Source: an optimization exercise on an open RTL-to-GDS flow (aim: small area and a short achievable clock period). Production flows keep margins and buffers that such runs may drop.
RTL that was checked went through simulation tests only; none was proved equivalent to the original.
Some runs may be left out. An edit can pass the tests and still lose a function that they never use.
The RTL of run 4 was laid out without a check of its function.

$ cat flow/config.mk
export PLATFORM = sky130hd
export DESIGN_NAME = main32
export DESIGN_NICKNAME = main32
export VERILOG_FILES = /design/flow/design.v
export SDC_FILE = /design/flow/constraint.sdc
export NUM_CORES = 8
export LEC_CHECK = 0
export CAP_MARGIN = 20
export CORE_MARGIN = 2
export CORE_UTILIZATION = 30
export SLEW_MARGIN = 20
$ cat flow/constraint.sdc
create_clock -name core_clock -period 560.0 [get_ports {clk}]
set_input_delay 112.0000 -clock core_clock [delete_from_list [all_inputs] [get_ports {clk}]]
set_output_delay 112.0000 -clock core_clock [all_outputs]
set_load 0.01 [all_outputs]
$ cat flow/design.v
`timescale 1ns / 1ps
module select_term (
    input x,      
    input c,      
    output y      
);
assign y = c & x;
endmodule
module halfAdder(
    input A, B,
    output C, S
);
    xor G1 (S, A, B);
    and G2 (C, A, B);
endmodule
module fullAdder(
    input Ci, A, B,
    output Co, S
);
    wire w1, w2, w3;
    or (Co, w1, w3);
    halfAdder HA1 (
        .A(Ci),
        .B(A),
        .C(w1),
        .S(w2)
    );
    halfAdder HA2 (
        .A(w2),
        .B(B),
        .C(w3),
        .S(S)
    );
endmodule
module and32M(
    input [31:0] A,
    input B,
    output [31:0] Y
    );
    generate
        for (genvar i = 0; i < 32; i = i + 1) begin
            and (Y[i], A[i], B);
        end
    endgenerate
endmodule
module and32(
    input [31:0] A, B,
    output [31:0] Y
    );
    generate
        for (genvar i = 0; i < 32; i = i + 1) begin
            and N (Y[i], A[i], B[i]);
        end
    endgenerate
endmodule
module or32(
    input [31:0] A, B,
    output [31:0] Y
    );
    generate
        for (genvar i = 0; i < 32; i = i + 1) begin
            or N (Y[i], A[i], B[i]);
        end
    endgenerate
endmodule
module xor32(
    input [31:0] A, B,
    output [31:0] Y
    );
    generate
        for (genvar i = 0; i < 32; i = i + 1) begin
            xor N (Y[i], A[i], B[i]);
        end
    endgenerate
endmodule
module xor32A(
    input [31:0] A,
    input B,
    output [31:0] Y
    );
    generate
        for (genvar i = 0; i < 32; i = i + 1) begin
            xor N (Y[i], A[i], B);
        end
    endgenerate
endmodule
module not32(
    input [31:0] X,
    output [31:0] Y
    );
    generate
        for (genvar i = 0; i < 32; i = i + 1) begin
            not N (Y[i], X[i]);
        end
    endgenerate
endmodule
module negate32(
    input [31:0] X,
    output [31:0] Y
);
    wire [31:0] nx;
    not32 N32 (
        .X(X),
        .Y(nx)
    );
    add32 A32 (
        .A(nx),
        .B(32'h0000_0001),
        .Ci(32'h0000_0000),
        .S(Y)
    );
endmodule
module mux2_1_32(
    input [31:0] X0, X1,
    input select,
    output reg [31:0] Y
);
    always @(*) begin
        case (select)
            1'b0 : Y = X0;
            1'b1 : Y = X1;
        endcase
    end
endmodule
module mux4_1_32(
    input [31:0] X0, X1, X2, X3,
    input [1:0] select,
    output reg [31:0] Y
);
    always @(*) begin
        case (select)
            2'b00 : Y = X0;
            2'b01 : Y = X1;
            2'b10 : Y = X2;
            2'b11 : Y = X3;
        endcase
    end
endmodule
module mux8_1_32(
    input [31:0] X0, X1, X2, X3, X4, X5, X6, X7,
    input [2:0] select,
    output reg [31:0] Y
);
    always @(*) begin
        case (select)
            3'b000 : Y = X0;
            3'b001 : Y = X1;
            3'b010 : Y = X2;
            3'b011 : Y = X3;
            3'b100 : Y = X4;
            3'b101 : Y = X5;
            3'b110 : Y = X6;
            3'b111 : Y = X7;
        endcase
    end
endmodule
module mux16_1_32(
    input [511:0] X,
    input [3:0] select,
    input clk,
    output reg [31:0] Y
);
    always @(*) begin
        case (select)
            4'b0000 : Y <= X[31:0];
            4'b0001 : Y <= X[63:32];
            4'b0010 : Y <= X[95:64];
            4'b0011 : Y <= X[127:96];
            4'b0100 : Y <= X[159:128];
            4'b0101 : Y <= X[191:160];
            4'b0110 : Y <= X[223:192];
            4'b0111 : Y <= X[255:224];
            4'b1000 : Y <= X[287:256];
            4'b1001 : Y <= X[319:288];
            4'b1010 : Y <= X[351:320];
            4'b1011 : Y <= X[383:352];
            4'b1100 : Y <= X[415:384];
            4'b1101 : Y <= X[447:416];
            4'b1110 : Y <= X[479:448];
            4'b1111 : Y <= X[511:480];
        endcase
    end
endmodule
module mux2_1_4(
    input [3:0] X0, X1,
    input select,
    output reg [3:0] Y
);
    always @(*) begin
        case (select)
            1'b0 : Y = X0;
            1'b1 : Y = X1;
        endcase
    end
endmodule
module mux2_1_1(
    input X0, X1,
    input select,
    output reg Y
);
    always @(*) begin
        case (select)
            1'b0 : Y = X0;
            1'b1 : Y = X1;
        endcase
    end
endmodule
module decoder32(
    input [4:0] X,
    output [31:0] Y
);
    wire [4:0] n;
    not (n[0], X[0]);
    not (n[1], X[1]);
    not (n[2], X[2]);
    not (n[3], X[3]);
    not (n[4], X[4]);
    and (Y[00], n[4], n[3], n[2], n[1], n[0]);
    and (Y[01], n[4], n[3], n[2], n[1], X[0]);
    and (Y[02], n[4], n[3], n[2], X[1], n[0]);
    and (Y[03], n[4], n[3], n[2], X[1], X[0]);
    and (Y[04], n[4], n[3], X[2], n[1], n[0]);
    and (Y[05], n[4], n[3], X[2], n[1], X[0]);
    and (Y[06], n[4], n[3], X[2], X[1], n[0]);
    and (Y[07], n[4], n[3], X[2], X[1], X[0]);
    and (Y[08], n[4], X[3], n[2], n[1], n[0]);
    and (Y[09], n[4], X[3], n[2], n[1], X[0]);
    and (Y[10], n[4], X[3], n[2], X[1], n[0]);
    and (Y[11], n[4], X[3], n[2], X[1], X[0]);
    and (Y[12], n[4], X[3], X[2], n[1], n[0]);
    and (Y[13], n[4], X[3], X[2], n[1], X[0]);
    and (Y[14], n[4], X[3], X[2], X[1], n[0]);
    and (Y[15], n[4], X[3], X[2], X[1], X[0]);
    and (Y[16], X[4], n[3], n[2], n[1], n[0]);
    and (Y[17], X[4], n[3], n[2], n[1], X[0]);
    and (Y[18], X[4], n[3], n[2], X[1], n[0]);
    and (Y[19], X[4], n[3], n[2], X[1], X[0]);
    and (Y[20], X[4], n[3], X[2], n[1], n[0]);
    and (Y[21], X[4], n[3], X[2], n[1], X[0]);
    and (Y[22], X[4], n[3], X[2], X[1], n[0]);
    and (Y[23], X[4], n[3], X[2], X[1], X[0]);
    and (Y[24], X[4], X[3], n[2], n[1], n[0]);
    and (Y[25], X[4], X[3], n[2], n[1], X[0]);
    and (Y[26], X[4], X[3], n[2], X[1], n[0]);
    and (Y[27], X[4], X[3], n[2], X[1], X[0]);
    and (Y[28], X[4], X[3], X[2], n[1], n[0]);
    and (Y[29], X[4], X[3], X[2], n[1], X[0]);
    and (Y[30], X[4], X[3], X[2], X[1], n[0]);
    and (Y[31], X[4], X[3], X[2], X[1], X[0]);
endmodule
module decoder16(
    input [3:0] X,
    input enable,
    output [15:0] Y
);
    wire [3:0] n;
    not (n[0], X[0]);
    not (n[1], X[1]);
    not (n[2], X[2]);
    not (n[3], X[3]);
    and (Y[00], n[3], n[2], n[1], n[0], enable);
    and (Y[01], n[3], n[2], n[1], X[0], enable);
    and (Y[02], n[3], n[2], X[1], n[0], enable);
    and (Y[03], n[3], n[2], X[1], X[0], enable);
    and (Y[04], n[3], X[2], n[1], n[0], enable);
    and (Y[05], n[3], X[2], n[1], X[0], enable);
    and (Y[06], n[3], X[2], X[1], n[0], enable);
    and (Y[07], n[3], X[2], X[1], X[0], enable);
    and (Y[08], X[3], n[2], n[1], n[0], enable);
    and (Y[09], X[3], n[2], n[1], X[0], enable);
    and (Y[10], X[3], n[2], X[1], n[0], enable);
    and (Y[11], X[3], n[2], X[1], X[0], enable);
    and (Y[12], X[3], X[2], n[1], n[0], enable);
    and (Y[13], X[3], X[2], n[1], X[0], enable);
    and (Y[14], X[3], X[2], X[1], n[0], enable);
    and (Y[15], X[3], X[2], X[1], X[0], enable);
endmodule
module lShift(
    input [31:0] X,
    input [4:0] shiftAmt,
    input SR,  
    output [31:0] Y
);
    wire [31:0] controlSig;
    wire [1023:0] terms;  
    decoder32 d32 (
        .X (shiftAmt),
        .Y(controlSig)
    );
    generate
        for (genvar i = 0; i < 32; i = i + 1) begin  
            for (genvar j = 0; j < 32; j = j + 1) begin  
                if (j - i < 0) begin
                    wire muxConnect;
                    mux2_1_1 M (
                        .X0(1'b0),
                        .X1(X[j - i + 32]),
                        .select(SR),
                        .Y(muxConnect)
                    );
                    select_term tsb (
                        .x(muxConnect),
                        .y(terms[j*32 + i]),
                        .c(controlSig[i])
                    );
                end else begin
                    select_term tsb (
                        .x(X[j - i]),
                        .y(terms[j*32 + i]),
                        .c(controlSig[i])
                    );
                end
            end
        end
        for (genvar j = 0; j < 32; j = j + 1) begin
            assign Y[j] = |terms[j*32 +: 32];
        end
    endgenerate
endmodule
module rShift(
    input [31:0] X,
    input [4:0] shiftAmt,
    input SR,  
    input LA,  
    output [31:0] Y
);
    wire [31:0] controlSig;
    wire [1023:0] terms;  
    decoder32 d32 (
        .X (shiftAmt),
        .Y(controlSig)
    );
    generate
        for (genvar i = 0; i < 32; i = i + 1) begin  
            for (genvar j = 0; j < 32; j = j + 1) begin  
                if (j + i >= 32) begin
                    wire newBit, muxConnect;
                    mux2_1_1 M_LA (
                        .X0(1'b0),
                        .X1(X[31]),
                        .select(LA),
                        .Y(newBit)
                    );
                    mux2_1_1 M_SR (
                        .X0(newBit),
                        .X1(X[j + i - 32]),
                        .select(SR),
                        .Y(muxConnect)
                    );
                    select_term tsb (
                        .x(muxConnect),
                        .y(terms[j*32 + i]),
                        .c(controlSig[i])
                    );
                end else begin
                    select_term tsb (
                        .x(X[j + i]),
                        .y(terms[j*32 + i]),
                        .c(controlSig[i])
                    );
                end
            end
        end
        for (genvar j = 0; j < 32; j = j + 1) begin
            assign Y[j] = |terms[j*32 +: 32];
        end
    endgenerate
endmodule
`timescale 1ns / 1ps
module add32(      
    input [31:0] A, B,
    input Ci,
    output [31:0] S,
    output Co
);
    wire [31:0] cBus;
    assign Co = cBus[31];
    generate
        for (genvar i = 0; i < 32; i = i + 1) begin
            if (i == 0) begin
                fullAdder FAi (
                    .A(A[i]),
                    .B(B[i]),
                    .Ci(Ci),
                    .S(S[i]),
                    .Co(cBus[i])
                );
            end else begin
                fullAdder FAi (
                    .A(A[i]),
                    .B(B[i]),
                    .Ci(cBus[i-1]),
                    .S(S[i]),
                    .Co(cBus[i])
                );
            end
        end
    endgenerate
endmodule
module add4(      
    input [3:0] A, B,
    input Ci,
    output [3:0] S,
    output Co
);
    wire [3:0] cBus;
    assign Co = cBus[3];
    generate
        for (genvar i = 0; i < 4; i = i + 1) begin
            if (i == 0) begin
                fullAdder FAi (
                    .A(A[i]),
                    .B(B[i]),
                    .Ci(Ci),
                    .S(S[i]),
                    .Co(cBus[i])
                );
            end else begin
                fullAdder FAi (
                    .A(A[i]),
                    .B(B[i]),
                    .Ci(cBus[i-1]),
                    .S(S[i]),
                    .Co(cBus[i])
                );
            end
        end
    endgenerate
endmodule
module addSub32(       
    input [31:0] A, B,
    input control,  
    output [31:0] S,
    output Co
);
    wire [31:0] fB;  
    xor32A XA(
        .A(B),
        .B(control),
        .Y(fB)
    );
    add32 a32 (
        .Ci(control),
        .A(A),
        .B(fB),
        .S(S),
        .Co(Co)
    );
endmodule
`timescale 1ns / 1ps
module d_FF4(
    input [3:0] D,
    input clk,
    output reg [3:0] Q
    );
    always @(posedge clk) begin
        Q <= D;
    end
endmodule
module reg4(
    input [3:0] D,
    input clk, enable,
    output [3:0] Q
);
    wire [3:0] out, in;
    mux2_1_4 M1 (
        .X0(out),
        .X1(D),
        .select(enable),
        .Y(in)
    );
    d_FF4 R_main (
        .D(in),
        .clk(clk),
        .Q(out)
    );
    assign Q = out;
endmodule
module d_FF(
    input [31:0] D,
    input clk,
    output reg [31:0] Q
    );
    always @(posedge clk) begin
        Q <= D;
    end
endmodule
module reg32(
    input [31:0] D,
    input clk, enable,
    output [31:0] Q
);
    wire [31:0] out, in;
    mux2_1_32 M1 (
        .X0(out),
        .X1(D),
        .select(enable),
        .Y(in)
    );
    d_FF R_main (
        .D(in),
        .clk(clk),
        .Q(out)
    );
    assign Q = out;
endmodule
module regCell(
    input [31:0] D0, D1,
    input S0, S1, clk,
    output [31:0] Q
);
    wire enable;
    wire [31:0] writeData;
    assign enable = S0 ^ S1;
    mux2_1_32 M1(
        .X0(D0), .X1(D1),
        .select(S1),
        .Y(writeData)
    );
    reg32 R32 (
        .D(writeData),
        .clk(clk), .enable(enable),
        .Q(Q)
    );
endmodule
module regFile(
    input [31:0] inp0, inp1,
    input [4:0] inSelect0, inSelect1,  
    input [3:0] outSelect0, outSelect1, outSelect2,
    input clk,
    output [31:0] out0, out1, out2
);
    wire [15:0] S0Arr, S1Arr;
    wire [511:0] rFileStatus;
    decoder16 D1(
        .X(inSelect0[3:0]),
        .enable(inSelect0[4]),
        .Y(S0Arr)
    );
    decoder16 D2(
        .X(inSelect1[3:0]),
        .enable(inSelect1[4]),
        .Y(S1Arr)
    );
    generate
        for (genvar i = 0; i < 16; i = i + 1) begin
            regCell rC(
                .D0(inp0), 
                .D1(inp1),
                .S0(S0Arr[i]), 
                .S1(S1Arr[i]), 
                .clk(clk),
                .Q(rFileStatus[(i+1)*32 - 1:i*32])
            );
        end
    endgenerate
    mux16_1_32 M0(
        .X(rFileStatus),
        .select(outSelect0),
        .clk(clk),
        .Y(out0)
    );
    mux16_1_32 M1(
        .X(rFileStatus),
        .select(outSelect1),
        .clk(clk),
        .Y(out1)
    );
    mux16_1_32 M2(
        .X(rFileStatus),
        .select(outSelect2),
        .clk(clk),
        .Y(out2)
    );
endmodule
`timescale 1ns / 1ps
module multiplierBase(
    input [31:0] A, B,
    output [31:0] OH, OL
    );
    wire [31:0] prodArr [31:0];
    wire [30:0] carryBus;
    wire [31:0] sumArr [30:0];
    wire [64:0] finalProd;
    generate
        for (genvar i = 0; i < 32; i = i + 1) begin
            and32M G1 (
                .A(A),
                .B(B[i]),
                .Y(prodArr[i])
            );
        end
    endgenerate
    generate
        for (genvar i = 0; i < 31; i = i + 1) begin
            if (i == 0) begin
                add32 G2 (
                    .A({1'b0, prodArr[0][31:1]}),
                    .B(prodArr[1]),
                    .Ci(1'b0),
                    .S(sumArr[0]),
                    .Co(carryBus[0])
                );
            end else begin
                add32 G3 (
                    .A({carryBus[i-1], sumArr[i-1][31:1]}),
                    .B(prodArr[i+1]),
                    .Ci(1'b0),
                    .S(sumArr[i]),
                    .Co(carryBus[i])
                );
            end
        end
    endgenerate
    assign OL[0] = prodArr[0][0];
    assign OH = {carryBus[30] ,sumArr[30][31:1]};
    generate
        for (genvar i = 0; i < 31; i = i + 1) begin
            assign OL[i+1] = sumArr[i][0];
        end
    endgenerate
endmodule
module intMul(
    input [31:0] A, B,
    input us,  
    output [31:0] OH, OL
);
    wire xBit, fMux;
    xor G1 (xBit, A[31], B[31]);
    and G2 (fMux, xBit, us);
    wire [31:0] mag1, mag2;
    wire [31:0] oM1, oM2;
    wire muxA, muxB;
    assign muxA = A[31] & us;
    assign muxB = B[31] & us;
    negate32 N1 (
        .X(A),
        .Y(mag1)
    );
    negate32 N2 (
        .X(B),
        .Y(mag2)
    );
    mux2_1_32 M1 (
        .X0(A),
        .X1(mag1),
        .select(muxA),
        .Y(oM1)
    );
    mux2_1_32 M2 (
        .X0(B),
        .X1(mag2),
        .select(muxB),
        .Y(oM2)
    );
    wire [31:0] OHm, OLm;
    multiplierBase MB (
        .A(oM1),
        .B(oM2),
        .OH(OHm),
        .OL(OLm)
    );
    wire [31:0] OHn, OLn;
    not32 NT1 (
        .X(OHm),
        .Y(OHn)
    );
    not32 NT2 (
        .X(OLm),
        .Y(OLn)
    );
    wire [31:0] OHn2, OLn2;
    wire t;
    add32 A1 (
        .A(OLn),
        .B(32'h0000_0001),
        .Ci(1'b0),
        .S(OLn2),
        .Co(t)
    );
    add32 A2 (
        .A(OHn),
        .B(32'h0000_0000),
        .Ci(t),
        .S(OHn2)
    );
    mux2_1_32 M5 (
        .X0(OHm),
        .X1(OHn2),
        .select(fMux),
        .Y(OH)
    );
    mux2_1_32 M6 (
        .X0(OLm),
        .X1(OLn2),
        .select(fMux),
        .Y(OL)
    );
endmodule
`timescale 1ns / 1ps
module dividerCell(
    input nxtBit,
    input [31:0] prevAns, invDivider,
    output Q,
    output [31:0] R
    );
    wire [31:0] subRes;
    wire muxCont;
    wire temp;
    add32 S1 (
        .A({prevAns[30:0], nxtBit}),
        .B(invDivider),
        .Ci(1'b1),
        .S(subRes),
        .Co(temp)
    );
    mux2_1_32 M1 (
        .X0(subRes),
        .X1({prevAns[30:0], nxtBit}),
        .select(subRes[31]),
        .Y(R)
    );
    assign Q = ~subRes[31];
endmodule
module division(
    input [31:0] A, B, prevR,
    output [31:0] Q, R
);
    wire [31:0] invB;
    wire t;
    wire [31:0] subArr [31:0];
    generate
        for (genvar i = 0; i < 32; i = i + 1) begin
            not N (invB[i], B[i]);
        end
    endgenerate
    generate
        for (genvar i = 31; i >= 0; i = i - 1) begin
            if (i == 31) begin
                dividerCell dC1 (
                    .nxtBit(A[31]),
                    .prevAns(prevR),
                    .invDivider(invB),
                    .Q(Q[31]),
                    .R(subArr[31])
                );
            end else begin
                dividerCell dC2 (
                    .nxtBit(A[i]),
                    .prevAns(subArr[i+1]),
                    .invDivider(invB),
                    .Q(Q[i]),
                    .R(subArr[i])
                );
            end
        end
    endgenerate
    assign R = subArr[31];
endmodule
module intDiv(
    input [31:0] A, B,
    input us,
    output [31:0] Q, R
);
    wire fSign;
    xor G1 (fSign, A[31], B[31]);
    wire [31:0] absA, absB, negA, negB, baseQ, baseR;
    wire muxA, muxB;
    negate32 N1 (
        .X(A),
        .Y(negA)
    );
    negate32 N2 (
        .X(B),
        .Y(negB)
    );
    assign muxA = A[31] & us;
    assign muxB = B[31] & us;
    mux2_1_32 M1 (
        .X0(A),
        .X1(negA),
        .select(muxA),
        .Y(absA)
    );
    mux2_1_32 M2 (
        .X0(B),
        .X1(negB),
        .select(muxB),
        .Y(absB)
    );
    division DMain (
        .A(absA), 
        .B(absB), 
        .prevR(32'b0000_0000),
        .Q(baseQ),
        .R(baseR)
    ); 
    wire [31:0] negQ, negR;
    negate32 N3 (
        .X(baseQ),
        .Y(negQ)
    );
    negate32 N4 (
        .X(baseR),
        .Y(negR)
    );
    wire fMux;
    and (fMux, us, fSign);
    mux2_1_32 M5 (
        .X0(baseQ),
        .X1(negQ),
        .select(fMux),
        .Y(Q)
    );
    mux2_1_32 M6 (
        .X0(baseR),
        .X1(negR),
        .select(fMux),
        .Y(R)
    );
endmodule
`timescale 1ns / 1ps
module iJump (
    input jmpEnable, misc,  
    input [31:0] inst,
    input [3:0] flag,
    output [31:0] newPC,
    output jumpValid
);
    reg outMux;
    always @(*) begin
        case (inst[28:26])
            3'b000: outMux <= flag[3];
            3'b001: outMux <= ~flag[3];
            3'b010: outMux <= flag[1];
            3'b011: outMux <= ~flag[1];
            3'b100: outMux <= flag[0];
            3'b101: outMux <= flag[1] | flag[0];
            3'b110: outMux <= flag[2];
            3'b111: outMux <= flag[2] | flag[1];
        endcase
    end
    assign ucJmp = misc & ~(inst[28] | inst[27] | inst[26]);
    assign newPC = {16'h0000, inst[15:0]};
    assign jumpValid = (outMux & jmpEnable) | ucJmp;
endmodule
module opDecoder(
    input [31:0] inst,
    input clk,
    output [7:0] opType
);
    wire n2, n1, n0, i2, i1, i0;
    assign {i2, i1, i0} = inst[31:29];
    assign {n2, n1, n0} = {~i2, ~i1, ~i0};
    assign opType[0] = n2 & n1 & n0;
    assign opType[1] = n2 & n1 & i0;
    assign opType[2] = n2 & i1 & n0;
    assign opType[3] = n2 & i1 & i0;
    assign opType[4] = i2 & n1 & n0;
    assign opType[5] = i2 & n1 & i0;
    assign opType[6] = i2 & i1 & n0;
    assign opType[7] = i2 & i1 & i0;
endmodule
module Bin1 (
    input [31:0] R0, R1,
    input [2:0] spCode,
    output [31:0] res
);
    wire [31:0] a32, o32, x32, aox, neAox, naox, lastMux0;
    and32 A1 (
        .A(R0), .B(R1),
        .Y(a32)
    );
    or32 O1 (
        .A(R0), .B(R1),
        .Y(o32)
    );
    xor32 X1 (
        .A(R0), .B(R1),
        .Y(x32)
    );
    mux4_1_32 M1 (
        .X0(a32), .X1(o32), .X2(x32), .X3(R0),
        .select(spCode[1:0]),
        .Y(aox)
    );
    negate32 N1(
        .X(aox),
        .Y(neAox)
    );
    not32 N2 (
        .X(aox),
        .Y(naox)
    );
    mux2_1_32 M2 (
        .X0(aox), .X1(neAox),
        .select(spCode[1] & spCode[0]),
        .Y(lastMux0)
    );
    mux2_1_32 M3 (
        .X0(lastMux0), .X1(naox),
        .select(spCode[2]),
        .Y(res)
    );
endmodule
module Bin2 (
    input [31:0] R0, R1,  
    input [2:0] spCode,
    output [31:0] res
);
    wire [31:0] L, R;
    lShift LS(
        .X(R0),
        .shiftAmt(R1[4:0]),
        .SR(spCode[1]),  
        .Y(L)
    );
    rShift RS(
        .X(R0),
        .shiftAmt(R1[4:0]),
        .SR(spCode[1]),  
        .LA(spCode[0]),  
        .Y(R)
    );
    mux2_1_32 M1 (
        .X0(L), .X1(R),
        .select(spCode[2]),
        .Y(res)
   );
endmodule
module arithCmp (
    input [31:0] R0, R1,
    input [2:0] spCode,
    input cmp,
    output [31:0] Rd1, Rd2,
    output usMSB, sMSB
);
    wire ctrl, bit33;
    wire [31:0] addSubOut, mul1, mul0, divQ, divR, filteredR1;
    assign ctrl = spCode[1] | spCode[0] | cmp;
    addSub32 addSub(       
        .A(R0), .B(R1),
        .control(ctrl),  
        .S(addSubOut),
        .Co(bit33)
    );
    assign usMSB = ~bit33;
    assign sMSB = addSubOut[31];
    intMul multiplier(
        .A(R0), .B(R1),
        .us(spCode[2]),  
        .OH(mul1), .OL(mul0)
    );
    intDiv divider(
        .A(R0), .B(R1),
        .us(spCode[2]),
        .Q(divQ), .R(divR)
    );
    mux2_1_32 M1 (
        .X0(mul1), .X1(divR),
        .select(spCode[0]),
        .Y(Rd2)
    );
    mux4_1_32 M2(
        .X0(addSubOut), .X1(addSubOut), .X2(mul0), .X3(divQ),
        .select(spCode[1:0]),
        .Y(Rd1)
    );
endmodule
module writes(
    input [31:0] regVal,
    input [15:0] inVal,
    input [2:0] spCode,
    output [31:0] newVal
);
    mux2_1_32 M1 (
        .X0({regVal[31:16], inVal}), .X1({inVal, regVal[15:0]}),
        .select(spCode[0]),
        .Y(newVal)
    );
endmodule
module loadStore #(
    parameter addWidth = 8
) (
    input [31:0] memAddress, R1val, memReadVal,
    output [addWidth - 1:0] memReadAdd,
    output [31:0] R0val, memWriteVal,
    output [addWidth - 1:0] memWriteAdd
);
    assign memReadAdd = memAddress[addWidth-1:0];
    assign R0val = memReadVal;
    assign memWriteAdd = memAddress[addWidth-1:0];
    assign memWriteVal = R1val;
endmodule
module comparator(
    input [31:0] Rd1, Rd2,
    input [2:0] spCode, inst,
    input sMSB, usMSB,
    output [3:0] flag
);
    wire iM, finalV2, finalOR, MSBbit;
    wire v1, v2;
    assign iM = inst[2] & ~inst[1] & ~inst[0] & spCode[1] & ~spCode[0];
    assign isMul = iM;
    assign v1 = |Rd1;
    assign v2 = |Rd2;
    assign finalV2 = v2 & iM;
    assign finalOR = v1 | finalV2;
    assign flag[3] = ~finalOR;
    assign flag[1] = ~finalOR;
    mux2_1_1 M1 (
        .X0(sMSB), .X1(usMSB),
        .select(spCode[0]),
        .Y(MSBbit)
    );
    assign flag[2] = MSBbit;
    assign flag[0] = ~MSBbit;
endmodule
module main32 #(
    parameter ramDepth = 8
) (
    input rst, clk,
    input [3:0] rSelect,
    output [31:0] regOut, PCOut,
    output [3:0] flagOut,
    input [31:0] instIn,
    output [ramDepth-1:0] memAddr,
    output [31:0] memWData,
    output memWE,
    input [31:0] memRData
);
   wire [3:0] flag;  
   wire [31:0] inst;
   wire [7:0] hotInst;
   wire [31:0] setPC, readPC, nxtPC, incPC, jmpPC, writeB, readB;
   wire jmpValid, memWriteEnable, flagWriteEnable;
   wire [ramDepth-1:0] W_loc, R_loc;
   wire [3:0] newFlag;
   wire [31:0] regWData0, regWData1, R1Read, R2Read;
   wire [4:0] regWAdd1;
   wire [31:0] val1, val2;
   wire [31:0] bin1Out, bin2Out, arithOut1, arithOut2;
   wire [31:0] writesOut;
   wire [31:0] loadRegVal;
   wire sMSB, usMSB, regWrite1enable;
   assign PCOut = readPC;
   assign flagOut = flag;
   assign inst = instIn;
   assign readB = memRData;
   assign memAddr = R_loc;
   assign memWData = writeB;
   assign memWE = memWriteEnable;
   assign memWriteEnable = hotInst[5] & inst[28];  
   reg4 Flag (
        .D(newFlag),
        .clk(clk), .enable(flagWriteEnable),
        .Q(flag)
    );
   reg32 PC ( 
        .D(setPC),
        .clk(clk), 
        .enable(1'b1),
        .Q(readPC)
   );
   mux2_1_32 M1 (
        .X0(nxtPC), .X1(32'h0000_0000),
        .select(rst),
        .Y(setPC)
   );
   add32 INC_PC(
        .A(readPC), .B(32'h0000_0001),
        .Ci(1'b0),
        .S(incPC)
    );
   mux2_1_32 M2 (
        .X0(incPC), .X1(jmpPC),
        .select(jmpValid),
        .Y(nxtPC)
   );
   iJump JMP (
        .jmpEnable(hotInst[7]),
        .misc(hotInst[3]),
        .inst(inst),
        .flag(flag),
        .newPC(jmpPC),
        .jumpValid(jmpValid)
    );
    opDecoder OD (
        .inst(inst),
        .clk(clk),
        .opType(hotInst)
    );
    assign flagWriteEnable = hotInst[4] | hotInst[2] | hotInst[1] | hotInst[0];
    assign regWAdd1[4] = hotInst[4] & inst[27];  
    assign regWrite1enable = hotInst[0] | hotInst[1] | hotInst[4] | hotInst[6] | (hotInst[5] & ~inst[28]);
    assign regWData1 = arithOut2;
    add4 RPP (
        .A(inst[23:20]), .B(4'b0001),
        .Ci(1'b0),
        .S(regWAdd1[3:0])
    );
    regFile RF(
        .inp0(regWData0), .inp1(regWData1),
        .inSelect0({regWrite1enable, inst[23:20]}), .inSelect1(regWAdd1),  
        .outSelect0(inst[19:16]), .outSelect1(inst[15:12]), .outSelect2(rSelect),
        .clk(clk),
        .out0(R1Read), .out1(R2Read), .out2(regOut)
    );
    mux4_1_32 M3 (
        .X0(R2Read), .X1(R2Read), .X2({16'h0000, inst[15:0]}), .X3({24'h0000_00, inst[15:8]}),
        .select(inst[25:24]),
        .Y(val2)
    );
    mux4_1_32 M4 (
        .X0(R1Read), .X1({16'h0000, inst[15:0]}), .X2(R1Read), .X3({24'h0000_00, inst[7:0]}),
        .select(inst[25:24]),
        .Y(val1)
    );
    Bin1 binary1 (
        .R0(val1), .R1(val2),
        .spCode(inst[28:26]),
        .res(bin1Out)
    );
    Bin2 binary2 (
        .R0(val1), .R1(val2),
        .spCode(inst[28:26]),
        .res(bin2Out)
    );
    arithCmp AC (
        .R0(val1), .R1(val2),
        .spCode(inst[28:26]),
        .cmp(hotInst[2]),
        .Rd1(arithOut1), .Rd2(arithOut2),
        .usMSB(usMSB), .sMSB(sMSB)
    );
    comparator comp(
        .Rd1(regWData0), .Rd2(arithOut2),
        .spCode(inst[28:26]), .inst(inst[31:29]),
        .sMSB(sMSB), .usMSB(usMSB),
        .flag(newFlag)
    );
    mux8_1_32 R0_combined (
        .X0(bin1Out), .X1(bin2Out), .X2(32'h0000_0000), .X3(32'h0000_0000),
        .X4(arithOut1), .X5(loadRegVal), .X6(writesOut), .X7(32'h0000_0000),
        .select(inst[31:29]),
        .Y(regWData0)
    );
    writes W (
        .regVal(val1),
        .inVal(inst[15:0]),
        .spCode(inst[28:26]),
        .newVal(writesOut)
    );
    loadStore #(
        .addWidth(ramDepth)
    ) LS (
        .memAddress(val2), .R1val(val1), .memReadVal(readB),
        .memReadAdd(R_loc),
        .R0val(loadRegVal), .memWriteVal(writeB),
        .memWriteAdd(W_loc)
    );
endmodule
$ cat flow/run.sh
#!/bin/bash
# synth_recipe.tcl (not shown) runs the flow's synth.tcl, then flattens the netlist and writes it again
# the make line also repeats each setting of config.mk as NAME=value (left out here)
make -C /OpenROAD-flow-scripts/flow DESIGN_CONFIG=/design/flow/config.mk WORK_HOME=/design/flow/orfs CLKGATE_MAP_FILE= SYNTH_SCRIPT=/design/flow/synth_recipe.tcl finish
Run 1, signal wires on met1:
Supply wires on this layer in gray.
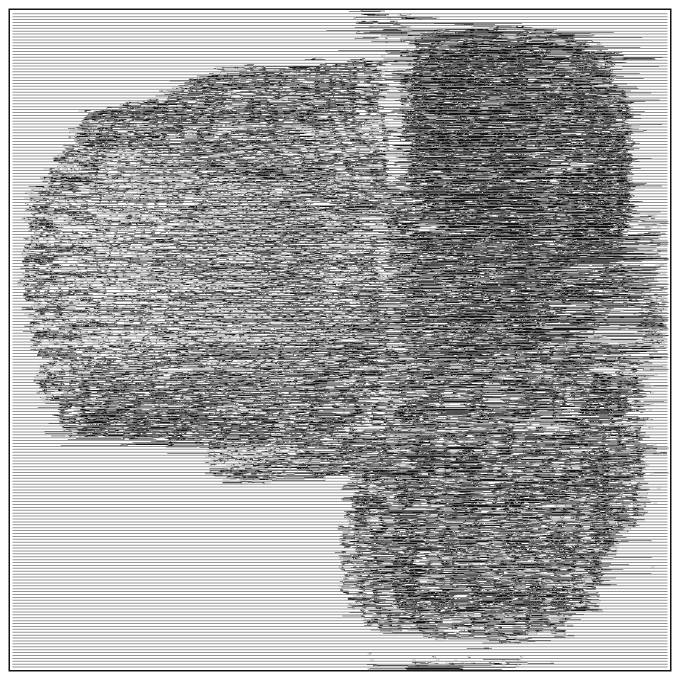
The layer carries 241 mm of wire. The layer holds 37% of the routed length.
Vias: 117904
drt total wl: 654100 microns
met1 usage: 42.22%

Run 1, met2 routing:
Scale bar: 200 microns.
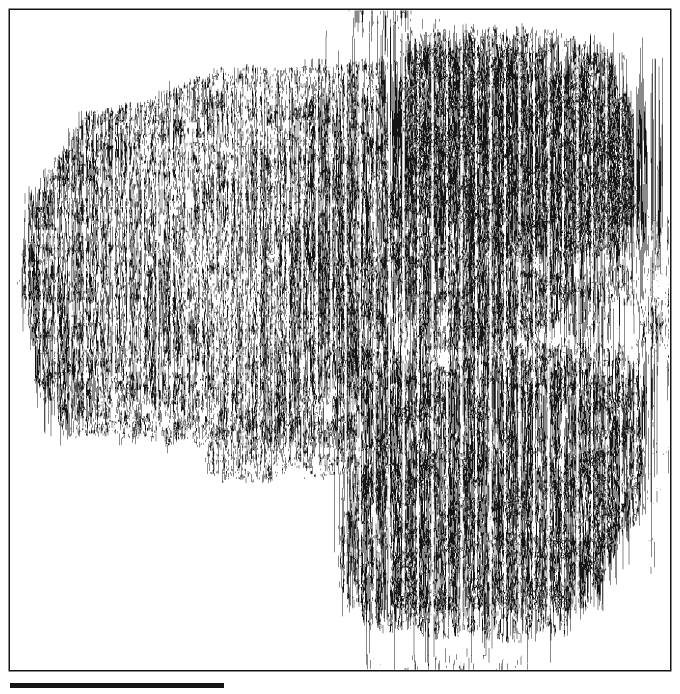
12761 nets have wire on it. The longest straight run is 197 microns. The wires run mostly vertical. The layer holds 39% of the routed length. The layer carries 257 mm of wire.
grt met2 use: 46.59%

Run 1, the metal 3 layer:
Scale bar: 200 microns.
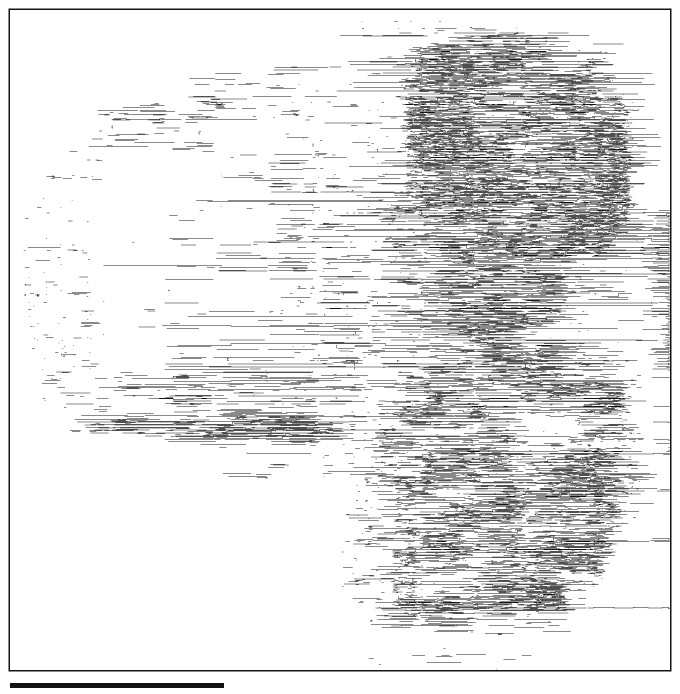
The longest straight run is 219 microns. The wires run mostly horizontal. 1927 nets have wire on it.
grt met3 use: 14.75%

==> impl_metrics.toml, run 1 <==
[timing]
slew_viol_final = 0
min_period_over_period_pct = 97.21
period_needed_ns = 544.35
skew_ns = 0.03888
max_freq_ghz = 0.001837

[min_path]
hold_path_depth = 1
holdPathEnd = "PC.R_main.Q[0]"
min_path_type = "reg -> reg"

[yosys]
synth_edf_count = 515
synthXorXnorAreaFrac_pct = 1.007
synth_top_cell_area_share_pct = 33.45
synth_compound_area_share_pct = 19.10
syn_inst = 12859
synth_ff_type = "edfxtp_1"
ys_ff_latch = 547
yosys-top-cells-area = "fa_1, edfxtp_1, nor2_1, ha_1, nand2_1"
avgSynthCellArea_sq_um = 8.802
synth_mux_area_share_pct = 4.792
synth_commonest_cells = "nor2_1, fa_1, nand2_1"
yosys.area.top_type = "fa_1"

[finish]
final_util_pct = 34.93
nNonClkBuffers = 1319
antenna_cells = 52
register_area_sq_um = 16110
dominant_cells = "multi-input combinational cells"
drive_gt1_share_pct = 17.44
nClkBuffers = 80
mostFrequentLayoutCells = "nor2_1, fa_1, nand2_1"
final_common_cell = "nor2_1"
largest-register = "RF.genblk1.rC.R32.R_main.Q"

[detailed_routing]
route.detailed.drc = 0
firstDrtPassIters = 21
dr_wl_met2_microns = 257500
top_layer = "met5"
ant_nets = 0

[critical_path]
crit_required_ns = 560.51
crit_path_end = "Flag.R_main.Q[1]"
cp.depth = 825
max_stage_delay_ns = 0.53
cp-start-kind = "primary input"
crit_start = "instIn[19]"
reg2reg_depth = 1235
r2r-end = "Flag.R_main.Q[1]"

[clock_tree]
cts_root_buf = "clkbuf_16"
cts_tree = "built"
clock_latency_ns = 0.67
clkTransAtPathRegs_ns = 0.07

[placement]
place_hpwl_microns = 455900
gp_congestion = 1.095
dp_worst_setup_slack_ns = -3.950

[global_route]
grt_pass1_vias = 112922
grt-busiest-layer = "met2"
track_usage_pct = 33.64
grt_pass1_wl_microns = 909300
antenna_found_initial = 61

[outcome]
status = "finished clean"

[floorplan]
die_x_microns = 618.2
Run 1, clock tree branches:
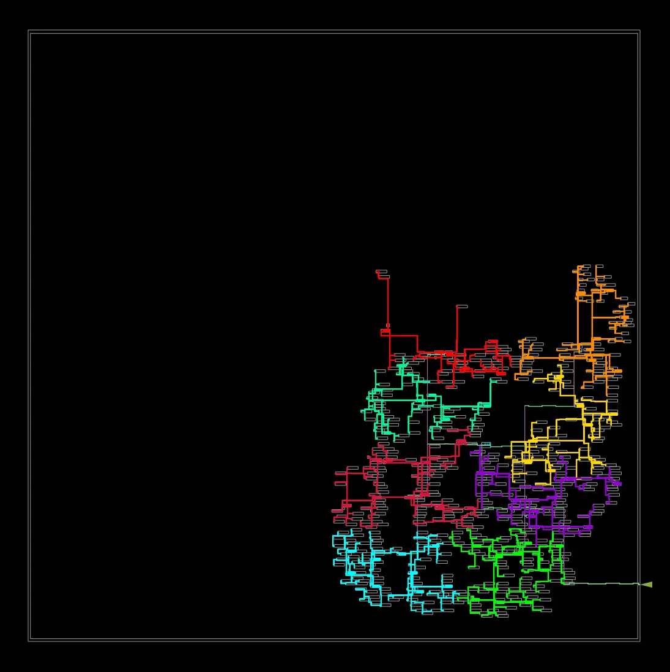

==> run 2: a larger rewrite; changed files in full <==
==> flow/design.v <==
module main32 (
    input rst, clk,
    input [3:0] rSelect,
    output [31:0] regOut, PCOut,
    output [3:0] flagOut,
    input [31:0] instIn,
    output [7:0] memAddr,
    output [31:0] memWData,
    output memWE,
    input [31:0] memRData
);
  wire [31:0] inst = instIn;
  wire [2:0] op = inst[31:29];
  wire [2:0] sp = inst[28:26];
  wire [1:0] ip = inst[25:24];
  wire [3:0] rd = inst[23:20];
  wire [3:0] ra = inst[19:16];
  wire [3:0] rb = inst[15:12];
  wire [15:0] imm = inst[15:0];
  wire isB0 = (op == 3'd0);
  wire isB1 = (op == 3'd1);
  wire isCMP = (op == 3'd2);
  wire isMISC = (op == 3'd3);
  wire isAR = (op == 3'd4);
  wire isLS = (op == 3'd5);
  wire isWR = (op == 3'd6);
  wire isJMP = (op == 3'd7);
  wire [511:0] rfq;
  wire [31:0] RA, RB;
  mc_rport u_ra (.q(rfq), .s(ra), .y(RA));
  mc_rport u_rb (.q(rfq), .s(rb), .y(RB));
  mc_rport u_ro (.q(rfq), .s(rSelect), .y(regOut));
  wire [31:0] A = (ip == 2'b01) ? {16'h0, imm} : (ip == 2'b11) ? {24'h0, inst[7:0]} : RA;
  wire [31:0] B = (ip == 2'b10) ? {16'h0, imm} : (ip == 2'b11) ? {24'h0, inst[15:8]} : RB;
  wire us = sp[2];
  wire [31:0] am, bm;
  wire isSRA = (sp == 3'b101);
  wire sgnA = isB1 ? isSRA : us;
  wire [31:0] bn;
  mc_cneg u_na (.x(A), .neg(isB0 | (sgnA & A[31])), .y(am));
  mc_cneg u_nb (.x(B), .neg(us & B[31]), .y(bn));
  wire fneg = isB1 ? (isSRA & A[31]) : (us & (A[31] ^ B[31]));
  wire [4:0] shn = B[4:0];
  wire [4:0] shk = sp[2] ? (5'd0 - shn) : shn;
  wire [31:0] shoh = 32'd1 << shk;
  assign bm = isB1 ? shoh : bn;
  wire cadd = (sp[1:0] != 2'b00) | isCMP;
  wire [31:0] S, b0res, b1res;
  wire co;
  mc_alu u_alu (.A(A), .B(B), .negA(am), .sp(sp), .cadd(cadd), .S(S), .b0res(b0res), .b1res(b1res), .co(co));
  wire div = sp[0] & isAR;
  wire [31:0] u = div ? ~bn : am;
  wire [31:0] sel, hy;
  wire [31:0] hx;
  wire [31:0] rr [0:31];
  mc_row0 u_row31 (.u(u), .lsb(div & am[31]), .div(div), .bi(bm[31]), .r(rr[31]), .sel(sel[31]), .y(hy[31]));
  assign hx[31] = 1'b0;
  genvar i;
  generate for (i = 30; i >= 0; i = i - 1) begin : ar
    mc_row u_row (.prev(rr[i+1]), .u(u), .lsb(div & am[i]), .div(div), .bi(bm[i]), .r(rr[i]), .sel(sel[i]), .y(hy[i]));
    assign hx[i] = rr[i+1][31];
  end endgenerate
  wire [31:0] qv = ~sel;
  wire [31:0] hsum;
  mc_hadd u_hadd (.x(hx), .y(hy), .s(hsum));
  wire [31:0] lo0 = div ? qv : rr[0];
  wire [31:0] lo;
  mc_cneg u_nlo (.x(lo0), .neg(fneg), .y(lo));
  wire lz = ~(|rr[0]);
  wire [31:0] hi0 = (div ? rr[31] : hsum) ^ {32{fneg}};
  wire [31:0] hi;
  mc_cinc u_nhi (.x(hi0), .inc(fneg & (div | lz)), .y(hi));
  reg [31:0] res;
  always @(*) case (op)
    3'd0: res = b0res;
    3'd1: res = (sp[2:1] == 2'b00) ? lo : sp[1] ? (lo | hi) : (shn == 5'd0) ? lo : hi;
    3'd4: res = sp[1] ? lo : S;
    3'd5: res = memRData;
    3'd6: res = sp[0] ? {imm, A[15:0]} : {A[31:16], imm};
    default: res = 32'h0;
  endcase
  wire zmul = ~(|A) | ~(|B);
  wire zdiv = ~(|qv);
  wire zres = ~(|res);
  wire nZ = isCMP ? 1'b1 : (isAR & sp[1]) ? (div ? zdiv : zmul) : zres;
  wire nLT = sp[0] ? ~co : S[31];
  wire fwe = isB0 | isB1 | isCMP | isAR;
  reg fZ, fLT;
  always @(posedge clk) if (fwe) begin fZ <= nZ; fLT <= nLT; end
  assign flagOut = {fZ, fLT, fZ, ~fLT};
  wire we0 = isB0 | isB1 | isAR | isWR | (isLS & ~inst[28]);
  wire we1 = isAR & sp[1];
  wire [3:0] rd1 = rd + 4'd1;
  wire [31:0] busE = rd[0] ? hi : res;
  wire [31:0] busO = rd[0] ? res : hi;
  genvar k;
  generate for (k = 0; k < 16; k = k + 1) begin : rf
    wire en = (we0 & (rd == k)) | (we1 & (rd1 == k));
    reg [31:0] q;
    always @(posedge clk) if (en) q <= (k % 2) ? busO : busE;
    assign rfq[k*32 +: 32] = q;
  end endgenerate
  assign memAddr = B[7:0];
  assign memWData = A;
  assign memWE = isLS & inst[28];
  reg [31:0] pc;
  wire jc = sp[2] ? ((sp[1] ? fLT : ~fLT) | (sp[0] & fZ)) : (fZ ^ sp[0]);
  wire jmp = (isJMP & jc) | (isMISC & (sp == 3'b000));
  always @(posedge clk) pc <= rst ? 32'h0 : jmp ? {16'h0, imm} : pc + 32'd1;
  assign PCOut = pc;
endmodule
module mc_cneg (
    input [31:0] x,
    input neg,
    output [31:0] y
);
  wire og1 = x[1] | x[0];
  wire og2 = x[3] | x[2];
  wire og3 = x[5] | x[4];
  wire og4 = x[7] | x[6];
  wire og5 = x[9] | x[8];
  wire og6 = x[11] | x[10];
  wire og7 = x[13] | x[12];
  wire og8 = x[15] | x[14];
  wire og9 = x[17] | x[16];
  wire og10 = x[19] | x[18];
  wire og11 = x[21] | x[20];
  wire og12 = x[23] | x[22];
  wire og13 = x[25] | x[24];
  wire og14 = x[27] | x[26];
  wire og15 = x[29] | x[28];
  wire og16 = og2 | og1;
  wire og17 = og4 | og3;
  wire og18 = og6 | og5;
  wire og19 = og8 | og7;
  wire og20 = og10 | og9;
  wire og21 = og12 | og11;
  wire og22 = og14 | og13;
  wire og23 = og17 | og16;
  wire og24 = og19 | og18;
  wire og25 = og21 | og20;
  wire og26 = og24 | og23;
  wire og27 = og25 | og26;
  wire og28 = og18 | og23;
  wire og29 = og20 | og26;
  wire og30 = og22 | og27;
  wire og31 = og3 | og16;
  wire og32 = og5 | og23;
  wire og33 = og7 | og28;
  wire og34 = og9 | og26;
  wire og35 = og11 | og29;
  wire og36 = og13 | og27;
  wire og37 = og15 | og30;
  wire og38 = x[2] | og1;
  wire og39 = x[4] | og16;
  wire og40 = x[6] | og31;
  wire og41 = x[8] | og23;
  wire og42 = x[10] | og32;
  wire og43 = x[12] | og28;
  wire og44 = x[14] | og33;
  wire og45 = x[16] | og26;
  wire og46 = x[18] | og34;
  wire og47 = x[20] | og29;
  wire og48 = x[22] | og35;
  wire og49 = x[24] | og27;
  wire og50 = x[26] | og36;
  wire og51 = x[28] | og30;
  wire og52 = x[30] | og37;
  assign y[0] = x[0];
  assign y[1] = x[1] ^ (neg & x[0]);
  assign y[2] = x[2] ^ (neg & og1);
  assign y[3] = x[3] ^ (neg & og38);
  assign y[4] = x[4] ^ (neg & og16);
  assign y[5] = x[5] ^ (neg & og39);
  assign y[6] = x[6] ^ (neg & og31);
  assign y[7] = x[7] ^ (neg & og40);
  assign y[8] = x[8] ^ (neg & og23);
  assign y[9] = x[9] ^ (neg & og41);
  assign y[10] = x[10] ^ (neg & og32);
  assign y[11] = x[11] ^ (neg & og42);
  assign y[12] = x[12] ^ (neg & og28);
  assign y[13] = x[13] ^ (neg & og43);
  assign y[14] = x[14] ^ (neg & og33);
  assign y[15] = x[15] ^ (neg & og44);
  assign y[16] = x[16] ^ (neg & og26);
  assign y[17] = x[17] ^ (neg & og45);
  assign y[18] = x[18] ^ (neg & og34);
  assign y[19] = x[19] ^ (neg & og46);
  assign y[20] = x[20] ^ (neg & og29);
  assign y[21] = x[21] ^ (neg & og47);
  assign y[22] = x[22] ^ (neg & og35);
  assign y[23] = x[23] ^ (neg & og48);
  assign y[24] = x[24] ^ (neg & og27);
  assign y[25] = x[25] ^ (neg & og49);
  assign y[26] = x[26] ^ (neg & og36);
  assign y[27] = x[27] ^ (neg & og50);
  assign y[28] = x[28] ^ (neg & og30);
  assign y[29] = x[29] ^ (neg & og51);
  assign y[30] = x[30] ^ (neg & og37);
  assign y[31] = x[31] ^ (neg & og52);
endmodule
module mc_cinc (
    input [31:0] x,
    input inc,
    output [31:0] y
);
  wire og53 = x[1] & x[0];
  wire og54 = x[3] & x[2];
  wire og55 = x[5] & x[4];
  wire og56 = x[7] & x[6];
  wire og57 = x[9] & x[8];
  wire og58 = x[11] & x[10];
  wire og59 = x[13] & x[12];
  wire og60 = x[15] & x[14];
  wire og61 = x[17] & x[16];
  wire og62 = x[19] & x[18];
  wire og63 = x[21] & x[20];
  wire og64 = x[23] & x[22];
  wire og65 = x[25] & x[24];
  wire og66 = x[27] & x[26];
  wire og67 = x[29] & x[28];
  wire og68 = og54 & og53;
  wire og69 = og56 & og55;
  wire og70 = og58 & og57;
  wire og71 = og60 & og59;
  wire og72 = og62 & og61;
  wire og73 = og64 & og63;
  wire og74 = og66 & og65;
  wire og75 = og69 & og68;
  wire og76 = og71 & og70;
  wire og77 = og73 & og72;
  wire og78 = og76 & og75;
  wire og79 = og77 & og78;
  wire og80 = og70 & og75;
  wire og81 = og72 & og78;
  wire og82 = og74 & og79;
  wire og83 = og55 & og68;
  wire og84 = og57 & og75;
  wire og85 = og59 & og80;
  wire og86 = og61 & og78;
  wire og87 = og63 & og81;
  wire og88 = og65 & og79;
  wire og89 = og67 & og82;
  wire og90 = x[2] & og53;
  wire og91 = x[4] & og68;
  wire og92 = x[6] & og83;
  wire og93 = x[8] & og75;
  wire og94 = x[10] & og84;
  wire og95 = x[12] & og80;
  wire og96 = x[14] & og85;
  wire og97 = x[16] & og78;
  wire og98 = x[18] & og86;
  wire og99 = x[20] & og81;
  wire og100 = x[22] & og87;
  wire og101 = x[24] & og79;
  wire og102 = x[26] & og88;
  wire og103 = x[28] & og82;
  wire og104 = x[30] & og89;
  assign y[0] = x[0] ^ inc;
  assign y[1] = x[1] ^ (inc & x[0]);
  assign y[2] = x[2] ^ (inc & og53);
  assign y[3] = x[3] ^ (inc & og90);
  assign y[4] = x[4] ^ (inc & og68);
  assign y[5] = x[5] ^ (inc & og91);
  assign y[6] = x[6] ^ (inc & og83);
  assign y[7] = x[7] ^ (inc & og92);
  assign y[8] = x[8] ^ (inc & og75);
  assign y[9] = x[9] ^ (inc & og93);
  assign y[10] = x[10] ^ (inc & og84);
  assign y[11] = x[11] ^ (inc & og94);
  assign y[12] = x[12] ^ (inc & og80);
  assign y[13] = x[13] ^ (inc & og95);
  assign y[14] = x[14] ^ (inc & og85);
  assign y[15] = x[15] ^ (inc & og96);
  assign y[16] = x[16] ^ (inc & og78);
  assign y[17] = x[17] ^ (inc & og97);
  assign y[18] = x[18] ^ (inc & og86);
  assign y[19] = x[19] ^ (inc & og98);
  assign y[20] = x[20] ^ (inc & og81);
  assign y[21] = x[21] ^ (inc & og99);
  assign y[22] = x[22] ^ (inc & og87);
  assign y[23] = x[23] ^ (inc & og100);
  assign y[24] = x[24] ^ (inc & og79);
  assign y[25] = x[25] ^ (inc & og101);
  assign y[26] = x[26] ^ (inc & og88);
  assign y[27] = x[27] ^ (inc & og102);
  assign y[28] = x[28] ^ (inc & og82);
  assign y[29] = x[29] ^ (inc & og103);
  assign y[30] = x[30] ^ (inc & og89);
  assign y[31] = x[31] ^ (inc & og104);
endmodule
module mc_rport (
    input [511:0] q,
    input [3:0] s,
    output [31:0] y
);
  assign y = q[s*32 +: 32];
endmodule
module mc_alu (
    input [31:0] A, B, negA,
    input [2:0] sp,
    input cadd,
    output [31:0] S, b0res, b1res,
    output co
);
  wire [31:0] Bx = B ^ {32{cadd}};
  wire [32:0] ads_c;
  wire [31:0] ads_s;
  assign ads_c[0] = cadd;
  assign ads_s[0] = A[0] ^ Bx[0] ^ ads_c[0];
  assign ads_c[1] = (A[0] & Bx[0]) | (A[0] & ads_c[0]) | (Bx[0] & ads_c[0]);
  assign ads_s[1] = A[1] ^ Bx[1] ^ ads_c[1];
  assign ads_c[2] = (A[1] & Bx[1]) | (A[1] & ads_c[1]) | (Bx[1] & ads_c[1]);
  assign ads_s[2] = A[2] ^ Bx[2] ^ ads_c[2];
  assign ads_c[3] = (A[2] & Bx[2]) | (A[2] & ads_c[2]) | (Bx[2] & ads_c[2]);
  assign ads_s[3] = A[3] ^ Bx[3] ^ ads_c[3];
  assign ads_c[4] = (A[3] & Bx[3]) | (A[3] & ads_c[3]) | (Bx[3] & ads_c[3]);
  assign ads_s[4] = A[4] ^ Bx[4] ^ ads_c[4];
  assign ads_c[5] = (A[4] & Bx[4]) | (A[4] & ads_c[4]) | (Bx[4] & ads_c[4]);
  assign ads_s[5] = A[5] ^ Bx[5] ^ ads_c[5];
  assign ads_c[6] = (A[5] & Bx[5]) | (A[5] & ads_c[5]) | (Bx[5] & ads_c[5]);
  assign ads_s[6] = A[6] ^ Bx[6] ^ ads_c[6];
  assign ads_c[7] = (A[6] & Bx[6]) | (A[6] & ads_c[6]) | (Bx[6] & ads_c[6]);
  assign ads_s[7] = A[7] ^ Bx[7] ^ ads_c[7];
  assign ads_c[8] = (A[7] & Bx[7]) | (A[7] & ads_c[7]) | (Bx[7] & ads_c[7]);
  assign ads_s[8] = A[8] ^ Bx[8] ^ ads_c[8];
  assign ads_c[9] = (A[8] & Bx[8]) | (A[8] & ads_c[8]) | (Bx[8] & ads_c[8]);
  assign ads_s[9] = A[9] ^ Bx[9] ^ ads_c[9];
  assign ads_c[10] = (A[9] & Bx[9]) | (A[9] & ads_c[9]) | (Bx[9] & ads_c[9]);
  assign ads_s[10] = A[10] ^ Bx[10] ^ ads_c[10];
  assign ads_c[11] = (A[10] & Bx[10]) | (A[10] & ads_c[10]) | (Bx[10] & ads_c[10]);
  assign ads_s[11] = A[11] ^ Bx[11] ^ ads_c[11];
  assign ads_c[12] = (A[11] & Bx[11]) | (A[11] & ads_c[11]) | (Bx[11] & ads_c[11]);
  assign ads_s[12] = A[12] ^ Bx[12] ^ ads_c[12];
  assign ads_c[13] = (A[12] & Bx[12]) | (A[12] & ads_c[12]) | (Bx[12] & ads_c[12]);
  assign ads_s[13] = A[13] ^ Bx[13] ^ ads_c[13];
  assign ads_c[14] = (A[13] & Bx[13]) | (A[13] & ads_c[13]) | (Bx[13] & ads_c[13]);
  assign ads_s[14] = A[14] ^ Bx[14] ^ ads_c[14];
  assign ads_c[15] = (A[14] & Bx[14]) | (A[14] & ads_c[14]) | (Bx[14] & ads_c[14]);
  assign ads_s[15] = A[15] ^ Bx[15] ^ ads_c[15];
  assign ads_c[16] = (A[15] & Bx[15]) | (A[15] & ads_c[15]) | (Bx[15] & ads_c[15]);
  assign ads_s[16] = A[16] ^ Bx[16] ^ ads_c[16];
  assign ads_c[17] = (A[16] & Bx[16]) | (A[16] & ads_c[16]) | (Bx[16] & ads_c[16]);
  assign ads_s[17] = A[17] ^ Bx[17] ^ ads_c[17];
  assign ads_c[18] = (A[17] & Bx[17]) | (A[17] & ads_c[17]) | (Bx[17] & ads_c[17]);
  assign ads_s[18] = A[18] ^ Bx[18] ^ ads_c[18];
  assign ads_c[19] = (A[18] & Bx[18]) | (A[18] & ads_c[18]) | (Bx[18] & ads_c[18]);
  assign ads_s[19] = A[19] ^ Bx[19] ^ ads_c[19];
  assign ads_c[20] = (A[19] & Bx[19]) | (A[19] & ads_c[19]) | (Bx[19] & ads_c[19]);
  assign ads_s[20] = A[20] ^ Bx[20] ^ ads_c[20];
  assign ads_c[21] = (A[20] & Bx[20]) | (A[20] & ads_c[20]) | (Bx[20] & ads_c[20]);
  assign ads_s[21] = A[21] ^ Bx[21] ^ ads_c[21];
  assign ads_c[22] = (A[21] & Bx[21]) | (A[21] & ads_c[21]) | (Bx[21] & ads_c[21]);
  assign ads_s[22] = A[22] ^ Bx[22] ^ ads_c[22];
  assign ads_c[23] = (A[22] & Bx[22]) | (A[22] & ads_c[22]) | (Bx[22] & ads_c[22]);
  assign ads_s[23] = A[23] ^ Bx[23] ^ ads_c[23];
  assign ads_c[24] = (A[23] & Bx[23]) | (A[23] & ads_c[23]) | (Bx[23] & ads_c[23]);
  assign ads_s[24] = A[24] ^ Bx[24] ^ ads_c[24];
  assign ads_c[25] = (A[24] & Bx[24]) | (A[24] & ads_c[24]) | (Bx[24] & ads_c[24]);
  assign ads_s[25] = A[25] ^ Bx[25] ^ ads_c[25];
  assign ads_c[26] = (A[25] & Bx[25]) | (A[25] & ads_c[25]) | (Bx[25] & ads_c[25]);
  assign ads_s[26] = A[26] ^ Bx[26] ^ ads_c[26];
  assign ads_c[27] = (A[26] & Bx[26]) | (A[26] & ads_c[26]) | (Bx[26] & ads_c[26]);
  assign ads_s[27] = A[27] ^ Bx[27] ^ ads_c[27];
  assign ads_c[28] = (A[27] & Bx[27]) | (A[27] & ads_c[27]) | (Bx[27] & ads_c[27]);
  assign ads_s[28] = A[28] ^ Bx[28] ^ ads_c[28];
  assign ads_c[29] = (A[28] & Bx[28]) | (A[28] & ads_c[28]) | (Bx[28] & ads_c[28]);
  assign ads_s[29] = A[29] ^ Bx[29] ^ ads_c[29];
  assign ads_c[30] = (A[29] & Bx[29]) | (A[29] & ads_c[29]) | (Bx[29] & ads_c[29]);
  assign ads_s[30] = A[30] ^ Bx[30] ^ ads_c[30];
  assign ads_c[31] = (A[30] & Bx[30]) | (A[30] & ads_c[30]) | (Bx[30] & ads_c[30]);
  assign ads_s[31] = A[31] ^ Bx[31] ^ ads_c[31];
  assign ads_c[32] = (A[31] & Bx[31]) | (A[31] & ads_c[31]) | (Bx[31] & ads_c[31]);
  assign S = ads_s;
  assign co = ads_c[32];
  reg [31:0] X0;
  always @(*) case (sp[1:0])
    2'b00: X0 = A & B;
    2'b01: X0 = A | B;
    2'b10: X0 = A ^ B;
    default: X0 = A;
  endcase
  assign b0res = sp[2] ? ~X0 : (sp[1:0] == 2'b11) ? negA : X0;
  assign b1res = 32'h0;
endmodule
module mc_row (
    input [31:0] prev, u,
    input lsb, div, bi,
    output [31:0] r,
    output sel, y
);
  wire [31:0] t = {prev[30:0], lsb};
  wire [31:0] a_g, a_p, a_s;
  assign a_p[0] = t[0] ^ u[0];
  assign a_g[0] = (t[0] & u[0]) | (a_p[0] & div);
  assign a_p[1] = t[1] ^ u[1];
  assign a_g[1] = t[1] & u[1];
  assign a_p[2] = t[2] ^ u[2];
  assign a_g[2] = t[2] & u[2];
  assign a_p[3] = t[3] ^ u[3];
  assign a_g[3] = t[3] & u[3];
  assign a_p[4] = t[4] ^ u[4];
  assign a_g[4] = t[4] & u[4];
  assign a_p[5] = t[5] ^ u[5];
  assign a_g[5] = t[5] & u[5];
  assign a_p[6] = t[6] ^ u[6];
  assign a_g[6] = t[6] & u[6];
  assign a_p[7] = t[7] ^ u[7];
  assign a_g[7] = t[7] & u[7];
  assign a_p[8] = t[8] ^ u[8];
  assign a_g[8] = t[8] & u[8];
  assign a_p[9] = t[9] ^ u[9];
  assign a_g[9] = t[9] & u[9];
  assign a_p[10] = t[10] ^ u[10];
  assign a_g[10] = t[10] & u[10];
  assign a_p[11] = t[11] ^ u[11];
  assign a_g[11] = t[11] & u[11];
  assign a_p[12] = t[12] ^ u[12];
  assign a_g[12] = t[12] & u[12];
  assign a_p[13] = t[13] ^ u[13];
  assign a_g[13] = t[13] & u[13];
  assign a_p[14] = t[14] ^ u[14];
  assign a_g[14] = t[14] & u[14];
  assign a_p[15] = t[15] ^ u[15];
  assign a_g[15] = t[15] & u[15];
  assign a_p[16] = t[16] ^ u[16];
  assign a_g[16] = t[16] & u[16];
  assign a_p[17] = t[17] ^ u[17];
  assign a_g[17] = t[17] & u[17];
  assign a_p[18] = t[18] ^ u[18];
  assign a_g[18] = t[18] & u[18];
  assign a_p[19] = t[19] ^ u[19];
  assign a_g[19] = t[19] & u[19];
  assign a_p[20] = t[20] ^ u[20];
  assign a_g[20] = t[20] & u[20];
  assign a_p[21] = t[21] ^ u[21];
  assign a_g[21] = t[21] & u[21];
  assign a_p[22] = t[22] ^ u[22];
  assign a_g[22] = t[22] & u[22];
  assign a_p[23] = t[23] ^ u[23];
  assign a_g[23] = t[23] & u[23];
  assign a_p[24] = t[24] ^ u[24];
  assign a_g[24] = t[24] & u[24];
  assign a_p[25] = t[25] ^ u[25];
  assign a_g[25] = t[25] & u[25];
  assign a_p[26] = t[26] ^ u[26];
  assign a_g[26] = t[26] & u[26];
  assign a_p[27] = t[27] ^ u[27];
  assign a_g[27] = t[27] & u[27];
  assign a_p[28] = t[28] ^ u[28];
  assign a_g[28] = t[28] & u[28];
  assign a_p[29] = t[29] ^ u[29];
  assign a_g[29] = t[29] & u[29];
  assign a_p[30] = t[30] ^ u[30];
  assign a_g[30] = t[30] & u[30];
  assign a_p[31] = t[31] ^ u[31];
  assign a_g[31] = t[31] & u[31];
  wire ag105 = a_g[1] | (a_p[1] & a_g[0]);
  wire ag106 = a_g[3] | (a_p[3] & a_g[2]);
  wire ap107 = a_p[3] & a_p[2];
  wire ag108 = a_g[5] | (a_p[5] & a_g[4]);
  wire ap109 = a_p[5] & a_p[4];
  wire ag110 = a_g[7] | (a_p[7] & a_g[6]);
  wire ap111 = a_p[7] & a_p[6];
  wire ag112 = a_g[9] | (a_p[9] & a_g[8]);
  wire ap113 = a_p[9] & a_p[8];
  wire ag114 = a_g[11] | (a_p[11] & a_g[10]);
  wire ap115 = a_p[11] & a_p[10];
  wire ag116 = a_g[13] | (a_p[13] & a_g[12]);
  wire ap117 = a_p[13] & a_p[12];
  wire ag118 = a_g[15] | (a_p[15] & a_g[14]);
  wire ap119 = a_p[15] & a_p[14];
  wire ag120 = a_g[17] | (a_p[17] & a_g[16]);
  wire ap121 = a_p[17] & a_p[16];
  wire ag122 = a_g[19] | (a_p[19] & a_g[18]);
  wire ap123 = a_p[19] & a_p[18];
  wire ag124 = a_g[21] | (a_p[21] & a_g[20]);
  wire ap125 = a_p[21] & a_p[20];
  wire ag126 = a_g[23] | (a_p[23] & a_g[22]);
  wire ap127 = a_p[23] & a_p[22];
  wire ag128 = a_g[25] | (a_p[25] & a_g[24]);
  wire ap129 = a_p[25] & a_p[24];
  wire ag130 = a_g[27] | (a_p[27] & a_g[26]);
  wire ap131 = a_p[27] & a_p[26];
  wire ag132 = a_g[29] | (a_p[29] & a_g[28]);
  wire ap133 = a_p[29] & a_p[28];
  wire ag134 = a_g[31] | (a_p[31] & a_g[30]);
  wire ap135 = a_p[31] & a_p[30];
  wire ag136 = ag106 | (ap107 & ag105);
  wire ag137 = ag110 | (ap111 & ag108);
  wire ap138 = ap111 & ap109;
  wire ag139 = ag114 | (ap115 & ag112);
  wire ap140 = ap115 & ap113;
  wire ag141 = ag118 | (ap119 & ag116);
  wire ap142 = ap119 & ap117;
  wire ag143 = ag122 | (ap123 & ag120);
  wire ap144 = ap123 & ap121;
  wire ag145 = ag126 | (ap127 & ag124);
  wire ap146 = ap127 & ap125;
  wire ag147 = ag130 | (ap131 & ag128);
  wire ap148 = ap131 & ap129;
  wire ag149 = ag134 | (ap135 & ag132);
  wire ap150 = ap135 & ap133;
  wire ag151 = ag137 | (ap138 & ag136);
  wire ag152 = ag141 | (ap142 & ag139);
  wire ap153 = ap142 & ap140;
  wire ag154 = ag145 | (ap146 & ag143);
  wire ap155 = ap146 & ap144;
  wire ag156 = ag149 | (ap150 & ag147);
  wire ap157 = ap150 & ap148;
  wire ag158 = ag152 | (ap153 & ag151);
  wire ag159 = ag156 | (ap157 & ag154);
  wire ap160 = ap157 & ap155;
  wire ag161 = ag159 | (ap160 & ag158);
  wire ag162 = ag154 | (ap155 & ag158);
  wire ag163 = ag139 | (ap140 & ag151);
  wire ag164 = ag143 | (ap144 & ag158);
  wire ag165 = ag147 | (ap148 & ag162);
  wire ag166 = ag108 | (ap109 & ag136);
  wire ag167 = ag112 | (ap113 & ag151);
  wire ag168 = ag116 | (ap117 & ag163);
  wire ag169 = ag120 | (ap121 & ag158);
  wire ag170 = ag124 | (ap125 & ag164);
  wire ag171 = ag128 | (ap129 & ag162);
  wire ag172 = ag132 | (ap133 & ag165);
  wire ag173 = a_g[2] | (a_p[2] & ag105);
  wire ag174 = a_g[4] | (a_p[4] & ag136);
  wire ag175 = a_g[6] | (a_p[6] & ag166);
  wire ag176 = a_g[8] | (a_p[8] & ag151);
  wire ag177 = a_g[10] | (a_p[10] & ag167);
  wire ag178 = a_g[12] | (a_p[12] & ag163);
  wire ag179 = a_g[14] | (a_p[14] & ag168);
  wire ag180 = a_g[16] | (a_p[16] & ag158);
  wire ag181 = a_g[18] | (a_p[18] & ag169);
  wire ag182 = a_g[20] | (a_p[20] & ag164);
  wire ag183 = a_g[22] | (a_p[22] & ag170);
  wire ag184 = a_g[24] | (a_p[24] & ag162);
  wire ag185 = a_g[26] | (a_p[26] & ag171);
  wire ag186 = a_g[28] | (a_p[28] & ag165);
  wire ag187 = a_g[30] | (a_p[30] & ag172);
  assign a_s[0] = a_p[0] ^ div;
  assign a_s[1] = a_p[1] ^ a_g[0];
  assign a_s[2] = a_p[2] ^ ag105;
  assign a_s[3] = a_p[3] ^ ag173;
  assign a_s[4] = a_p[4] ^ ag136;
  assign a_s[5] = a_p[5] ^ ag174;
  assign a_s[6] = a_p[6] ^ ag166;
  assign a_s[7] = a_p[7] ^ ag175;
  assign a_s[8] = a_p[8] ^ ag151;
  assign a_s[9] = a_p[9] ^ ag176;
  assign a_s[10] = a_p[10] ^ ag167;
  assign a_s[11] = a_p[11] ^ ag177;
  assign a_s[12] = a_p[12] ^ ag163;
  assign a_s[13] = a_p[13] ^ ag178;
  assign a_s[14] = a_p[14] ^ ag168;
  assign a_s[15] = a_p[15] ^ ag179;
  assign a_s[16] = a_p[16] ^ ag158;
  assign a_s[17] = a_p[17] ^ ag180;
  assign a_s[18] = a_p[18] ^ ag169;
  assign a_s[19] = a_p[19] ^ ag181;
  assign a_s[20] = a_p[20] ^ ag164;
  assign a_s[21] = a_p[21] ^ ag182;
  assign a_s[22] = a_p[22] ^ ag170;
  assign a_s[23] = a_p[23] ^ ag183;
  assign a_s[24] = a_p[24] ^ ag162;
  assign a_s[25] = a_p[25] ^ ag184;
  assign a_s[26] = a_p[26] ^ ag171;
  assign a_s[27] = a_p[27] ^ ag185;
  assign a_s[28] = a_p[28] ^ ag165;
  assign a_s[29] = a_p[29] ^ ag186;
  assign a_s[30] = a_p[30] ^ ag172;
  assign a_s[31] = a_p[31] ^ ag187;
  assign sel = div ? a_s[31] : ~bi;
  assign y = bi & ag161;
  assign r = sel ? t : a_s;
endmodule
module mc_row0 (
    input [31:0] u,
    input lsb, div, bi,
    output [31:0] r,
    output sel, y
);
  wire [31:0] t = {31'h0, lsb};
  wire [31:0] a_g, a_p, a_s;
  assign a_p[0] = t[0] ^ u[0];
  assign a_g[0] = (t[0] & u[0]) | (a_p[0] & div);
  assign a_p[1] = t[1] ^ u[1];
  assign a_g[1] = t[1] & u[1];
  assign a_p[2] = t[2] ^ u[2];
  assign a_g[2] = t[2] & u[2];
  assign a_p[3] = t[3] ^ u[3];
  assign a_g[3] = t[3] & u[3];
  assign a_p[4] = t[4] ^ u[4];
  assign a_g[4] = t[4] & u[4];
  assign a_p[5] = t[5] ^ u[5];
  assign a_g[5] = t[5] & u[5];
  assign a_p[6] = t[6] ^ u[6];
  assign a_g[6] = t[6] & u[6];
  assign a_p[7] = t[7] ^ u[7];
  assign a_g[7] = t[7] & u[7];
  assign a_p[8] = t[8] ^ u[8];
  assign a_g[8] = t[8] & u[8];
  assign a_p[9] = t[9] ^ u[9];
  assign a_g[9] = t[9] & u[9];
  assign a_p[10] = t[10] ^ u[10];
  assign a_g[10] = t[10] & u[10];
  assign a_p[11] = t[11] ^ u[11];
  assign a_g[11] = t[11] & u[11];
  assign a_p[12] = t[12] ^ u[12];
  assign a_g[12] = t[12] & u[12];
  assign a_p[13] = t[13] ^ u[13];
  assign a_g[13] = t[13] & u[13];
  assign a_p[14] = t[14] ^ u[14];
  assign a_g[14] = t[14] & u[14];
  assign a_p[15] = t[15] ^ u[15];
  assign a_g[15] = t[15] & u[15];
  assign a_p[16] = t[16] ^ u[16];
  assign a_g[16] = t[16] & u[16];
  assign a_p[17] = t[17] ^ u[17];
  assign a_g[17] = t[17] & u[17];
  assign a_p[18] = t[18] ^ u[18];
  assign a_g[18] = t[18] & u[18];
  assign a_p[19] = t[19] ^ u[19];
  assign a_g[19] = t[19] & u[19];
  assign a_p[20] = t[20] ^ u[20];
  assign a_g[20] = t[20] & u[20];
  assign a_p[21] = t[21] ^ u[21];
  assign a_g[21] = t[21] & u[21];
  assign a_p[22] = t[22] ^ u[22];
  assign a_g[22] = t[22] & u[22];
  assign a_p[23] = t[23] ^ u[23];
  assign a_g[23] = t[23] & u[23];
  assign a_p[24] = t[24] ^ u[24];
  assign a_g[24] = t[24] & u[24];
  assign a_p[25] = t[25] ^ u[25];
  assign a_g[25] = t[25] & u[25];
  assign a_p[26] = t[26] ^ u[26];
  assign a_g[26] = t[26] & u[26];
  assign a_p[27] = t[27] ^ u[27];
  assign a_g[27] = t[27] & u[27];
  assign a_p[28] = t[28] ^ u[28];
  assign a_g[28] = t[28] & u[28];
  assign a_p[29] = t[29] ^ u[29];
  assign a_g[29] = t[29] & u[29];
  assign a_p[30] = t[30] ^ u[30];
  assign a_g[30] = t[30] & u[30];
  assign a_p[31] = t[31] ^ u[31];
  assign a_g[31] = t[31] & u[31];
  wire ag188 = a_g[1] | (a_p[1] & a_g[0]);
  wire ag189 = a_g[3] | (a_p[3] & a_g[2]);
  wire ap190 = a_p[3] & a_p[2];
  wire ag191 = a_g[5] | (a_p[5] & a_g[4]);
  wire ap192 = a_p[5] & a_p[4];
  wire ag193 = a_g[7] | (a_p[7] & a_g[6]);
  wire ap194 = a_p[7] & a_p[6];
  wire ag195 = a_g[9] | (a_p[9] & a_g[8]);
  wire ap196 = a_p[9] & a_p[8];
  wire ag197 = a_g[11] | (a_p[11] & a_g[10]);
  wire ap198 = a_p[11] & a_p[10];
  wire ag199 = a_g[13] | (a_p[13] & a_g[12]);
  wire ap200 = a_p[13] & a_p[12];
  wire ag201 = a_g[15] | (a_p[15] & a_g[14]);
  wire ap202 = a_p[15] & a_p[14];
  wire ag203 = a_g[17] | (a_p[17] & a_g[16]);
  wire ap204 = a_p[17] & a_p[16];
  wire ag205 = a_g[19] | (a_p[19] & a_g[18]);
  wire ap206 = a_p[19] & a_p[18];
  wire ag207 = a_g[21] | (a_p[21] & a_g[20]);
  wire ap208 = a_p[21] & a_p[20];
  wire ag209 = a_g[23] | (a_p[23] & a_g[22]);
  wire ap210 = a_p[23] & a_p[22];
  wire ag211 = a_g[25] | (a_p[25] & a_g[24]);
  wire ap212 = a_p[25] & a_p[24];
  wire ag213 = a_g[27] | (a_p[27] & a_g[26]);
  wire ap214 = a_p[27] & a_p[26];
  wire ag215 = a_g[29] | (a_p[29] & a_g[28]);
  wire ap216 = a_p[29] & a_p[28];
  wire ag217 = a_g[31] | (a_p[31] & a_g[30]);
  wire ap218 = a_p[31] & a_p[30];
  wire ag219 = ag189 | (ap190 & ag188);
  wire ag220 = ag193 | (ap194 & ag191);
  wire ap221 = ap194 & ap192;
  wire ag222 = ag197 | (ap198 & ag195);
  wire ap223 = ap198 & ap196;
  wire ag224 = ag201 | (ap202 & ag199);
  wire ap225 = ap202 & ap200;
  wire ag226 = ag205 | (ap206 & ag203);
  wire ap227 = ap206 & ap204;
  wire ag228 = ag209 | (ap210 & ag207);
  wire ap229 = ap210 & ap208;
  wire ag230 = ag213 | (ap214 & ag211);
  wire ap231 = ap214 & ap212;
  wire ag232 = ag217 | (ap218 & ag215);
  wire ap233 = ap218 & ap216;
  wire ag234 = ag220 | (ap221 & ag219);
  wire ag235 = ag224 | (ap225 & ag222);
  wire ap236 = ap225 & ap223;
  wire ag237 = ag228 | (ap229 & ag226);
  wire ap238 = ap229 & ap227;
  wire ag239 = ag232 | (ap233 & ag230);
  wire ap240 = ap233 & ap231;
  wire ag241 = ag235 | (ap236 & ag234);
  wire ag242 = ag239 | (ap240 & ag237);
  wire ap243 = ap240 & ap238;
  wire ag244 = ag242 | (ap243 & ag241);
  wire ag245 = ag237 | (ap238 & ag241);
  wire ag246 = ag222 | (ap223 & ag234);
  wire ag247 = ag226 | (ap227 & ag241);
  wire ag248 = ag230 | (ap231 & ag245);
  wire ag249 = ag191 | (ap192 & ag219);
  wire ag250 = ag195 | (ap196 & ag234);
  wire ag251 = ag199 | (ap200 & ag246);
  wire ag252 = ag203 | (ap204 & ag241);
  wire ag253 = ag207 | (ap208 & ag247);
  wire ag254 = ag211 | (ap212 & ag245);
  wire ag255 = ag215 | (ap216 & ag248);
  wire ag256 = a_g[2] | (a_p[2] & ag188);
  wire ag257 = a_g[4] | (a_p[4] & ag219);
  wire ag258 = a_g[6] | (a_p[6] & ag249);
  wire ag259 = a_g[8] | (a_p[8] & ag234);
  wire ag260 = a_g[10] | (a_p[10] & ag250);
  wire ag261 = a_g[12] | (a_p[12] & ag246);
  wire ag262 = a_g[14] | (a_p[14] & ag251);
  wire ag263 = a_g[16] | (a_p[16] & ag241);
  wire ag264 = a_g[18] | (a_p[18] & ag252);
  wire ag265 = a_g[20] | (a_p[20] & ag247);
  wire ag266 = a_g[22] | (a_p[22] & ag253);
  wire ag267 = a_g[24] | (a_p[24] & ag245);
  wire ag268 = a_g[26] | (a_p[26] & ag254);
  wire ag269 = a_g[28] | (a_p[28] & ag248);
  wire ag270 = a_g[30] | (a_p[30] & ag255);
  assign a_s[0] = a_p[0] ^ div;
  assign a_s[1] = a_p[1] ^ a_g[0];
  assign a_s[2] = a_p[2] ^ ag188;
  assign a_s[3] = a_p[3] ^ ag256;
  assign a_s[4] = a_p[4] ^ ag219;
  assign a_s[5] = a_p[5] ^ ag257;
  assign a_s[6] = a_p[6] ^ ag249;
  assign a_s[7] = a_p[7] ^ ag258;
  assign a_s[8] = a_p[8] ^ ag234;
  assign a_s[9] = a_p[9] ^ ag259;
  assign a_s[10] = a_p[10] ^ ag250;
  assign a_s[11] = a_p[11] ^ ag260;
  assign a_s[12] = a_p[12] ^ ag246;
  assign a_s[13] = a_p[13] ^ ag261;
  assign a_s[14] = a_p[14] ^ ag251;
  assign a_s[15] = a_p[15] ^ ag262;
  assign a_s[16] = a_p[16] ^ ag241;
  assign a_s[17] = a_p[17] ^ ag263;
  assign a_s[18] = a_p[18] ^ ag252;
  assign a_s[19] = a_p[19] ^ ag264;
  assign a_s[20] = a_p[20] ^ ag247;
  assign a_s[21] = a_p[21] ^ ag265;
  assign a_s[22] = a_p[22] ^ ag253;
  assign a_s[23] = a_p[23] ^ ag266;
  assign a_s[24] = a_p[24] ^ ag245;
  assign a_s[25] = a_p[25] ^ ag267;
  assign a_s[26] = a_p[26] ^ ag254;
  assign a_s[27] = a_p[27] ^ ag268;
  assign a_s[28] = a_p[28] ^ ag248;
  assign a_s[29] = a_p[29] ^ ag269;
  assign a_s[30] = a_p[30] ^ ag255;
  assign a_s[31] = a_p[31] ^ ag270;
  assign sel = div ? a_s[31] : ~bi;
  assign y = bi & ag244;
  assign r = sel ? t : a_s;
endmodule
module mc_hadd (
    input [31:0] x, y,
    output [31:0] s
);
  wire [31:0] h_g, h_p, h_s;
  assign h_p[0] = x[0] ^ y[0];
  assign h_g[0] = x[0] & y[0];
  assign h_p[1] = x[1] ^ y[1];
  assign h_g[1] = x[1] & y[1];
  assign h_p[2] = x[2] ^ y[2];
  assign h_g[2] = x[2] & y[2];
  assign h_p[3] = x[3] ^ y[3];
  assign h_g[3] = x[3] & y[3];
  assign h_p[4] = x[4] ^ y[4];
  assign h_g[4] = x[4] & y[4];
  assign h_p[5] = x[5] ^ y[5];
  assign h_g[5] = x[5] & y[5];
  assign h_p[6] = x[6] ^ y[6];
  assign h_g[6] = x[6] & y[6];
  assign h_p[7] = x[7] ^ y[7];
  assign h_g[7] = x[7] & y[7];
  assign h_p[8] = x[8] ^ y[8];
  assign h_g[8] = x[8] & y[8];
  assign h_p[9] = x[9] ^ y[9];
  assign h_g[9] = x[9] & y[9];
  assign h_p[10] = x[10] ^ y[10];
  assign h_g[10] = x[10] & y[10];
  assign h_p[11] = x[11] ^ y[11];
  assign h_g[11] = x[11] & y[11];
  assign h_p[12] = x[12] ^ y[12];
  assign h_g[12] = x[12] & y[12];
  assign h_p[13] = x[13] ^ y[13];
  assign h_g[13] = x[13] & y[13];
  assign h_p[14] = x[14] ^ y[14];
  assign h_g[14] = x[14] & y[14];
  assign h_p[15] = x[15] ^ y[15];
  assign h_g[15] = x[15] & y[15];
  assign h_p[16] = x[16] ^ y[16];
  assign h_g[16] = x[16] & y[16];
  assign h_p[17] = x[17] ^ y[17];
  assign h_g[17] = x[17] & y[17];
  assign h_p[18] = x[18] ^ y[18];
  assign h_g[18] = x[18] & y[18];
  assign h_p[19] = x[19] ^ y[19];
  assign h_g[19] = x[19] & y[19];
  assign h_p[20] = x[20] ^ y[20];
  assign h_g[20] = x[20] & y[20];
  assign h_p[21] = x[21] ^ y[21];
  assign h_g[21] = x[21] & y[21];
  assign h_p[22] = x[22] ^ y[22];
  assign h_g[22] = x[22] & y[22];
  assign h_p[23] = x[23] ^ y[23];
  assign h_g[23] = x[23] & y[23];
  assign h_p[24] = x[24] ^ y[24];
  assign h_g[24] = x[24] & y[24];
  assign h_p[25] = x[25] ^ y[25];
  assign h_g[25] = x[25] & y[25];
  assign h_p[26] = x[26] ^ y[26];
  assign h_g[26] = x[26] & y[26];
  assign h_p[27] = x[27] ^ y[27];
  assign h_g[27] = x[27] & y[27];
  assign h_p[28] = x[28] ^ y[28];
  assign h_g[28] = x[28] & y[28];
  assign h_p[29] = x[29] ^ y[29];
  assign h_g[29] = x[29] & y[29];
  assign h_p[30] = x[30] ^ y[30];
  assign h_g[30] = x[30] & y[30];
  assign h_p[31] = x[31] ^ y[31];
  assign h_g[31] = x[31] & y[31];
  wire hg271 = h_g[1] | (h_p[1] & h_g[0]);
  wire hg272 = h_g[3] | (h_p[3] & h_g[2]);
  wire hp273 = h_p[3] & h_p[2];
  wire hg274 = h_g[5] | (h_p[5] & h_g[4]);
  wire hp275 = h_p[5] & h_p[4];
  wire hg276 = h_g[7] | (h_p[7] & h_g[6]);
  wire hp277 = h_p[7] & h_p[6];
  wire hg278 = h_g[9] | (h_p[9] & h_g[8]);
  wire hp279 = h_p[9] & h_p[8];
  wire hg280 = h_g[11] | (h_p[11] & h_g[10]);
  wire hp281 = h_p[11] & h_p[10];
  wire hg282 = h_g[13] | (h_p[13] & h_g[12]);
  wire hp283 = h_p[13] & h_p[12];
  wire hg284 = h_g[15] | (h_p[15] & h_g[14]);
  wire hp285 = h_p[15] & h_p[14];
  wire hg286 = h_g[17] | (h_p[17] & h_g[16]);
  wire hp287 = h_p[17] & h_p[16];
  wire hg288 = h_g[19] | (h_p[19] & h_g[18]);
  wire hp289 = h_p[19] & h_p[18];
  wire hg290 = h_g[21] | (h_p[21] & h_g[20]);
  wire hp291 = h_p[21] & h_p[20];
  wire hg292 = h_g[23] | (h_p[23] & h_g[22]);
  wire hp293 = h_p[23] & h_p[22];
  wire hg294 = h_g[25] | (h_p[25] & h_g[24]);
  wire hp295 = h_p[25] & h_p[24];
  wire hg296 = h_g[27] | (h_p[27] & h_g[26]);
  wire hp297 = h_p[27] & h_p[26];
  wire hg298 = h_g[29] | (h_p[29] & h_g[28]);
  wire hp299 = h_p[29] & h_p[28];
  wire hg300 = h_g[31] | (h_p[31] & h_g[30]);
  wire hp301 = h_p[31] & h_p[30];
  wire hg302 = hg272 | (hp273 & hg271);
  wire hg303 = hg276 | (hp277 & hg274);
  wire hp304 = hp277 & hp275;
  wire hg305 = hg280 | (hp281 & hg278);
  wire hp306 = hp281 & hp279;
  wire hg307 = hg284 | (hp285 & hg282);
  wire hp308 = hp285 & hp283;
  wire hg309 = hg288 | (hp289 & hg286);
  wire hp310 = hp289 & hp287;
  wire hg311 = hg292 | (hp293 & hg290);
  wire hp312 = hp293 & hp291;
  wire hg313 = hg296 | (hp297 & hg294);
  wire hp314 = hp297 & hp295;
  wire hg315 = hg300 | (hp301 & hg298);
  wire hp316 = hp301 & hp299;
  wire hg317 = hg303 | (hp304 & hg302);
  wire hg318 = hg307 | (hp308 & hg305);
  wire hp319 = hp308 & hp306;
  wire hg320 = hg311 | (hp312 & hg309);
  wire hp321 = hp312 & hp310;
  wire hg322 = hg315 | (hp316 & hg313);
  wire hp323 = hp316 & hp314;
  wire hg324 = hg318 | (hp319 & hg317);
  wire hg325 = hg322 | (hp323 & hg320);
  wire hp326 = hp323 & hp321;
  wire hg327 = hg325 | (hp326 & hg324);
  wire hg328 = hg320 | (hp321 & hg324);
  wire hg329 = hg305 | (hp306 & hg317);
  wire hg330 = hg309 | (hp310 & hg324);
  wire hg331 = hg313 | (hp314 & hg328);
  wire hg332 = hg274 | (hp275 & hg302);
  wire hg333 = hg278 | (hp279 & hg317);
  wire hg334 = hg282 | (hp283 & hg329);
  wire hg335 = hg286 | (hp287 & hg324);
  wire hg336 = hg290 | (hp291 & hg330);
  wire hg337 = hg294 | (hp295 & hg328);
  wire hg338 = hg298 | (hp299 & hg331);
  wire hg339 = h_g[2] | (h_p[2] & hg271);
  wire hg340 = h_g[4] | (h_p[4] & hg302);
  wire hg341 = h_g[6] | (h_p[6] & hg332);
  wire hg342 = h_g[8] | (h_p[8] & hg317);
  wire hg343 = h_g[10] | (h_p[10] & hg333);
  wire hg344 = h_g[12] | (h_p[12] & hg329);
  wire hg345 = h_g[14] | (h_p[14] & hg334);
  wire hg346 = h_g[16] | (h_p[16] & hg324);
  wire hg347 = h_g[18] | (h_p[18] & hg335);
  wire hg348 = h_g[20] | (h_p[20] & hg330);
  wire hg349 = h_g[22] | (h_p[22] & hg336);
  wire hg350 = h_g[24] | (h_p[24] & hg328);
  wire hg351 = h_g[26] | (h_p[26] & hg337);
  wire hg352 = h_g[28] | (h_p[28] & hg331);
  wire hg353 = h_g[30] | (h_p[30] & hg338);
  assign h_s[0] = h_p[0] ^ 1'b0;
  assign h_s[1] = h_p[1] ^ h_g[0];
  assign h_s[2] = h_p[2] ^ hg271;
  assign h_s[3] = h_p[3] ^ hg339;
  assign h_s[4] = h_p[4] ^ hg302;
  assign h_s[5] = h_p[5] ^ hg340;
  assign h_s[6] = h_p[6] ^ hg332;
  assign h_s[7] = h_p[7] ^ hg341;
  assign h_s[8] = h_p[8] ^ hg317;
  assign h_s[9] = h_p[9] ^ hg342;
  assign h_s[10] = h_p[10] ^ hg333;
  assign h_s[11] = h_p[11] ^ hg343;
  assign h_s[12] = h_p[12] ^ hg329;
  assign h_s[13] = h_p[13] ^ hg344;
  assign h_s[14] = h_p[14] ^ hg334;
  assign h_s[15] = h_p[15] ^ hg345;
  assign h_s[16] = h_p[16] ^ hg324;
  assign h_s[17] = h_p[17] ^ hg346;
  assign h_s[18] = h_p[18] ^ hg335;
  assign h_s[19] = h_p[19] ^ hg347;
  assign h_s[20] = h_p[20] ^ hg330;
  assign h_s[21] = h_p[21] ^ hg348;
  assign h_s[22] = h_p[22] ^ hg336;
  assign h_s[23] = h_p[23] ^ hg349;
  assign h_s[24] = h_p[24] ^ hg328;
  assign h_s[25] = h_p[25] ^ hg350;
  assign h_s[26] = h_p[26] ^ hg337;
  assign h_s[27] = h_p[27] ^ hg351;
  assign h_s[28] = h_p[28] ^ hg331;
  assign h_s[29] = h_p[29] ^ hg352;
  assign h_s[30] = h_p[30] ^ hg338;
  assign h_s[31] = h_p[31] ^ hg353;
  assign s = h_s;
endmodule
==> flow/config.mk <==
export PLATFORM = sky130hd
export DESIGN_NAME = main32
export DESIGN_NICKNAME = main32
export VERILOG_FILES = /design/flow/design.v
export SDC_FILE = /design/flow/constraint.sdc
export NUM_CORES = 8
export LEC_CHECK = 0
export CAP_MARGIN = 20
export CORE_MARGIN = 2
export CORE_UTILIZATION = 30
export SLEW_MARGIN = 50
export SYNTH_HIERARCHICAL = 1
Run 2, clock tree branches:
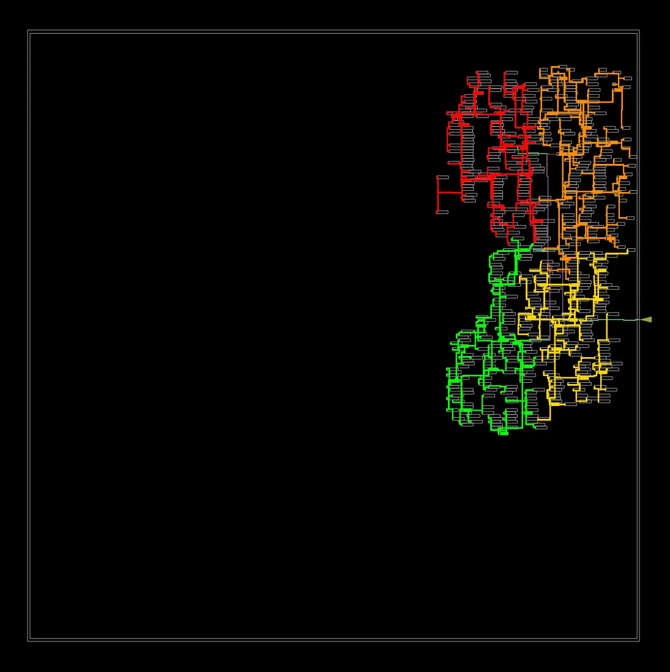
Clock Sinks: 546
H-tree Lvls: 2
number of sequential cells: 546
Num CTS Buffers: 51

Run 2, cell placement:
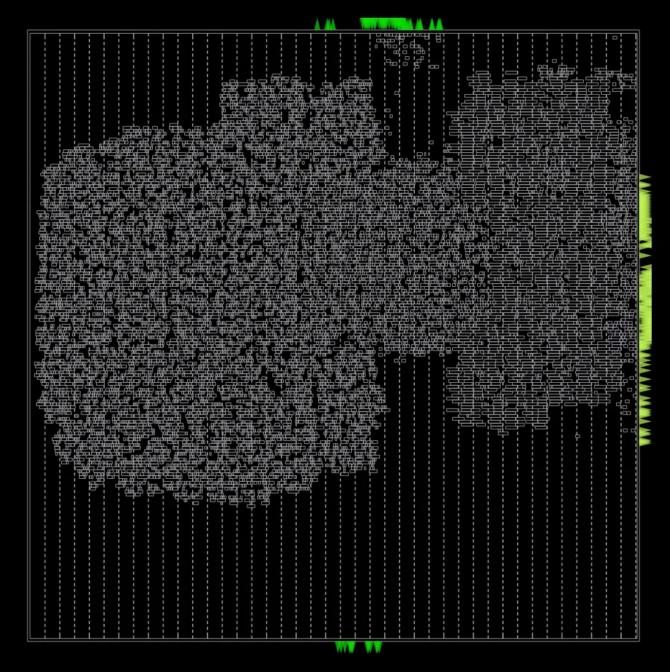
fin util: 33.26%
post-route insts no fill: 15393
# rows: 208

==> run 2 against run 1 <==
  * Fmax rose by 140%
  * Die area fell by 15%
  * Setup slack improved by 320 ns
  * Via count fell by 26%
  * Critical path depth fell by 815
  * Global-route usage fell by 11 points
  * Clock-buffer cell count fell by 21
  * Cell count fell by 15%
  * Design area fell by 19%
  * Critical endpoint is now memAddr[2]
  * Largest cell class unchanged
==> impl_metrics.toml, run 2 <==
[finish]
multi_input_area_share_pct = 71.54
nNonClkBuffers = 456
final_common_cell = "nand2_1"
nClkBuffers = 59
stdcell_area_sq_um = 106700
register_area_sq_um = 16080
dominant_cells = "multi-input combinational cells"
antenna_cells = 10
largest-register = "rf.q"
drive_gt1_share_pct = 12.48
mostFrequentLayoutCells = "nand2_1, ha_1, a21oi_1"
multi_input_gates = 9203

[detailed_routing]
ant_nets = 0
vias_per_cell = 5.677
firstDrtPassIters = 7
route.detailed.drc = 0
top_layer = "met5"
routed_wl_microns = 382800
dr_wl_met2_microns = 167000
vias = 87393

[critical_path]
critPathBufInv = 5
crit_start = "instIn[15]"
cp-start-kind = "primary input"
r2r-end = "rf[5].q[27]"
crit_path_end = "memAddr[2]"
cp-end-kind = "output port"
cp.depth = 10
crit_required_ns = 448.00
path_class = "in -> out"
max_stage_delay_ns = 0.79
reg2reg_depth = 490

[timing]
rsz0062_at_grt = "false"
skew_ns = 0.02900
max_freq_ghz = 0.004389
min_period_over_period_pct = 40.69
slew_viol_final = 0
period_needed_ns = 227.86

[placement]
gp_congestion = 0.9954
place_hpwl_microns = 294100
dp_worst_setup_slack_ns = 332.27

[yosys]
avgSynthCellArea_sq_um = 8.751
syn_inst = 11045

[min_path]
min-delay-start = "pc[31]"
hold_path_depth = 2
min_path_type = "reg -> reg"
holdPathEnd = "pc[31]"

[global_route]
grt_max_degree = 66
grtUsageMet2_pct = 35.44
grt-busiest-layer = "met2"
grt_pass1_vias = 82319
track_usage_pct = 22.76
grtUsageMet1_pct = 29.44
use_met3_pct = 5.109
antenna_found_initial = 28
grt_pass1_wl_microns = 554700

[floorplan]
die_x_microns = 571.6
die-area_sq_um = 326800

[clock_tree]
clkTransAtPathRegs_ns = 0.06
cts_root_buf = "clkbuf_16"
hold_buffers = 0
cts_setup_buffers = 0
cts_tree = "built"
clock_latency_ns = 0.62

[outcome]
status = "finished clean"
Run 2, met2 routing:
Scale bar: 200 microns.
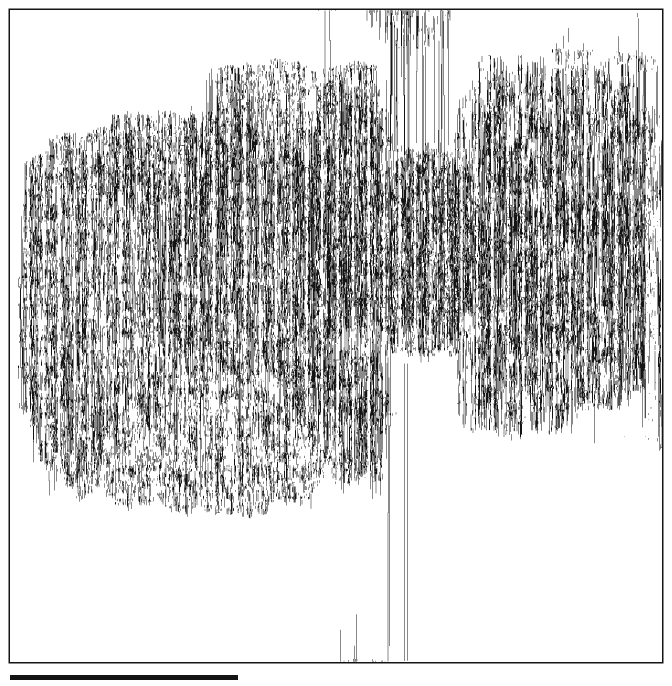

==> run 3: too many edits to list; what changed since run 2 <==
flow/design.v: 953 -> 1923 lines; modules unchanged: 2
  main32: edited, 111 -> 173 lines
  mc_dec16: new, 10 lines
  mc_sel16: new, 22 lines
  mc_sel17: new, 22 lines
  mc_sel18: new, 22 lines
  mc_rport: edited, 7 -> 12 lines
  mc_rporta: new, 43 lines
  mc_rportb: new, 43 lines
  mc_alu: edited, 87 -> 89 lines
  mc_rowp: new, 441 lines
  mc_rown: new, 446 lines
  mc_rowf: new, 191 lines
  mc_hadd: edited, 186 -> 186 lines
  g_a21oi: new, 3 lines
  g_a222oi: new, 3 lines
  g_a22oi: new, 3 lines
  g_inv: new, 3 lines
  g_mux2i: new, 3 lines
  g_nand2: new, 3 lines
  g_nand3: new, 3 lines
  g_nor2: new, 3 lines
  g_o21ai: new, 3 lines
  g_o22ai: new, 3 lines
  g_or2: new, 3 lines
  g_xnor2: new, 3 lines
  g_xor2: new, 3 lines
  g_ha: new, 4 lines
  removed: mc_row, mc_row0
==> module g_nand3 as of run 3 <==
module g_nand3 (input a, b, c, output y);
  assign y = ~(a & b & c);
endmodule
==> module mc_alu as of run 3 <==
module mc_alu (
    input [31:0] A, B, negA,
    input [2:0] sp,
    input cadd,
    output [31:0] S, b0res,
    output co
);
  wire [31:0] Bx = B ^ {32{cadd}};
  wire [32:0] ads_c;
  wire [31:0] ads_s;
  assign ads_c[0] = cadd;
  assign ads_s[0] = A[0] ^ Bx[0] ^ ads_c[0];
  assign ads_c[1] = (A[0] & Bx[0]) | (A[0] & ads_c[0]) | (Bx[0] & ads_c[0]);
  assign ads_s[1] = A[1] ^ Bx[1] ^ ads_c[1];
  assign ads_c[2] = (A[1] & Bx[1]) | (A[1] & ads_c[1]) | (Bx[1] & ads_c[1]);
  assign ads_s[2] = A[2] ^ Bx[2] ^ ads_c[2];
  assign ads_c[3] = (A[2] & Bx[2]) | (A[2] & ads_c[2]) | (Bx[2] & ads_c[2]);
  assign ads_s[3] = A[3] ^ Bx[3] ^ ads_c[3];
  assign ads_c[4] = (A[3] & Bx[3]) | (A[3] & ads_c[3]) | (Bx[3] & ads_c[3]);
  assign ads_s[4] = A[4] ^ Bx[4] ^ ads_c[4];
  assign ads_c[5] = (A[4] & Bx[4]) | (A[4] & ads_c[4]) | (Bx[4] & ads_c[4]);
  assign ads_s[5] = A[5] ^ Bx[5] ^ ads_c[5];
  assign ads_c[6] = (A[5] & Bx[5]) | (A[5] & ads_c[5]) | (Bx[5] & ads_c[5]);
  assign ads_s[6] = A[6] ^ Bx[6] ^ ads_c[6];
  assign ads_c[7] = (A[6] & Bx[6]) | (A[6] & ads_c[6]) | (Bx[6] & ads_c[6]);
  assign ads_s[7] = A[7] ^ Bx[7] ^ ads_c[7];
  assign ads_c[8] = (A[7] & Bx[7]) | (A[7] & ads_c[7]) | (Bx[7] & ads_c[7]);
  assign ads_s[8] = A[8] ^ Bx[8] ^ ads_c[8];
  assign ads_c[9] = (A[8] & Bx[8]) | (A[8] & ads_c[8]) | (Bx[8] & ads_c[8]);
  assign ads_s[9] = A[9] ^ Bx[9] ^ ads_c[9];
  assign ads_c[10] = (A[9] & Bx[9]) | (A[9] & ads_c[9]) | (Bx[9] & ads_c[9]);
  assign ads_s[10] = A[10] ^ Bx[10] ^ ads_c[10];
  assign ads_c[11] = (A[10] & Bx[10]) | (A[10] & ads_c[10]) | (Bx[10] & ads_c[10]);
  assign ads_s[11] = A[11] ^ Bx[11] ^ ads_c[11];
  assign ads_c[12] = (A[11] & Bx[11]) | (A[11] & ads_c[11]) | (Bx[11] & ads_c[11]);
  assign ads_s[12] = A[12] ^ Bx[12] ^ ads_c[12];
  assign ads_c[13] = (A[12] & Bx[12]) | (A[12] & ads_c[12]) | (Bx[12] & ads_c[12]);
  assign ads_s[13] = A[13] ^ Bx[13] ^ ads_c[13];
  assign ads_c[14] = (A[13] & Bx[13]) | (A[13] & ads_c[13]) | (Bx[13] & ads_c[13]);
  assign ads_s[14] = A[14] ^ Bx[14] ^ ads_c[14];
  assign ads_c[15] = (A[14] & Bx[14]) | (A[14] & ads_c[14]) | (Bx[14] & ads_c[14]);
  assign ads_s[15] = A[15] ^ Bx[15] ^ ads_c[15];
  assign ads_c[16] = (A[15] & Bx[15]) | (A[15] & ads_c[15]) | (Bx[15] & ads_c[15]);
  assign ads_s[16] = A[16] ^ Bx[16] ^ ads_c[16];
  assign ads_c[17] = (A[16] & Bx[16]) | (A[16] & ads_c[16]) | (Bx[16] & ads_c[16]);
  assign ads_s[17] = A[17] ^ Bx[17] ^ ads_c[17];
  assign ads_c[18] = (A[17] & Bx[17]) | (A[17] & ads_c[17]) | (Bx[17] & ads_c[17]);
  assign ads_s[18] = A[18] ^ Bx[18] ^ ads_c[18];
  assign ads_c[19] = (A[18] & Bx[18]) | (A[18] & ads_c[18]) | (Bx[18] & ads_c[18]);
  assign ads_s[19] = A[19] ^ Bx[19] ^ ads_c[19];
  assign ads_c[20] = (A[19] & Bx[19]) | (A[19] & ads_c[19]) | (Bx[19] & ads_c[19]);
  assign ads_s[20] = A[20] ^ Bx[20] ^ ads_c[20];
  assign ads_c[21] = (A[20] & Bx[20]) | (A[20] & ads_c[20]) | (Bx[20] & ads_c[20]);
  assign ads_s[21] = A[21] ^ Bx[21] ^ ads_c[21];
  assign ads_c[22] = (A[21] & Bx[21]) | (A[21] & ads_c[21]) | (Bx[21] & ads_c[21]);
  assign ads_s[22] = A[22] ^ Bx[22] ^ ads_c[22];
  assign ads_c[23] = (A[22] & Bx[22]) | (A[22] & ads_c[22]) | (Bx[22] & ads_c[22]);
  assign ads_s[23] = A[23] ^ Bx[23] ^ ads_c[23];
  assign ads_c[24] = (A[23] & Bx[23]) | (A[23] & ads_c[23]) | (Bx[23] & ads_c[23]);
  assign ads_s[24] = A[24] ^ Bx[24] ^ ads_c[24];
  assign ads_c[25] = (A[24] & Bx[24]) | (A[24] & ads_c[24]) | (Bx[24] & ads_c[24]);
  assign ads_s[25] = A[25] ^ Bx[25] ^ ads_c[25];
  assign ads_c[26] = (A[25] & Bx[25]) | (A[25] & ads_c[25]) | (Bx[25] & ads_c[25]);
  assign ads_s[26] = A[26] ^ Bx[26] ^ ads_c[26];
  assign ads_c[27] = (A[26] & Bx[26]) | (A[26] & ads_c[26]) | (Bx[26] & ads_c[26]);
  assign ads_s[27] = A[27] ^ Bx[27] ^ ads_c[27];
  assign ads_c[28] = (A[27] & Bx[27]) | (A[27] & ads_c[27]) | (Bx[27] & ads_c[27]);
  assign ads_s[28] = A[28] ^ Bx[28] ^ ads_c[28];
  assign ads_c[29] = (A[28] & Bx[28]) | (A[28] & ads_c[28]) | (Bx[28] & ads_c[28]);
  assign ads_s[29] = A[29] ^ Bx[29] ^ ads_c[29];
  assign ads_c[30] = (A[29] & Bx[29]) | (A[29] & ads_c[29]) | (Bx[29] & ads_c[29]);
  assign ads_s[30] = A[30] ^ Bx[30] ^ ads_c[30];
  assign ads_c[31] = (A[30] & Bx[30]) | (A[30] & ads_c[30]) | (Bx[30] & ads_c[30]);
  assign ads_s[31] = A[31] ^ Bx[31] ^ ads_c[31];
  assign ads_c[32] = (A[31] & Bx[31]) | (A[31] & ads_c[31]) | (Bx[31] & ads_c[31]);
  assign S = ads_s;
  assign co = ads_c[32];
  wire isand = (sp[1:0] == 2'b00), isor = (sp[1:0] == 2'b01), isxor = (sp[1:0] == 2'b10);
  wire k11 = ~isxor ^ sp[2];
  wire k10 = ~isand ^ sp[2];
  wire k01 = (isor | isxor) ^ sp[2];
  wire k00 = sp[2];
  wire neg = (sp == 3'b011);
  genvar k;
  generate for (k = 0; k < 32; k = k + 1) begin : b0
    wire x = A[k] ? (B[k] ? k11 : k10) : (B[k] ? k01 : k00);
    assign b0res[k] = neg ? negA[k] : x;
  end endgenerate
endmodule
==> module mc_sel17 as of run 3 <==
module mc_sel17 (
    input [16:0] oh, d,
    output y
);
  wire w122;
  g_a222oi g123 (.a1(oh[0]), .a2(d[0]), .b1(oh[1]), .b2(d[1]), .c1(oh[2]), .c2(d[2]), .y(w122));
  wire w124;
  g_a222oi g125 (.a1(oh[3]), .a2(d[3]), .b1(oh[4]), .b2(d[4]), .c1(oh[5]), .c2(d[5]), .y(w124));
  wire w126;
  g_a222oi g127 (.a1(oh[6]), .a2(d[6]), .b1(oh[7]), .b2(d[7]), .c1(oh[8]), .c2(d[8]), .y(w126));
  wire w128;
  g_a222oi g129 (.a1(oh[9]), .a2(d[9]), .b1(oh[10]), .b2(d[10]), .c1(oh[11]), .c2(d[11]), .y(w128));
  wire w130;
  g_a222oi g131 (.a1(oh[12]), .a2(d[12]), .b1(oh[13]), .b2(d[13]), .c1(oh[14]), .c2(d[14]), .y(w130));
  wire w132;
  g_a22oi g133 (.a1(oh[15]), .a2(d[15]), .b1(oh[16]), .b2(d[16]), .y(w132));
  wire w134;
  g_nand3 g135 (.a(w122), .b(w124), .c(w126), .y(w134));
  wire w136;
  g_nand3 g137 (.a(w128), .b(w130), .c(w132), .y(w136));
  g_or2 g138 (.a(w134), .b(w136), .y(y));
endmodule
==> module g_nand2 as of run 3 <==
module g_nand2 (input a, b, output y);
  assign y = ~(a & b);
endmodule
==> module mc_rport as of run 3 <==
module mc_rport (
    input [511:0] q,
    input [3:0] s,
    output [31:0] y
);
  wire [15:0] oh;
  mc_dec16 u_dec (.s(s), .en(1'b1), .oh(oh));
  genvar k;
  generate for (k = 0; k < 32; k = k + 1) begin : b
    mc_sel16 u_b (.oh(oh), .d({q[480+k], q[448+k], q[416+k], q[384+k], q[352+k], q[320+k], q[288+k], q[256+k], q[224+k], q[192+k], q[160+k], q[128+k], q[96+k], q[64+k], q[32+k], q[0+k]}), .y(y[k]));
  end endgenerate
endmodule
==> module g_inv as of run 3 <==
module g_inv (input a, output y);
  assign y = ~a;
endmodule
==> module g_a22oi as of run 3 <==
module g_a22oi (input a1, a2, b1, b2, output y);
  assign y = ~((a1 & a2) | (b1 & b2));
endmodule
==> module g_a21oi as of run 3 <==
module g_a21oi (input a1, a2, b1, output y);
  assign y = ~((a1 & a2) | b1);
endmodule
==> module g_o21ai as of run 3 <==
module g_o21ai (input a1, a2, b1, output y);
  assign y = ~((a1 | a2) & b1);
endmodule
==> module mc_sel18 as of run 3 <==
module mc_sel18 (
    input [17:0] oh, d,
    output y
);
  wire w139;
  g_a222oi g140 (.a1(oh[0]), .a2(d[0]), .b1(oh[1]), .b2(d[1]), .c1(oh[2]), .c2(d[2]), .y(w139));
  wire w141;
  g_a222oi g142 (.a1(oh[3]), .a2(d[3]), .b1(oh[4]), .b2(d[4]), .c1(oh[5]), .c2(d[5]), .y(w141));
  wire w143;
  g_a222oi g144 (.a1(oh[6]), .a2(d[6]), .b1(oh[7]), .b2(d[7]), .c1(oh[8]), .c2(d[8]), .y(w143));
  wire w145;
  g_a222oi g146 (.a1(oh[9]), .a2(d[9]), .b1(oh[10]), .b2(d[10]), .c1(oh[11]), .c2(d[11]), .y(w145));
  wire w147;
  g_a222oi g148 (.a1(oh[12]), .a2(d[12]), .b1(oh[13]), .b2(d[13]), .c1(oh[14]), .c2(d[14]), .y(w147));
  wire w149;
  g_a222oi g150 (.a1(oh[15]), .a2(d[15]), .b1(oh[16]), .b2(d[16]), .c1(oh[17]), .c2(d[17]), .y(w149));
  wire w151;
  g_nand3 g152 (.a(w139), .b(w141), .c(w143), .y(w151));
  wire w153;
  g_nand3 g154 (.a(w145), .b(w147), .c(w149), .y(w153));
  g_or2 g155 (.a(w151), .b(w153), .y(y));
endmodule
==> module mc_dec16 as of run 3 <==
module mc_dec16 (
    input [3:0] s,
    input en,
    output [15:0] oh
);
  genvar k;
  generate for (k = 0; k < 16; k = k + 1) begin : d
    assign oh[k] = en & (s == k);
  end endgenerate
endmodule
==> module g_xor2 as of run 3 <==
module g_xor2 (input a, b, output y);
  assign y = a ^ b;
endmodule
--- a/flow/config.mk
+++ b/flow/config.mk
@@ -9,4 +9,4 @@
 export CORE_MARGIN = 2
 export CORE_UTILIZATION = 30
-export SLEW_MARGIN = 50
+export SLEW_MARGIN = 20
 export SYNTH_HIERARCHICAL = 1
Run 3, met2 routing:
Scale bar: 200 microns.
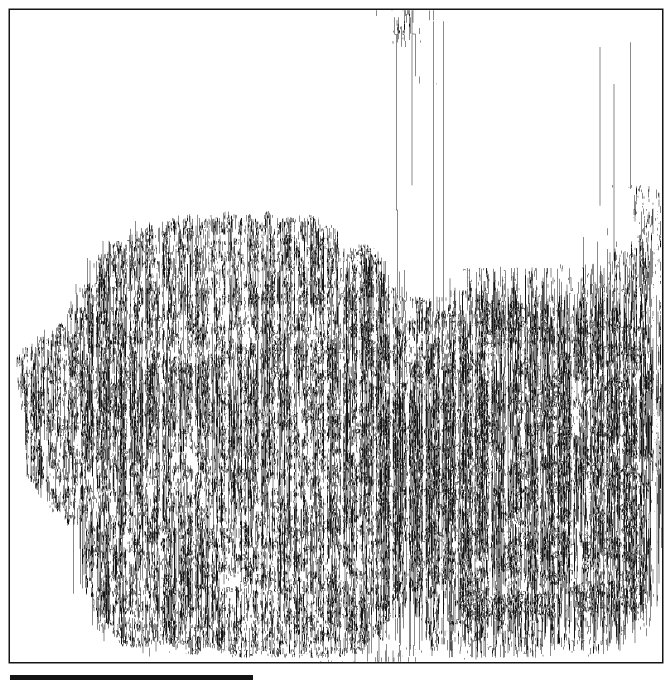
The layer holds 42% of the routed length. The layer carries 165 mm of wire. The longest straight run is 243 microns. 9563 nets have wire on it. The wires run mostly vertical.
grt met2 use: 39.10%
drt total wl: 389600 microns
Vias: 90873

==> run 3 against run 2 <==
  * Still clean
  * Sequential share of layout area up 1.6 points
  * Setup slack worse by 0.97 ns
  * Die area fell by 12%
  * Wire length up 1.8%
  * Flip-flop and latch count stayed put
  * Synthesized cell count is 1.7% lower
  * Critical path type unchanged
  * Largest cell class unchanged
==> impl_metrics.toml, run 3 <==
[critical_path]
crit_required_ns = 448.00
arrival_ns = 116.82
cp-end-kind = "output port"
crit_fanout = 32
path_class = "in -> out"
r2r_slack_ns = 445.58
critPathBufInv = 2
cp-start-kind = "primary input"
reg2reg_depth = 366
crit_path_frequent_cell = "clkdlybuf4s50_1"
r2r-start = "rf[9].q[0]"
crit_path_end = "memAddr[0]"
cp.depth = 7
crit_start = "instIn[14]"
max_stage_delay_ns = 1.13
r2r-end = "rf[13].q[23]"

[global_route]
grt-busiest-layer = "met2"
grt_pass1_vias = 81377
grt_max_degree = 111
grt_pass1_wl_microns = 556200
grtUsageMet1_pct = 32.31
track_usage_pct = 25.52
use_met3_pct = 7.034
antenna_found_initial = 33

[finish]
nNonClkBuffers = 496
antenna_cells = 27
final_common_cell = "xnor2_1"
multi_input_gates = 9491
drive_gt1_share_pct = 6.053
seq_cells = 546
dominant_cells = "multi-input combinational cells"
multiInputGateArea_sq_um = 67350
layout.nets = 11465
nonClockInverterCount = 680
top_regs = "rf.q x512, pc x32"
mostFrequentLayoutCells = "xnor2_1, nand2_1, mux2i_1"
register_area_sq_um = 16080
nClkBuffers = 56
stdcell_area_sq_um = 96710
largest-register = "rf.q"
final_util_pct = 34.20
multi_input_area_share_pct = 69.64

[min_path]
min_path_type = "reg -> reg"
min-delay-start = "pc[0]"
hold_path_depth = 1
holdPathEnd = "pc[0]"

[placement]
place_hpwl_microns = 292100
gp_congestion = 1.028
dp_cells = 14950
dp_worst_setup_slack_ns = 331.61

[timing]
skew_ns = 0.07607
period_needed_ns = 228.82
hold_viol = 0
slew_viol_final = 0
max_freq_ghz = 0.004370
rsz0062_at_grt = "false"
layout_setup_ws_ns = 331.18
min_period_over_period_pct = 40.86
worst_slew_pin_slew_ns = 1.362

[detailed_routing]
dr_wl_met2_microns = 165500
vias_per_cell = 6.030
wl_met3_microns = 48270
ant_nets = 0
firstDrtPassIters = 19
route.detailed.drc = 0
wl_per_cell_microns = 25.85
top_layer = "met5"

[clock_tree]
cts_setup_buffers = 0
htreeDepth = 2
cts_tree = "built"
hold_buffers = 0
cts_made_buffers = 48
cts_root_buf = "clkbuf_16"
cts_resized = 0
cts.sinks = 546
clkTransAtPathRegs_ns = 0.07
clock_latency_ns = 0.67

[yosys]
syn_inst = 10860
avgSynthCellArea_sq_um = 7.865

[run]
cap_viol_max_count = 0

[floorplan]
taps = 3743
num_rows = 195
die_x_microns = 537.6
start_util_pct = 30.21
io_pins = 179
die-area_sq_um = 289000
die_h_microns = 537.6

[outcome]
status = "finished clean"
Run 3, cell placement:
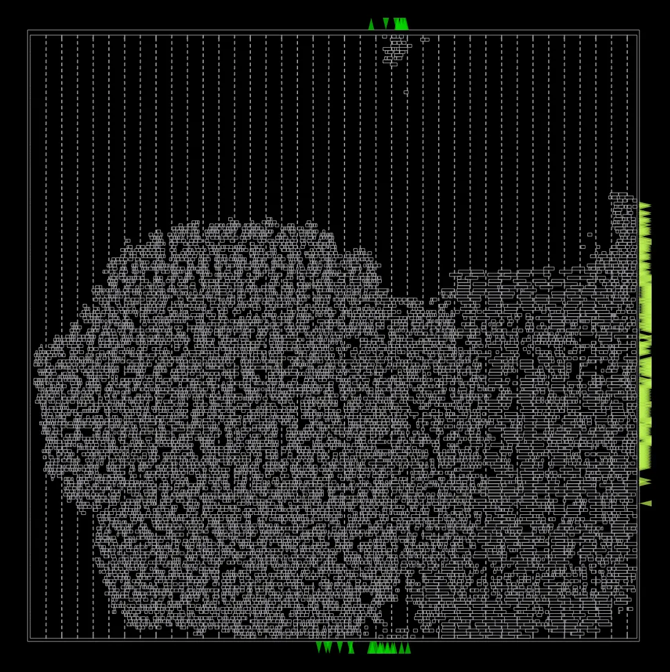
register share of the cell area: 16.62%
post-route insts no fill: 15070
FILL cells: 29560

Run 3, clock tree branches:
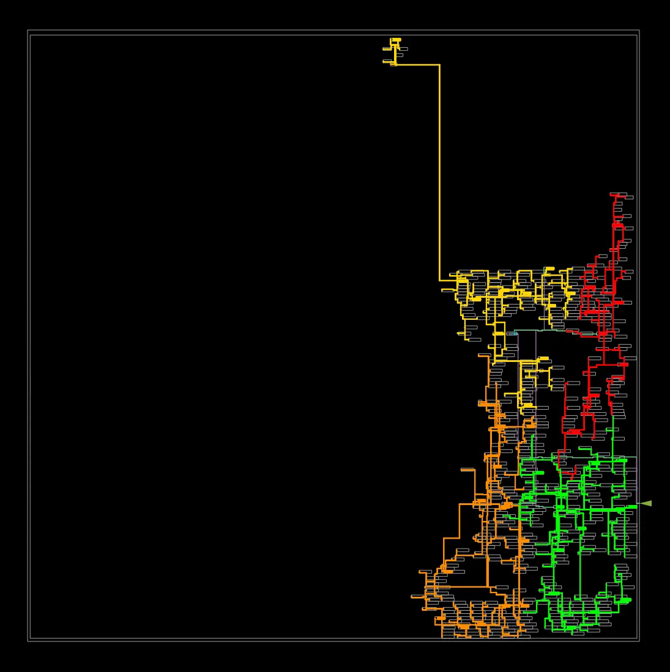

==> run 4: too many edits to list; what changed since run 3 <==
flow/design.v: 1923 -> 1919 lines; modules unchanged: 25
  mc_rowp: edited, 441 -> 439 lines
  mc_rown: edited, 446 -> 444 lines
  mc_rowf: edited, 191 -> 191 lines
  mc_hadd: edited, 186 -> 186 lines
==> flow/flow/run.sh (new file) <==
#!/bin/bash
# Own layout flow: the standard synthesis, then the standard ORFS layout with the
# port buffers set to buf_2 (the default picks the weakest buffer, a delay cell).
set -euo pipefail
bash standard.sh synth > synth.log 2>&1
bash standard.sh "BUFFER_PORTS_ARGS=-buffer_cell sky130_fd_sc_hd__buf_2" finish > layout.log 2>&1
==> flow/standard.sh (new file) <==
#!/bin/bash
# synth_recipe.tcl (not shown) runs the flow's synth.tcl, then flattens the netlist and writes it again
# the make line also repeats each setting of config.mk as NAME=value (left out here)
make -C /OpenROAD-flow-scripts/flow DESIGN_CONFIG=/design/flow/config.mk WORK_HOME=/design/flow/orfs CLKGATE_MAP_FILE= SYNTH_SCRIPT=/design/flow/synth_recipe.tcl "${@:-finish}"
removed: flow/run.sh
Run 4, clock tree branches:
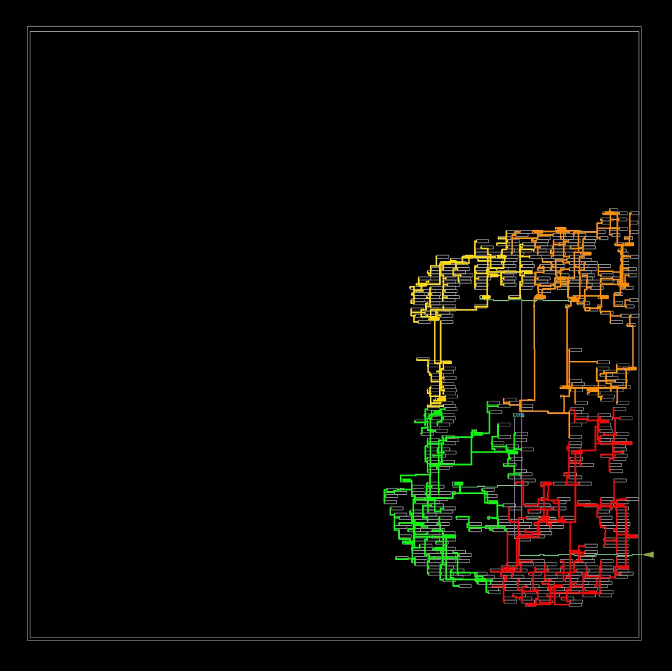
Num CTS Buffers: 52
Root Buffer: clkbuf_16

==> run 4 against run 3 <==
  * Die area is essentially flat
  * Wire length grew 1.5%
  * Setup slack gained 1.1 ns
  * Synthesized area is essentially flat
  * Largest cell class unchanged
  * Flip-flop and latch count is the same
  * Cell count shrank 0.12%
  * Hold slack gained 0.036 ns
  * Global-route usage grew 0.40 points
  * Utilization shrank 0.29 points
==> impl_metrics.toml, run 4 <==
[finish]
seq_cells = 546
largest-register = "rf.q"
multiInputGateArea_sq_um = 67540
nClkBuffers = 58
dominant_cells = "multi-input combinational cells"
register_area_sq_um = 16080
multi_input_area_share_pct = 70.44
layoutNonFillerInstCount = 15052
mostFrequentLayoutCells = "xnor2_1, nand2_1, mux2i_1"
layout.nets = 11455
num-fill-cells = 29664
seq_area_share_pct = 16.76
top_regs = "rf.q x512, pc x32"
nNonClkBuffers = 513

[detailed_routing]
top_layer = "met5"
route.detailed.drc = 0
firstDrtPassIters = 21
vias_per_cell = 5.982
wl_per_cell_microns = 26.28

[critical_path]
r2r-end = "fZ"
cp.depth = 8
crit_start = "instIn[15]"
cp-start-kind = "primary input"
r2r_slack_ns = 453.69
crit_fanout = 22
cp-end-kind = "output port"

[global_route]
grt_pass1_vias = 81659
use_met3_pct = 8.501
antenna_found_initial = 29
grtUsageMet2_pct = 39.18
grt_pass1_wl_microns = 559300

[timing]
skew_ns = 0.05230
worst_slew_pin_slew_ns = 1.265

[clock_tree]
clock_latency_ns = 0.67
cts_resized = 0
clkTransAtPathRegs_ns = 0.07

[floorplan]
taps = 3743
start_util_pct = 30.20
num_rows = 195
die_h_microns = 537.5

[yosys]
syn_inst = 10829
avgSynthCellArea_sq_um = 7.886

[outcome]
status = "finished clean"

[min_path]
hold_path_depth = 1
holdPathEnd = "pc[0]"

[placement]
dp_worst_setup_slack_ns = 332.72
place_hpwl_microns = 296500
Run 4, the metal 4 layer:
Supply wires on this layer in gray.
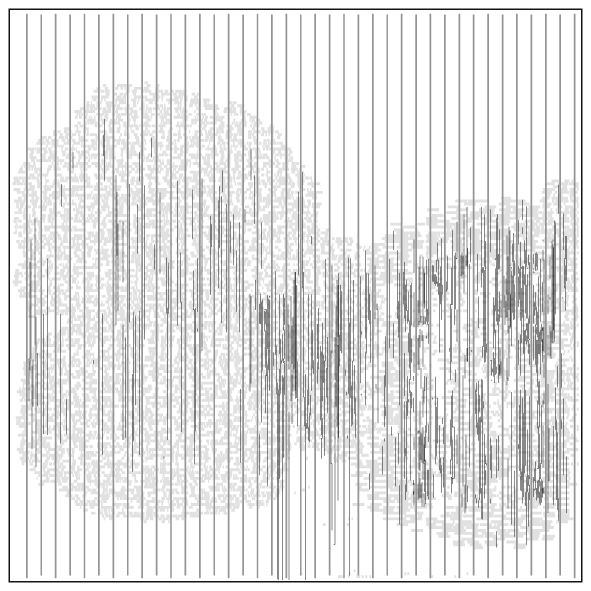
The longest straight run is 238 microns. The layer holds 6.1% of the routed length.
drt total wl: 395500 microns
Vias: 90047

-- afterwards: timing with drivers on the ports --
Ports are ideal in the flow. The routed layouts listed here were re-timed in OpenROAD. Step 1 (the two cells are an assumption about what drives the block):
set clk [get_ports {clk}]
set_driving_cell -lib_cell sky130_fd_sc_hd__clkbuf_16 $clk
set_driving_cell -lib_cell sky130_fd_sc_hd__buf_2 [delete_from_list [all_inputs] $clk]
Step 2 also shifts input and output timing later by t, the mid clock arrival at the registers, as if the neighbouring blocks saw the same clock. Slacks: ideal / step 1 / step 2; pairs: ideal / step 1.
run	shift t [ns]	setup WS [ns]	worst setup path at the end	worst slew at a driven data input, ns	cell pins on the clock port's net
run 1	0.732	15.648 / 15.641 / 14.909	input to register	0.16	1
run 2	0.659	332.145 / 332.119 / 332.119	input to output	0.17	1
run 3	0.709	331.176 / 331.138 / 331.138	input to output	0.24	1
run 4	0.712	332.302 / 332.281 / 332.281	input to output	0.29	1
After both steps every run listed still meets setup and hold. For run 1, which loses most, drivers alone change the setup slack by -0.007 ns; drivers and shift together by -0.739 ns.
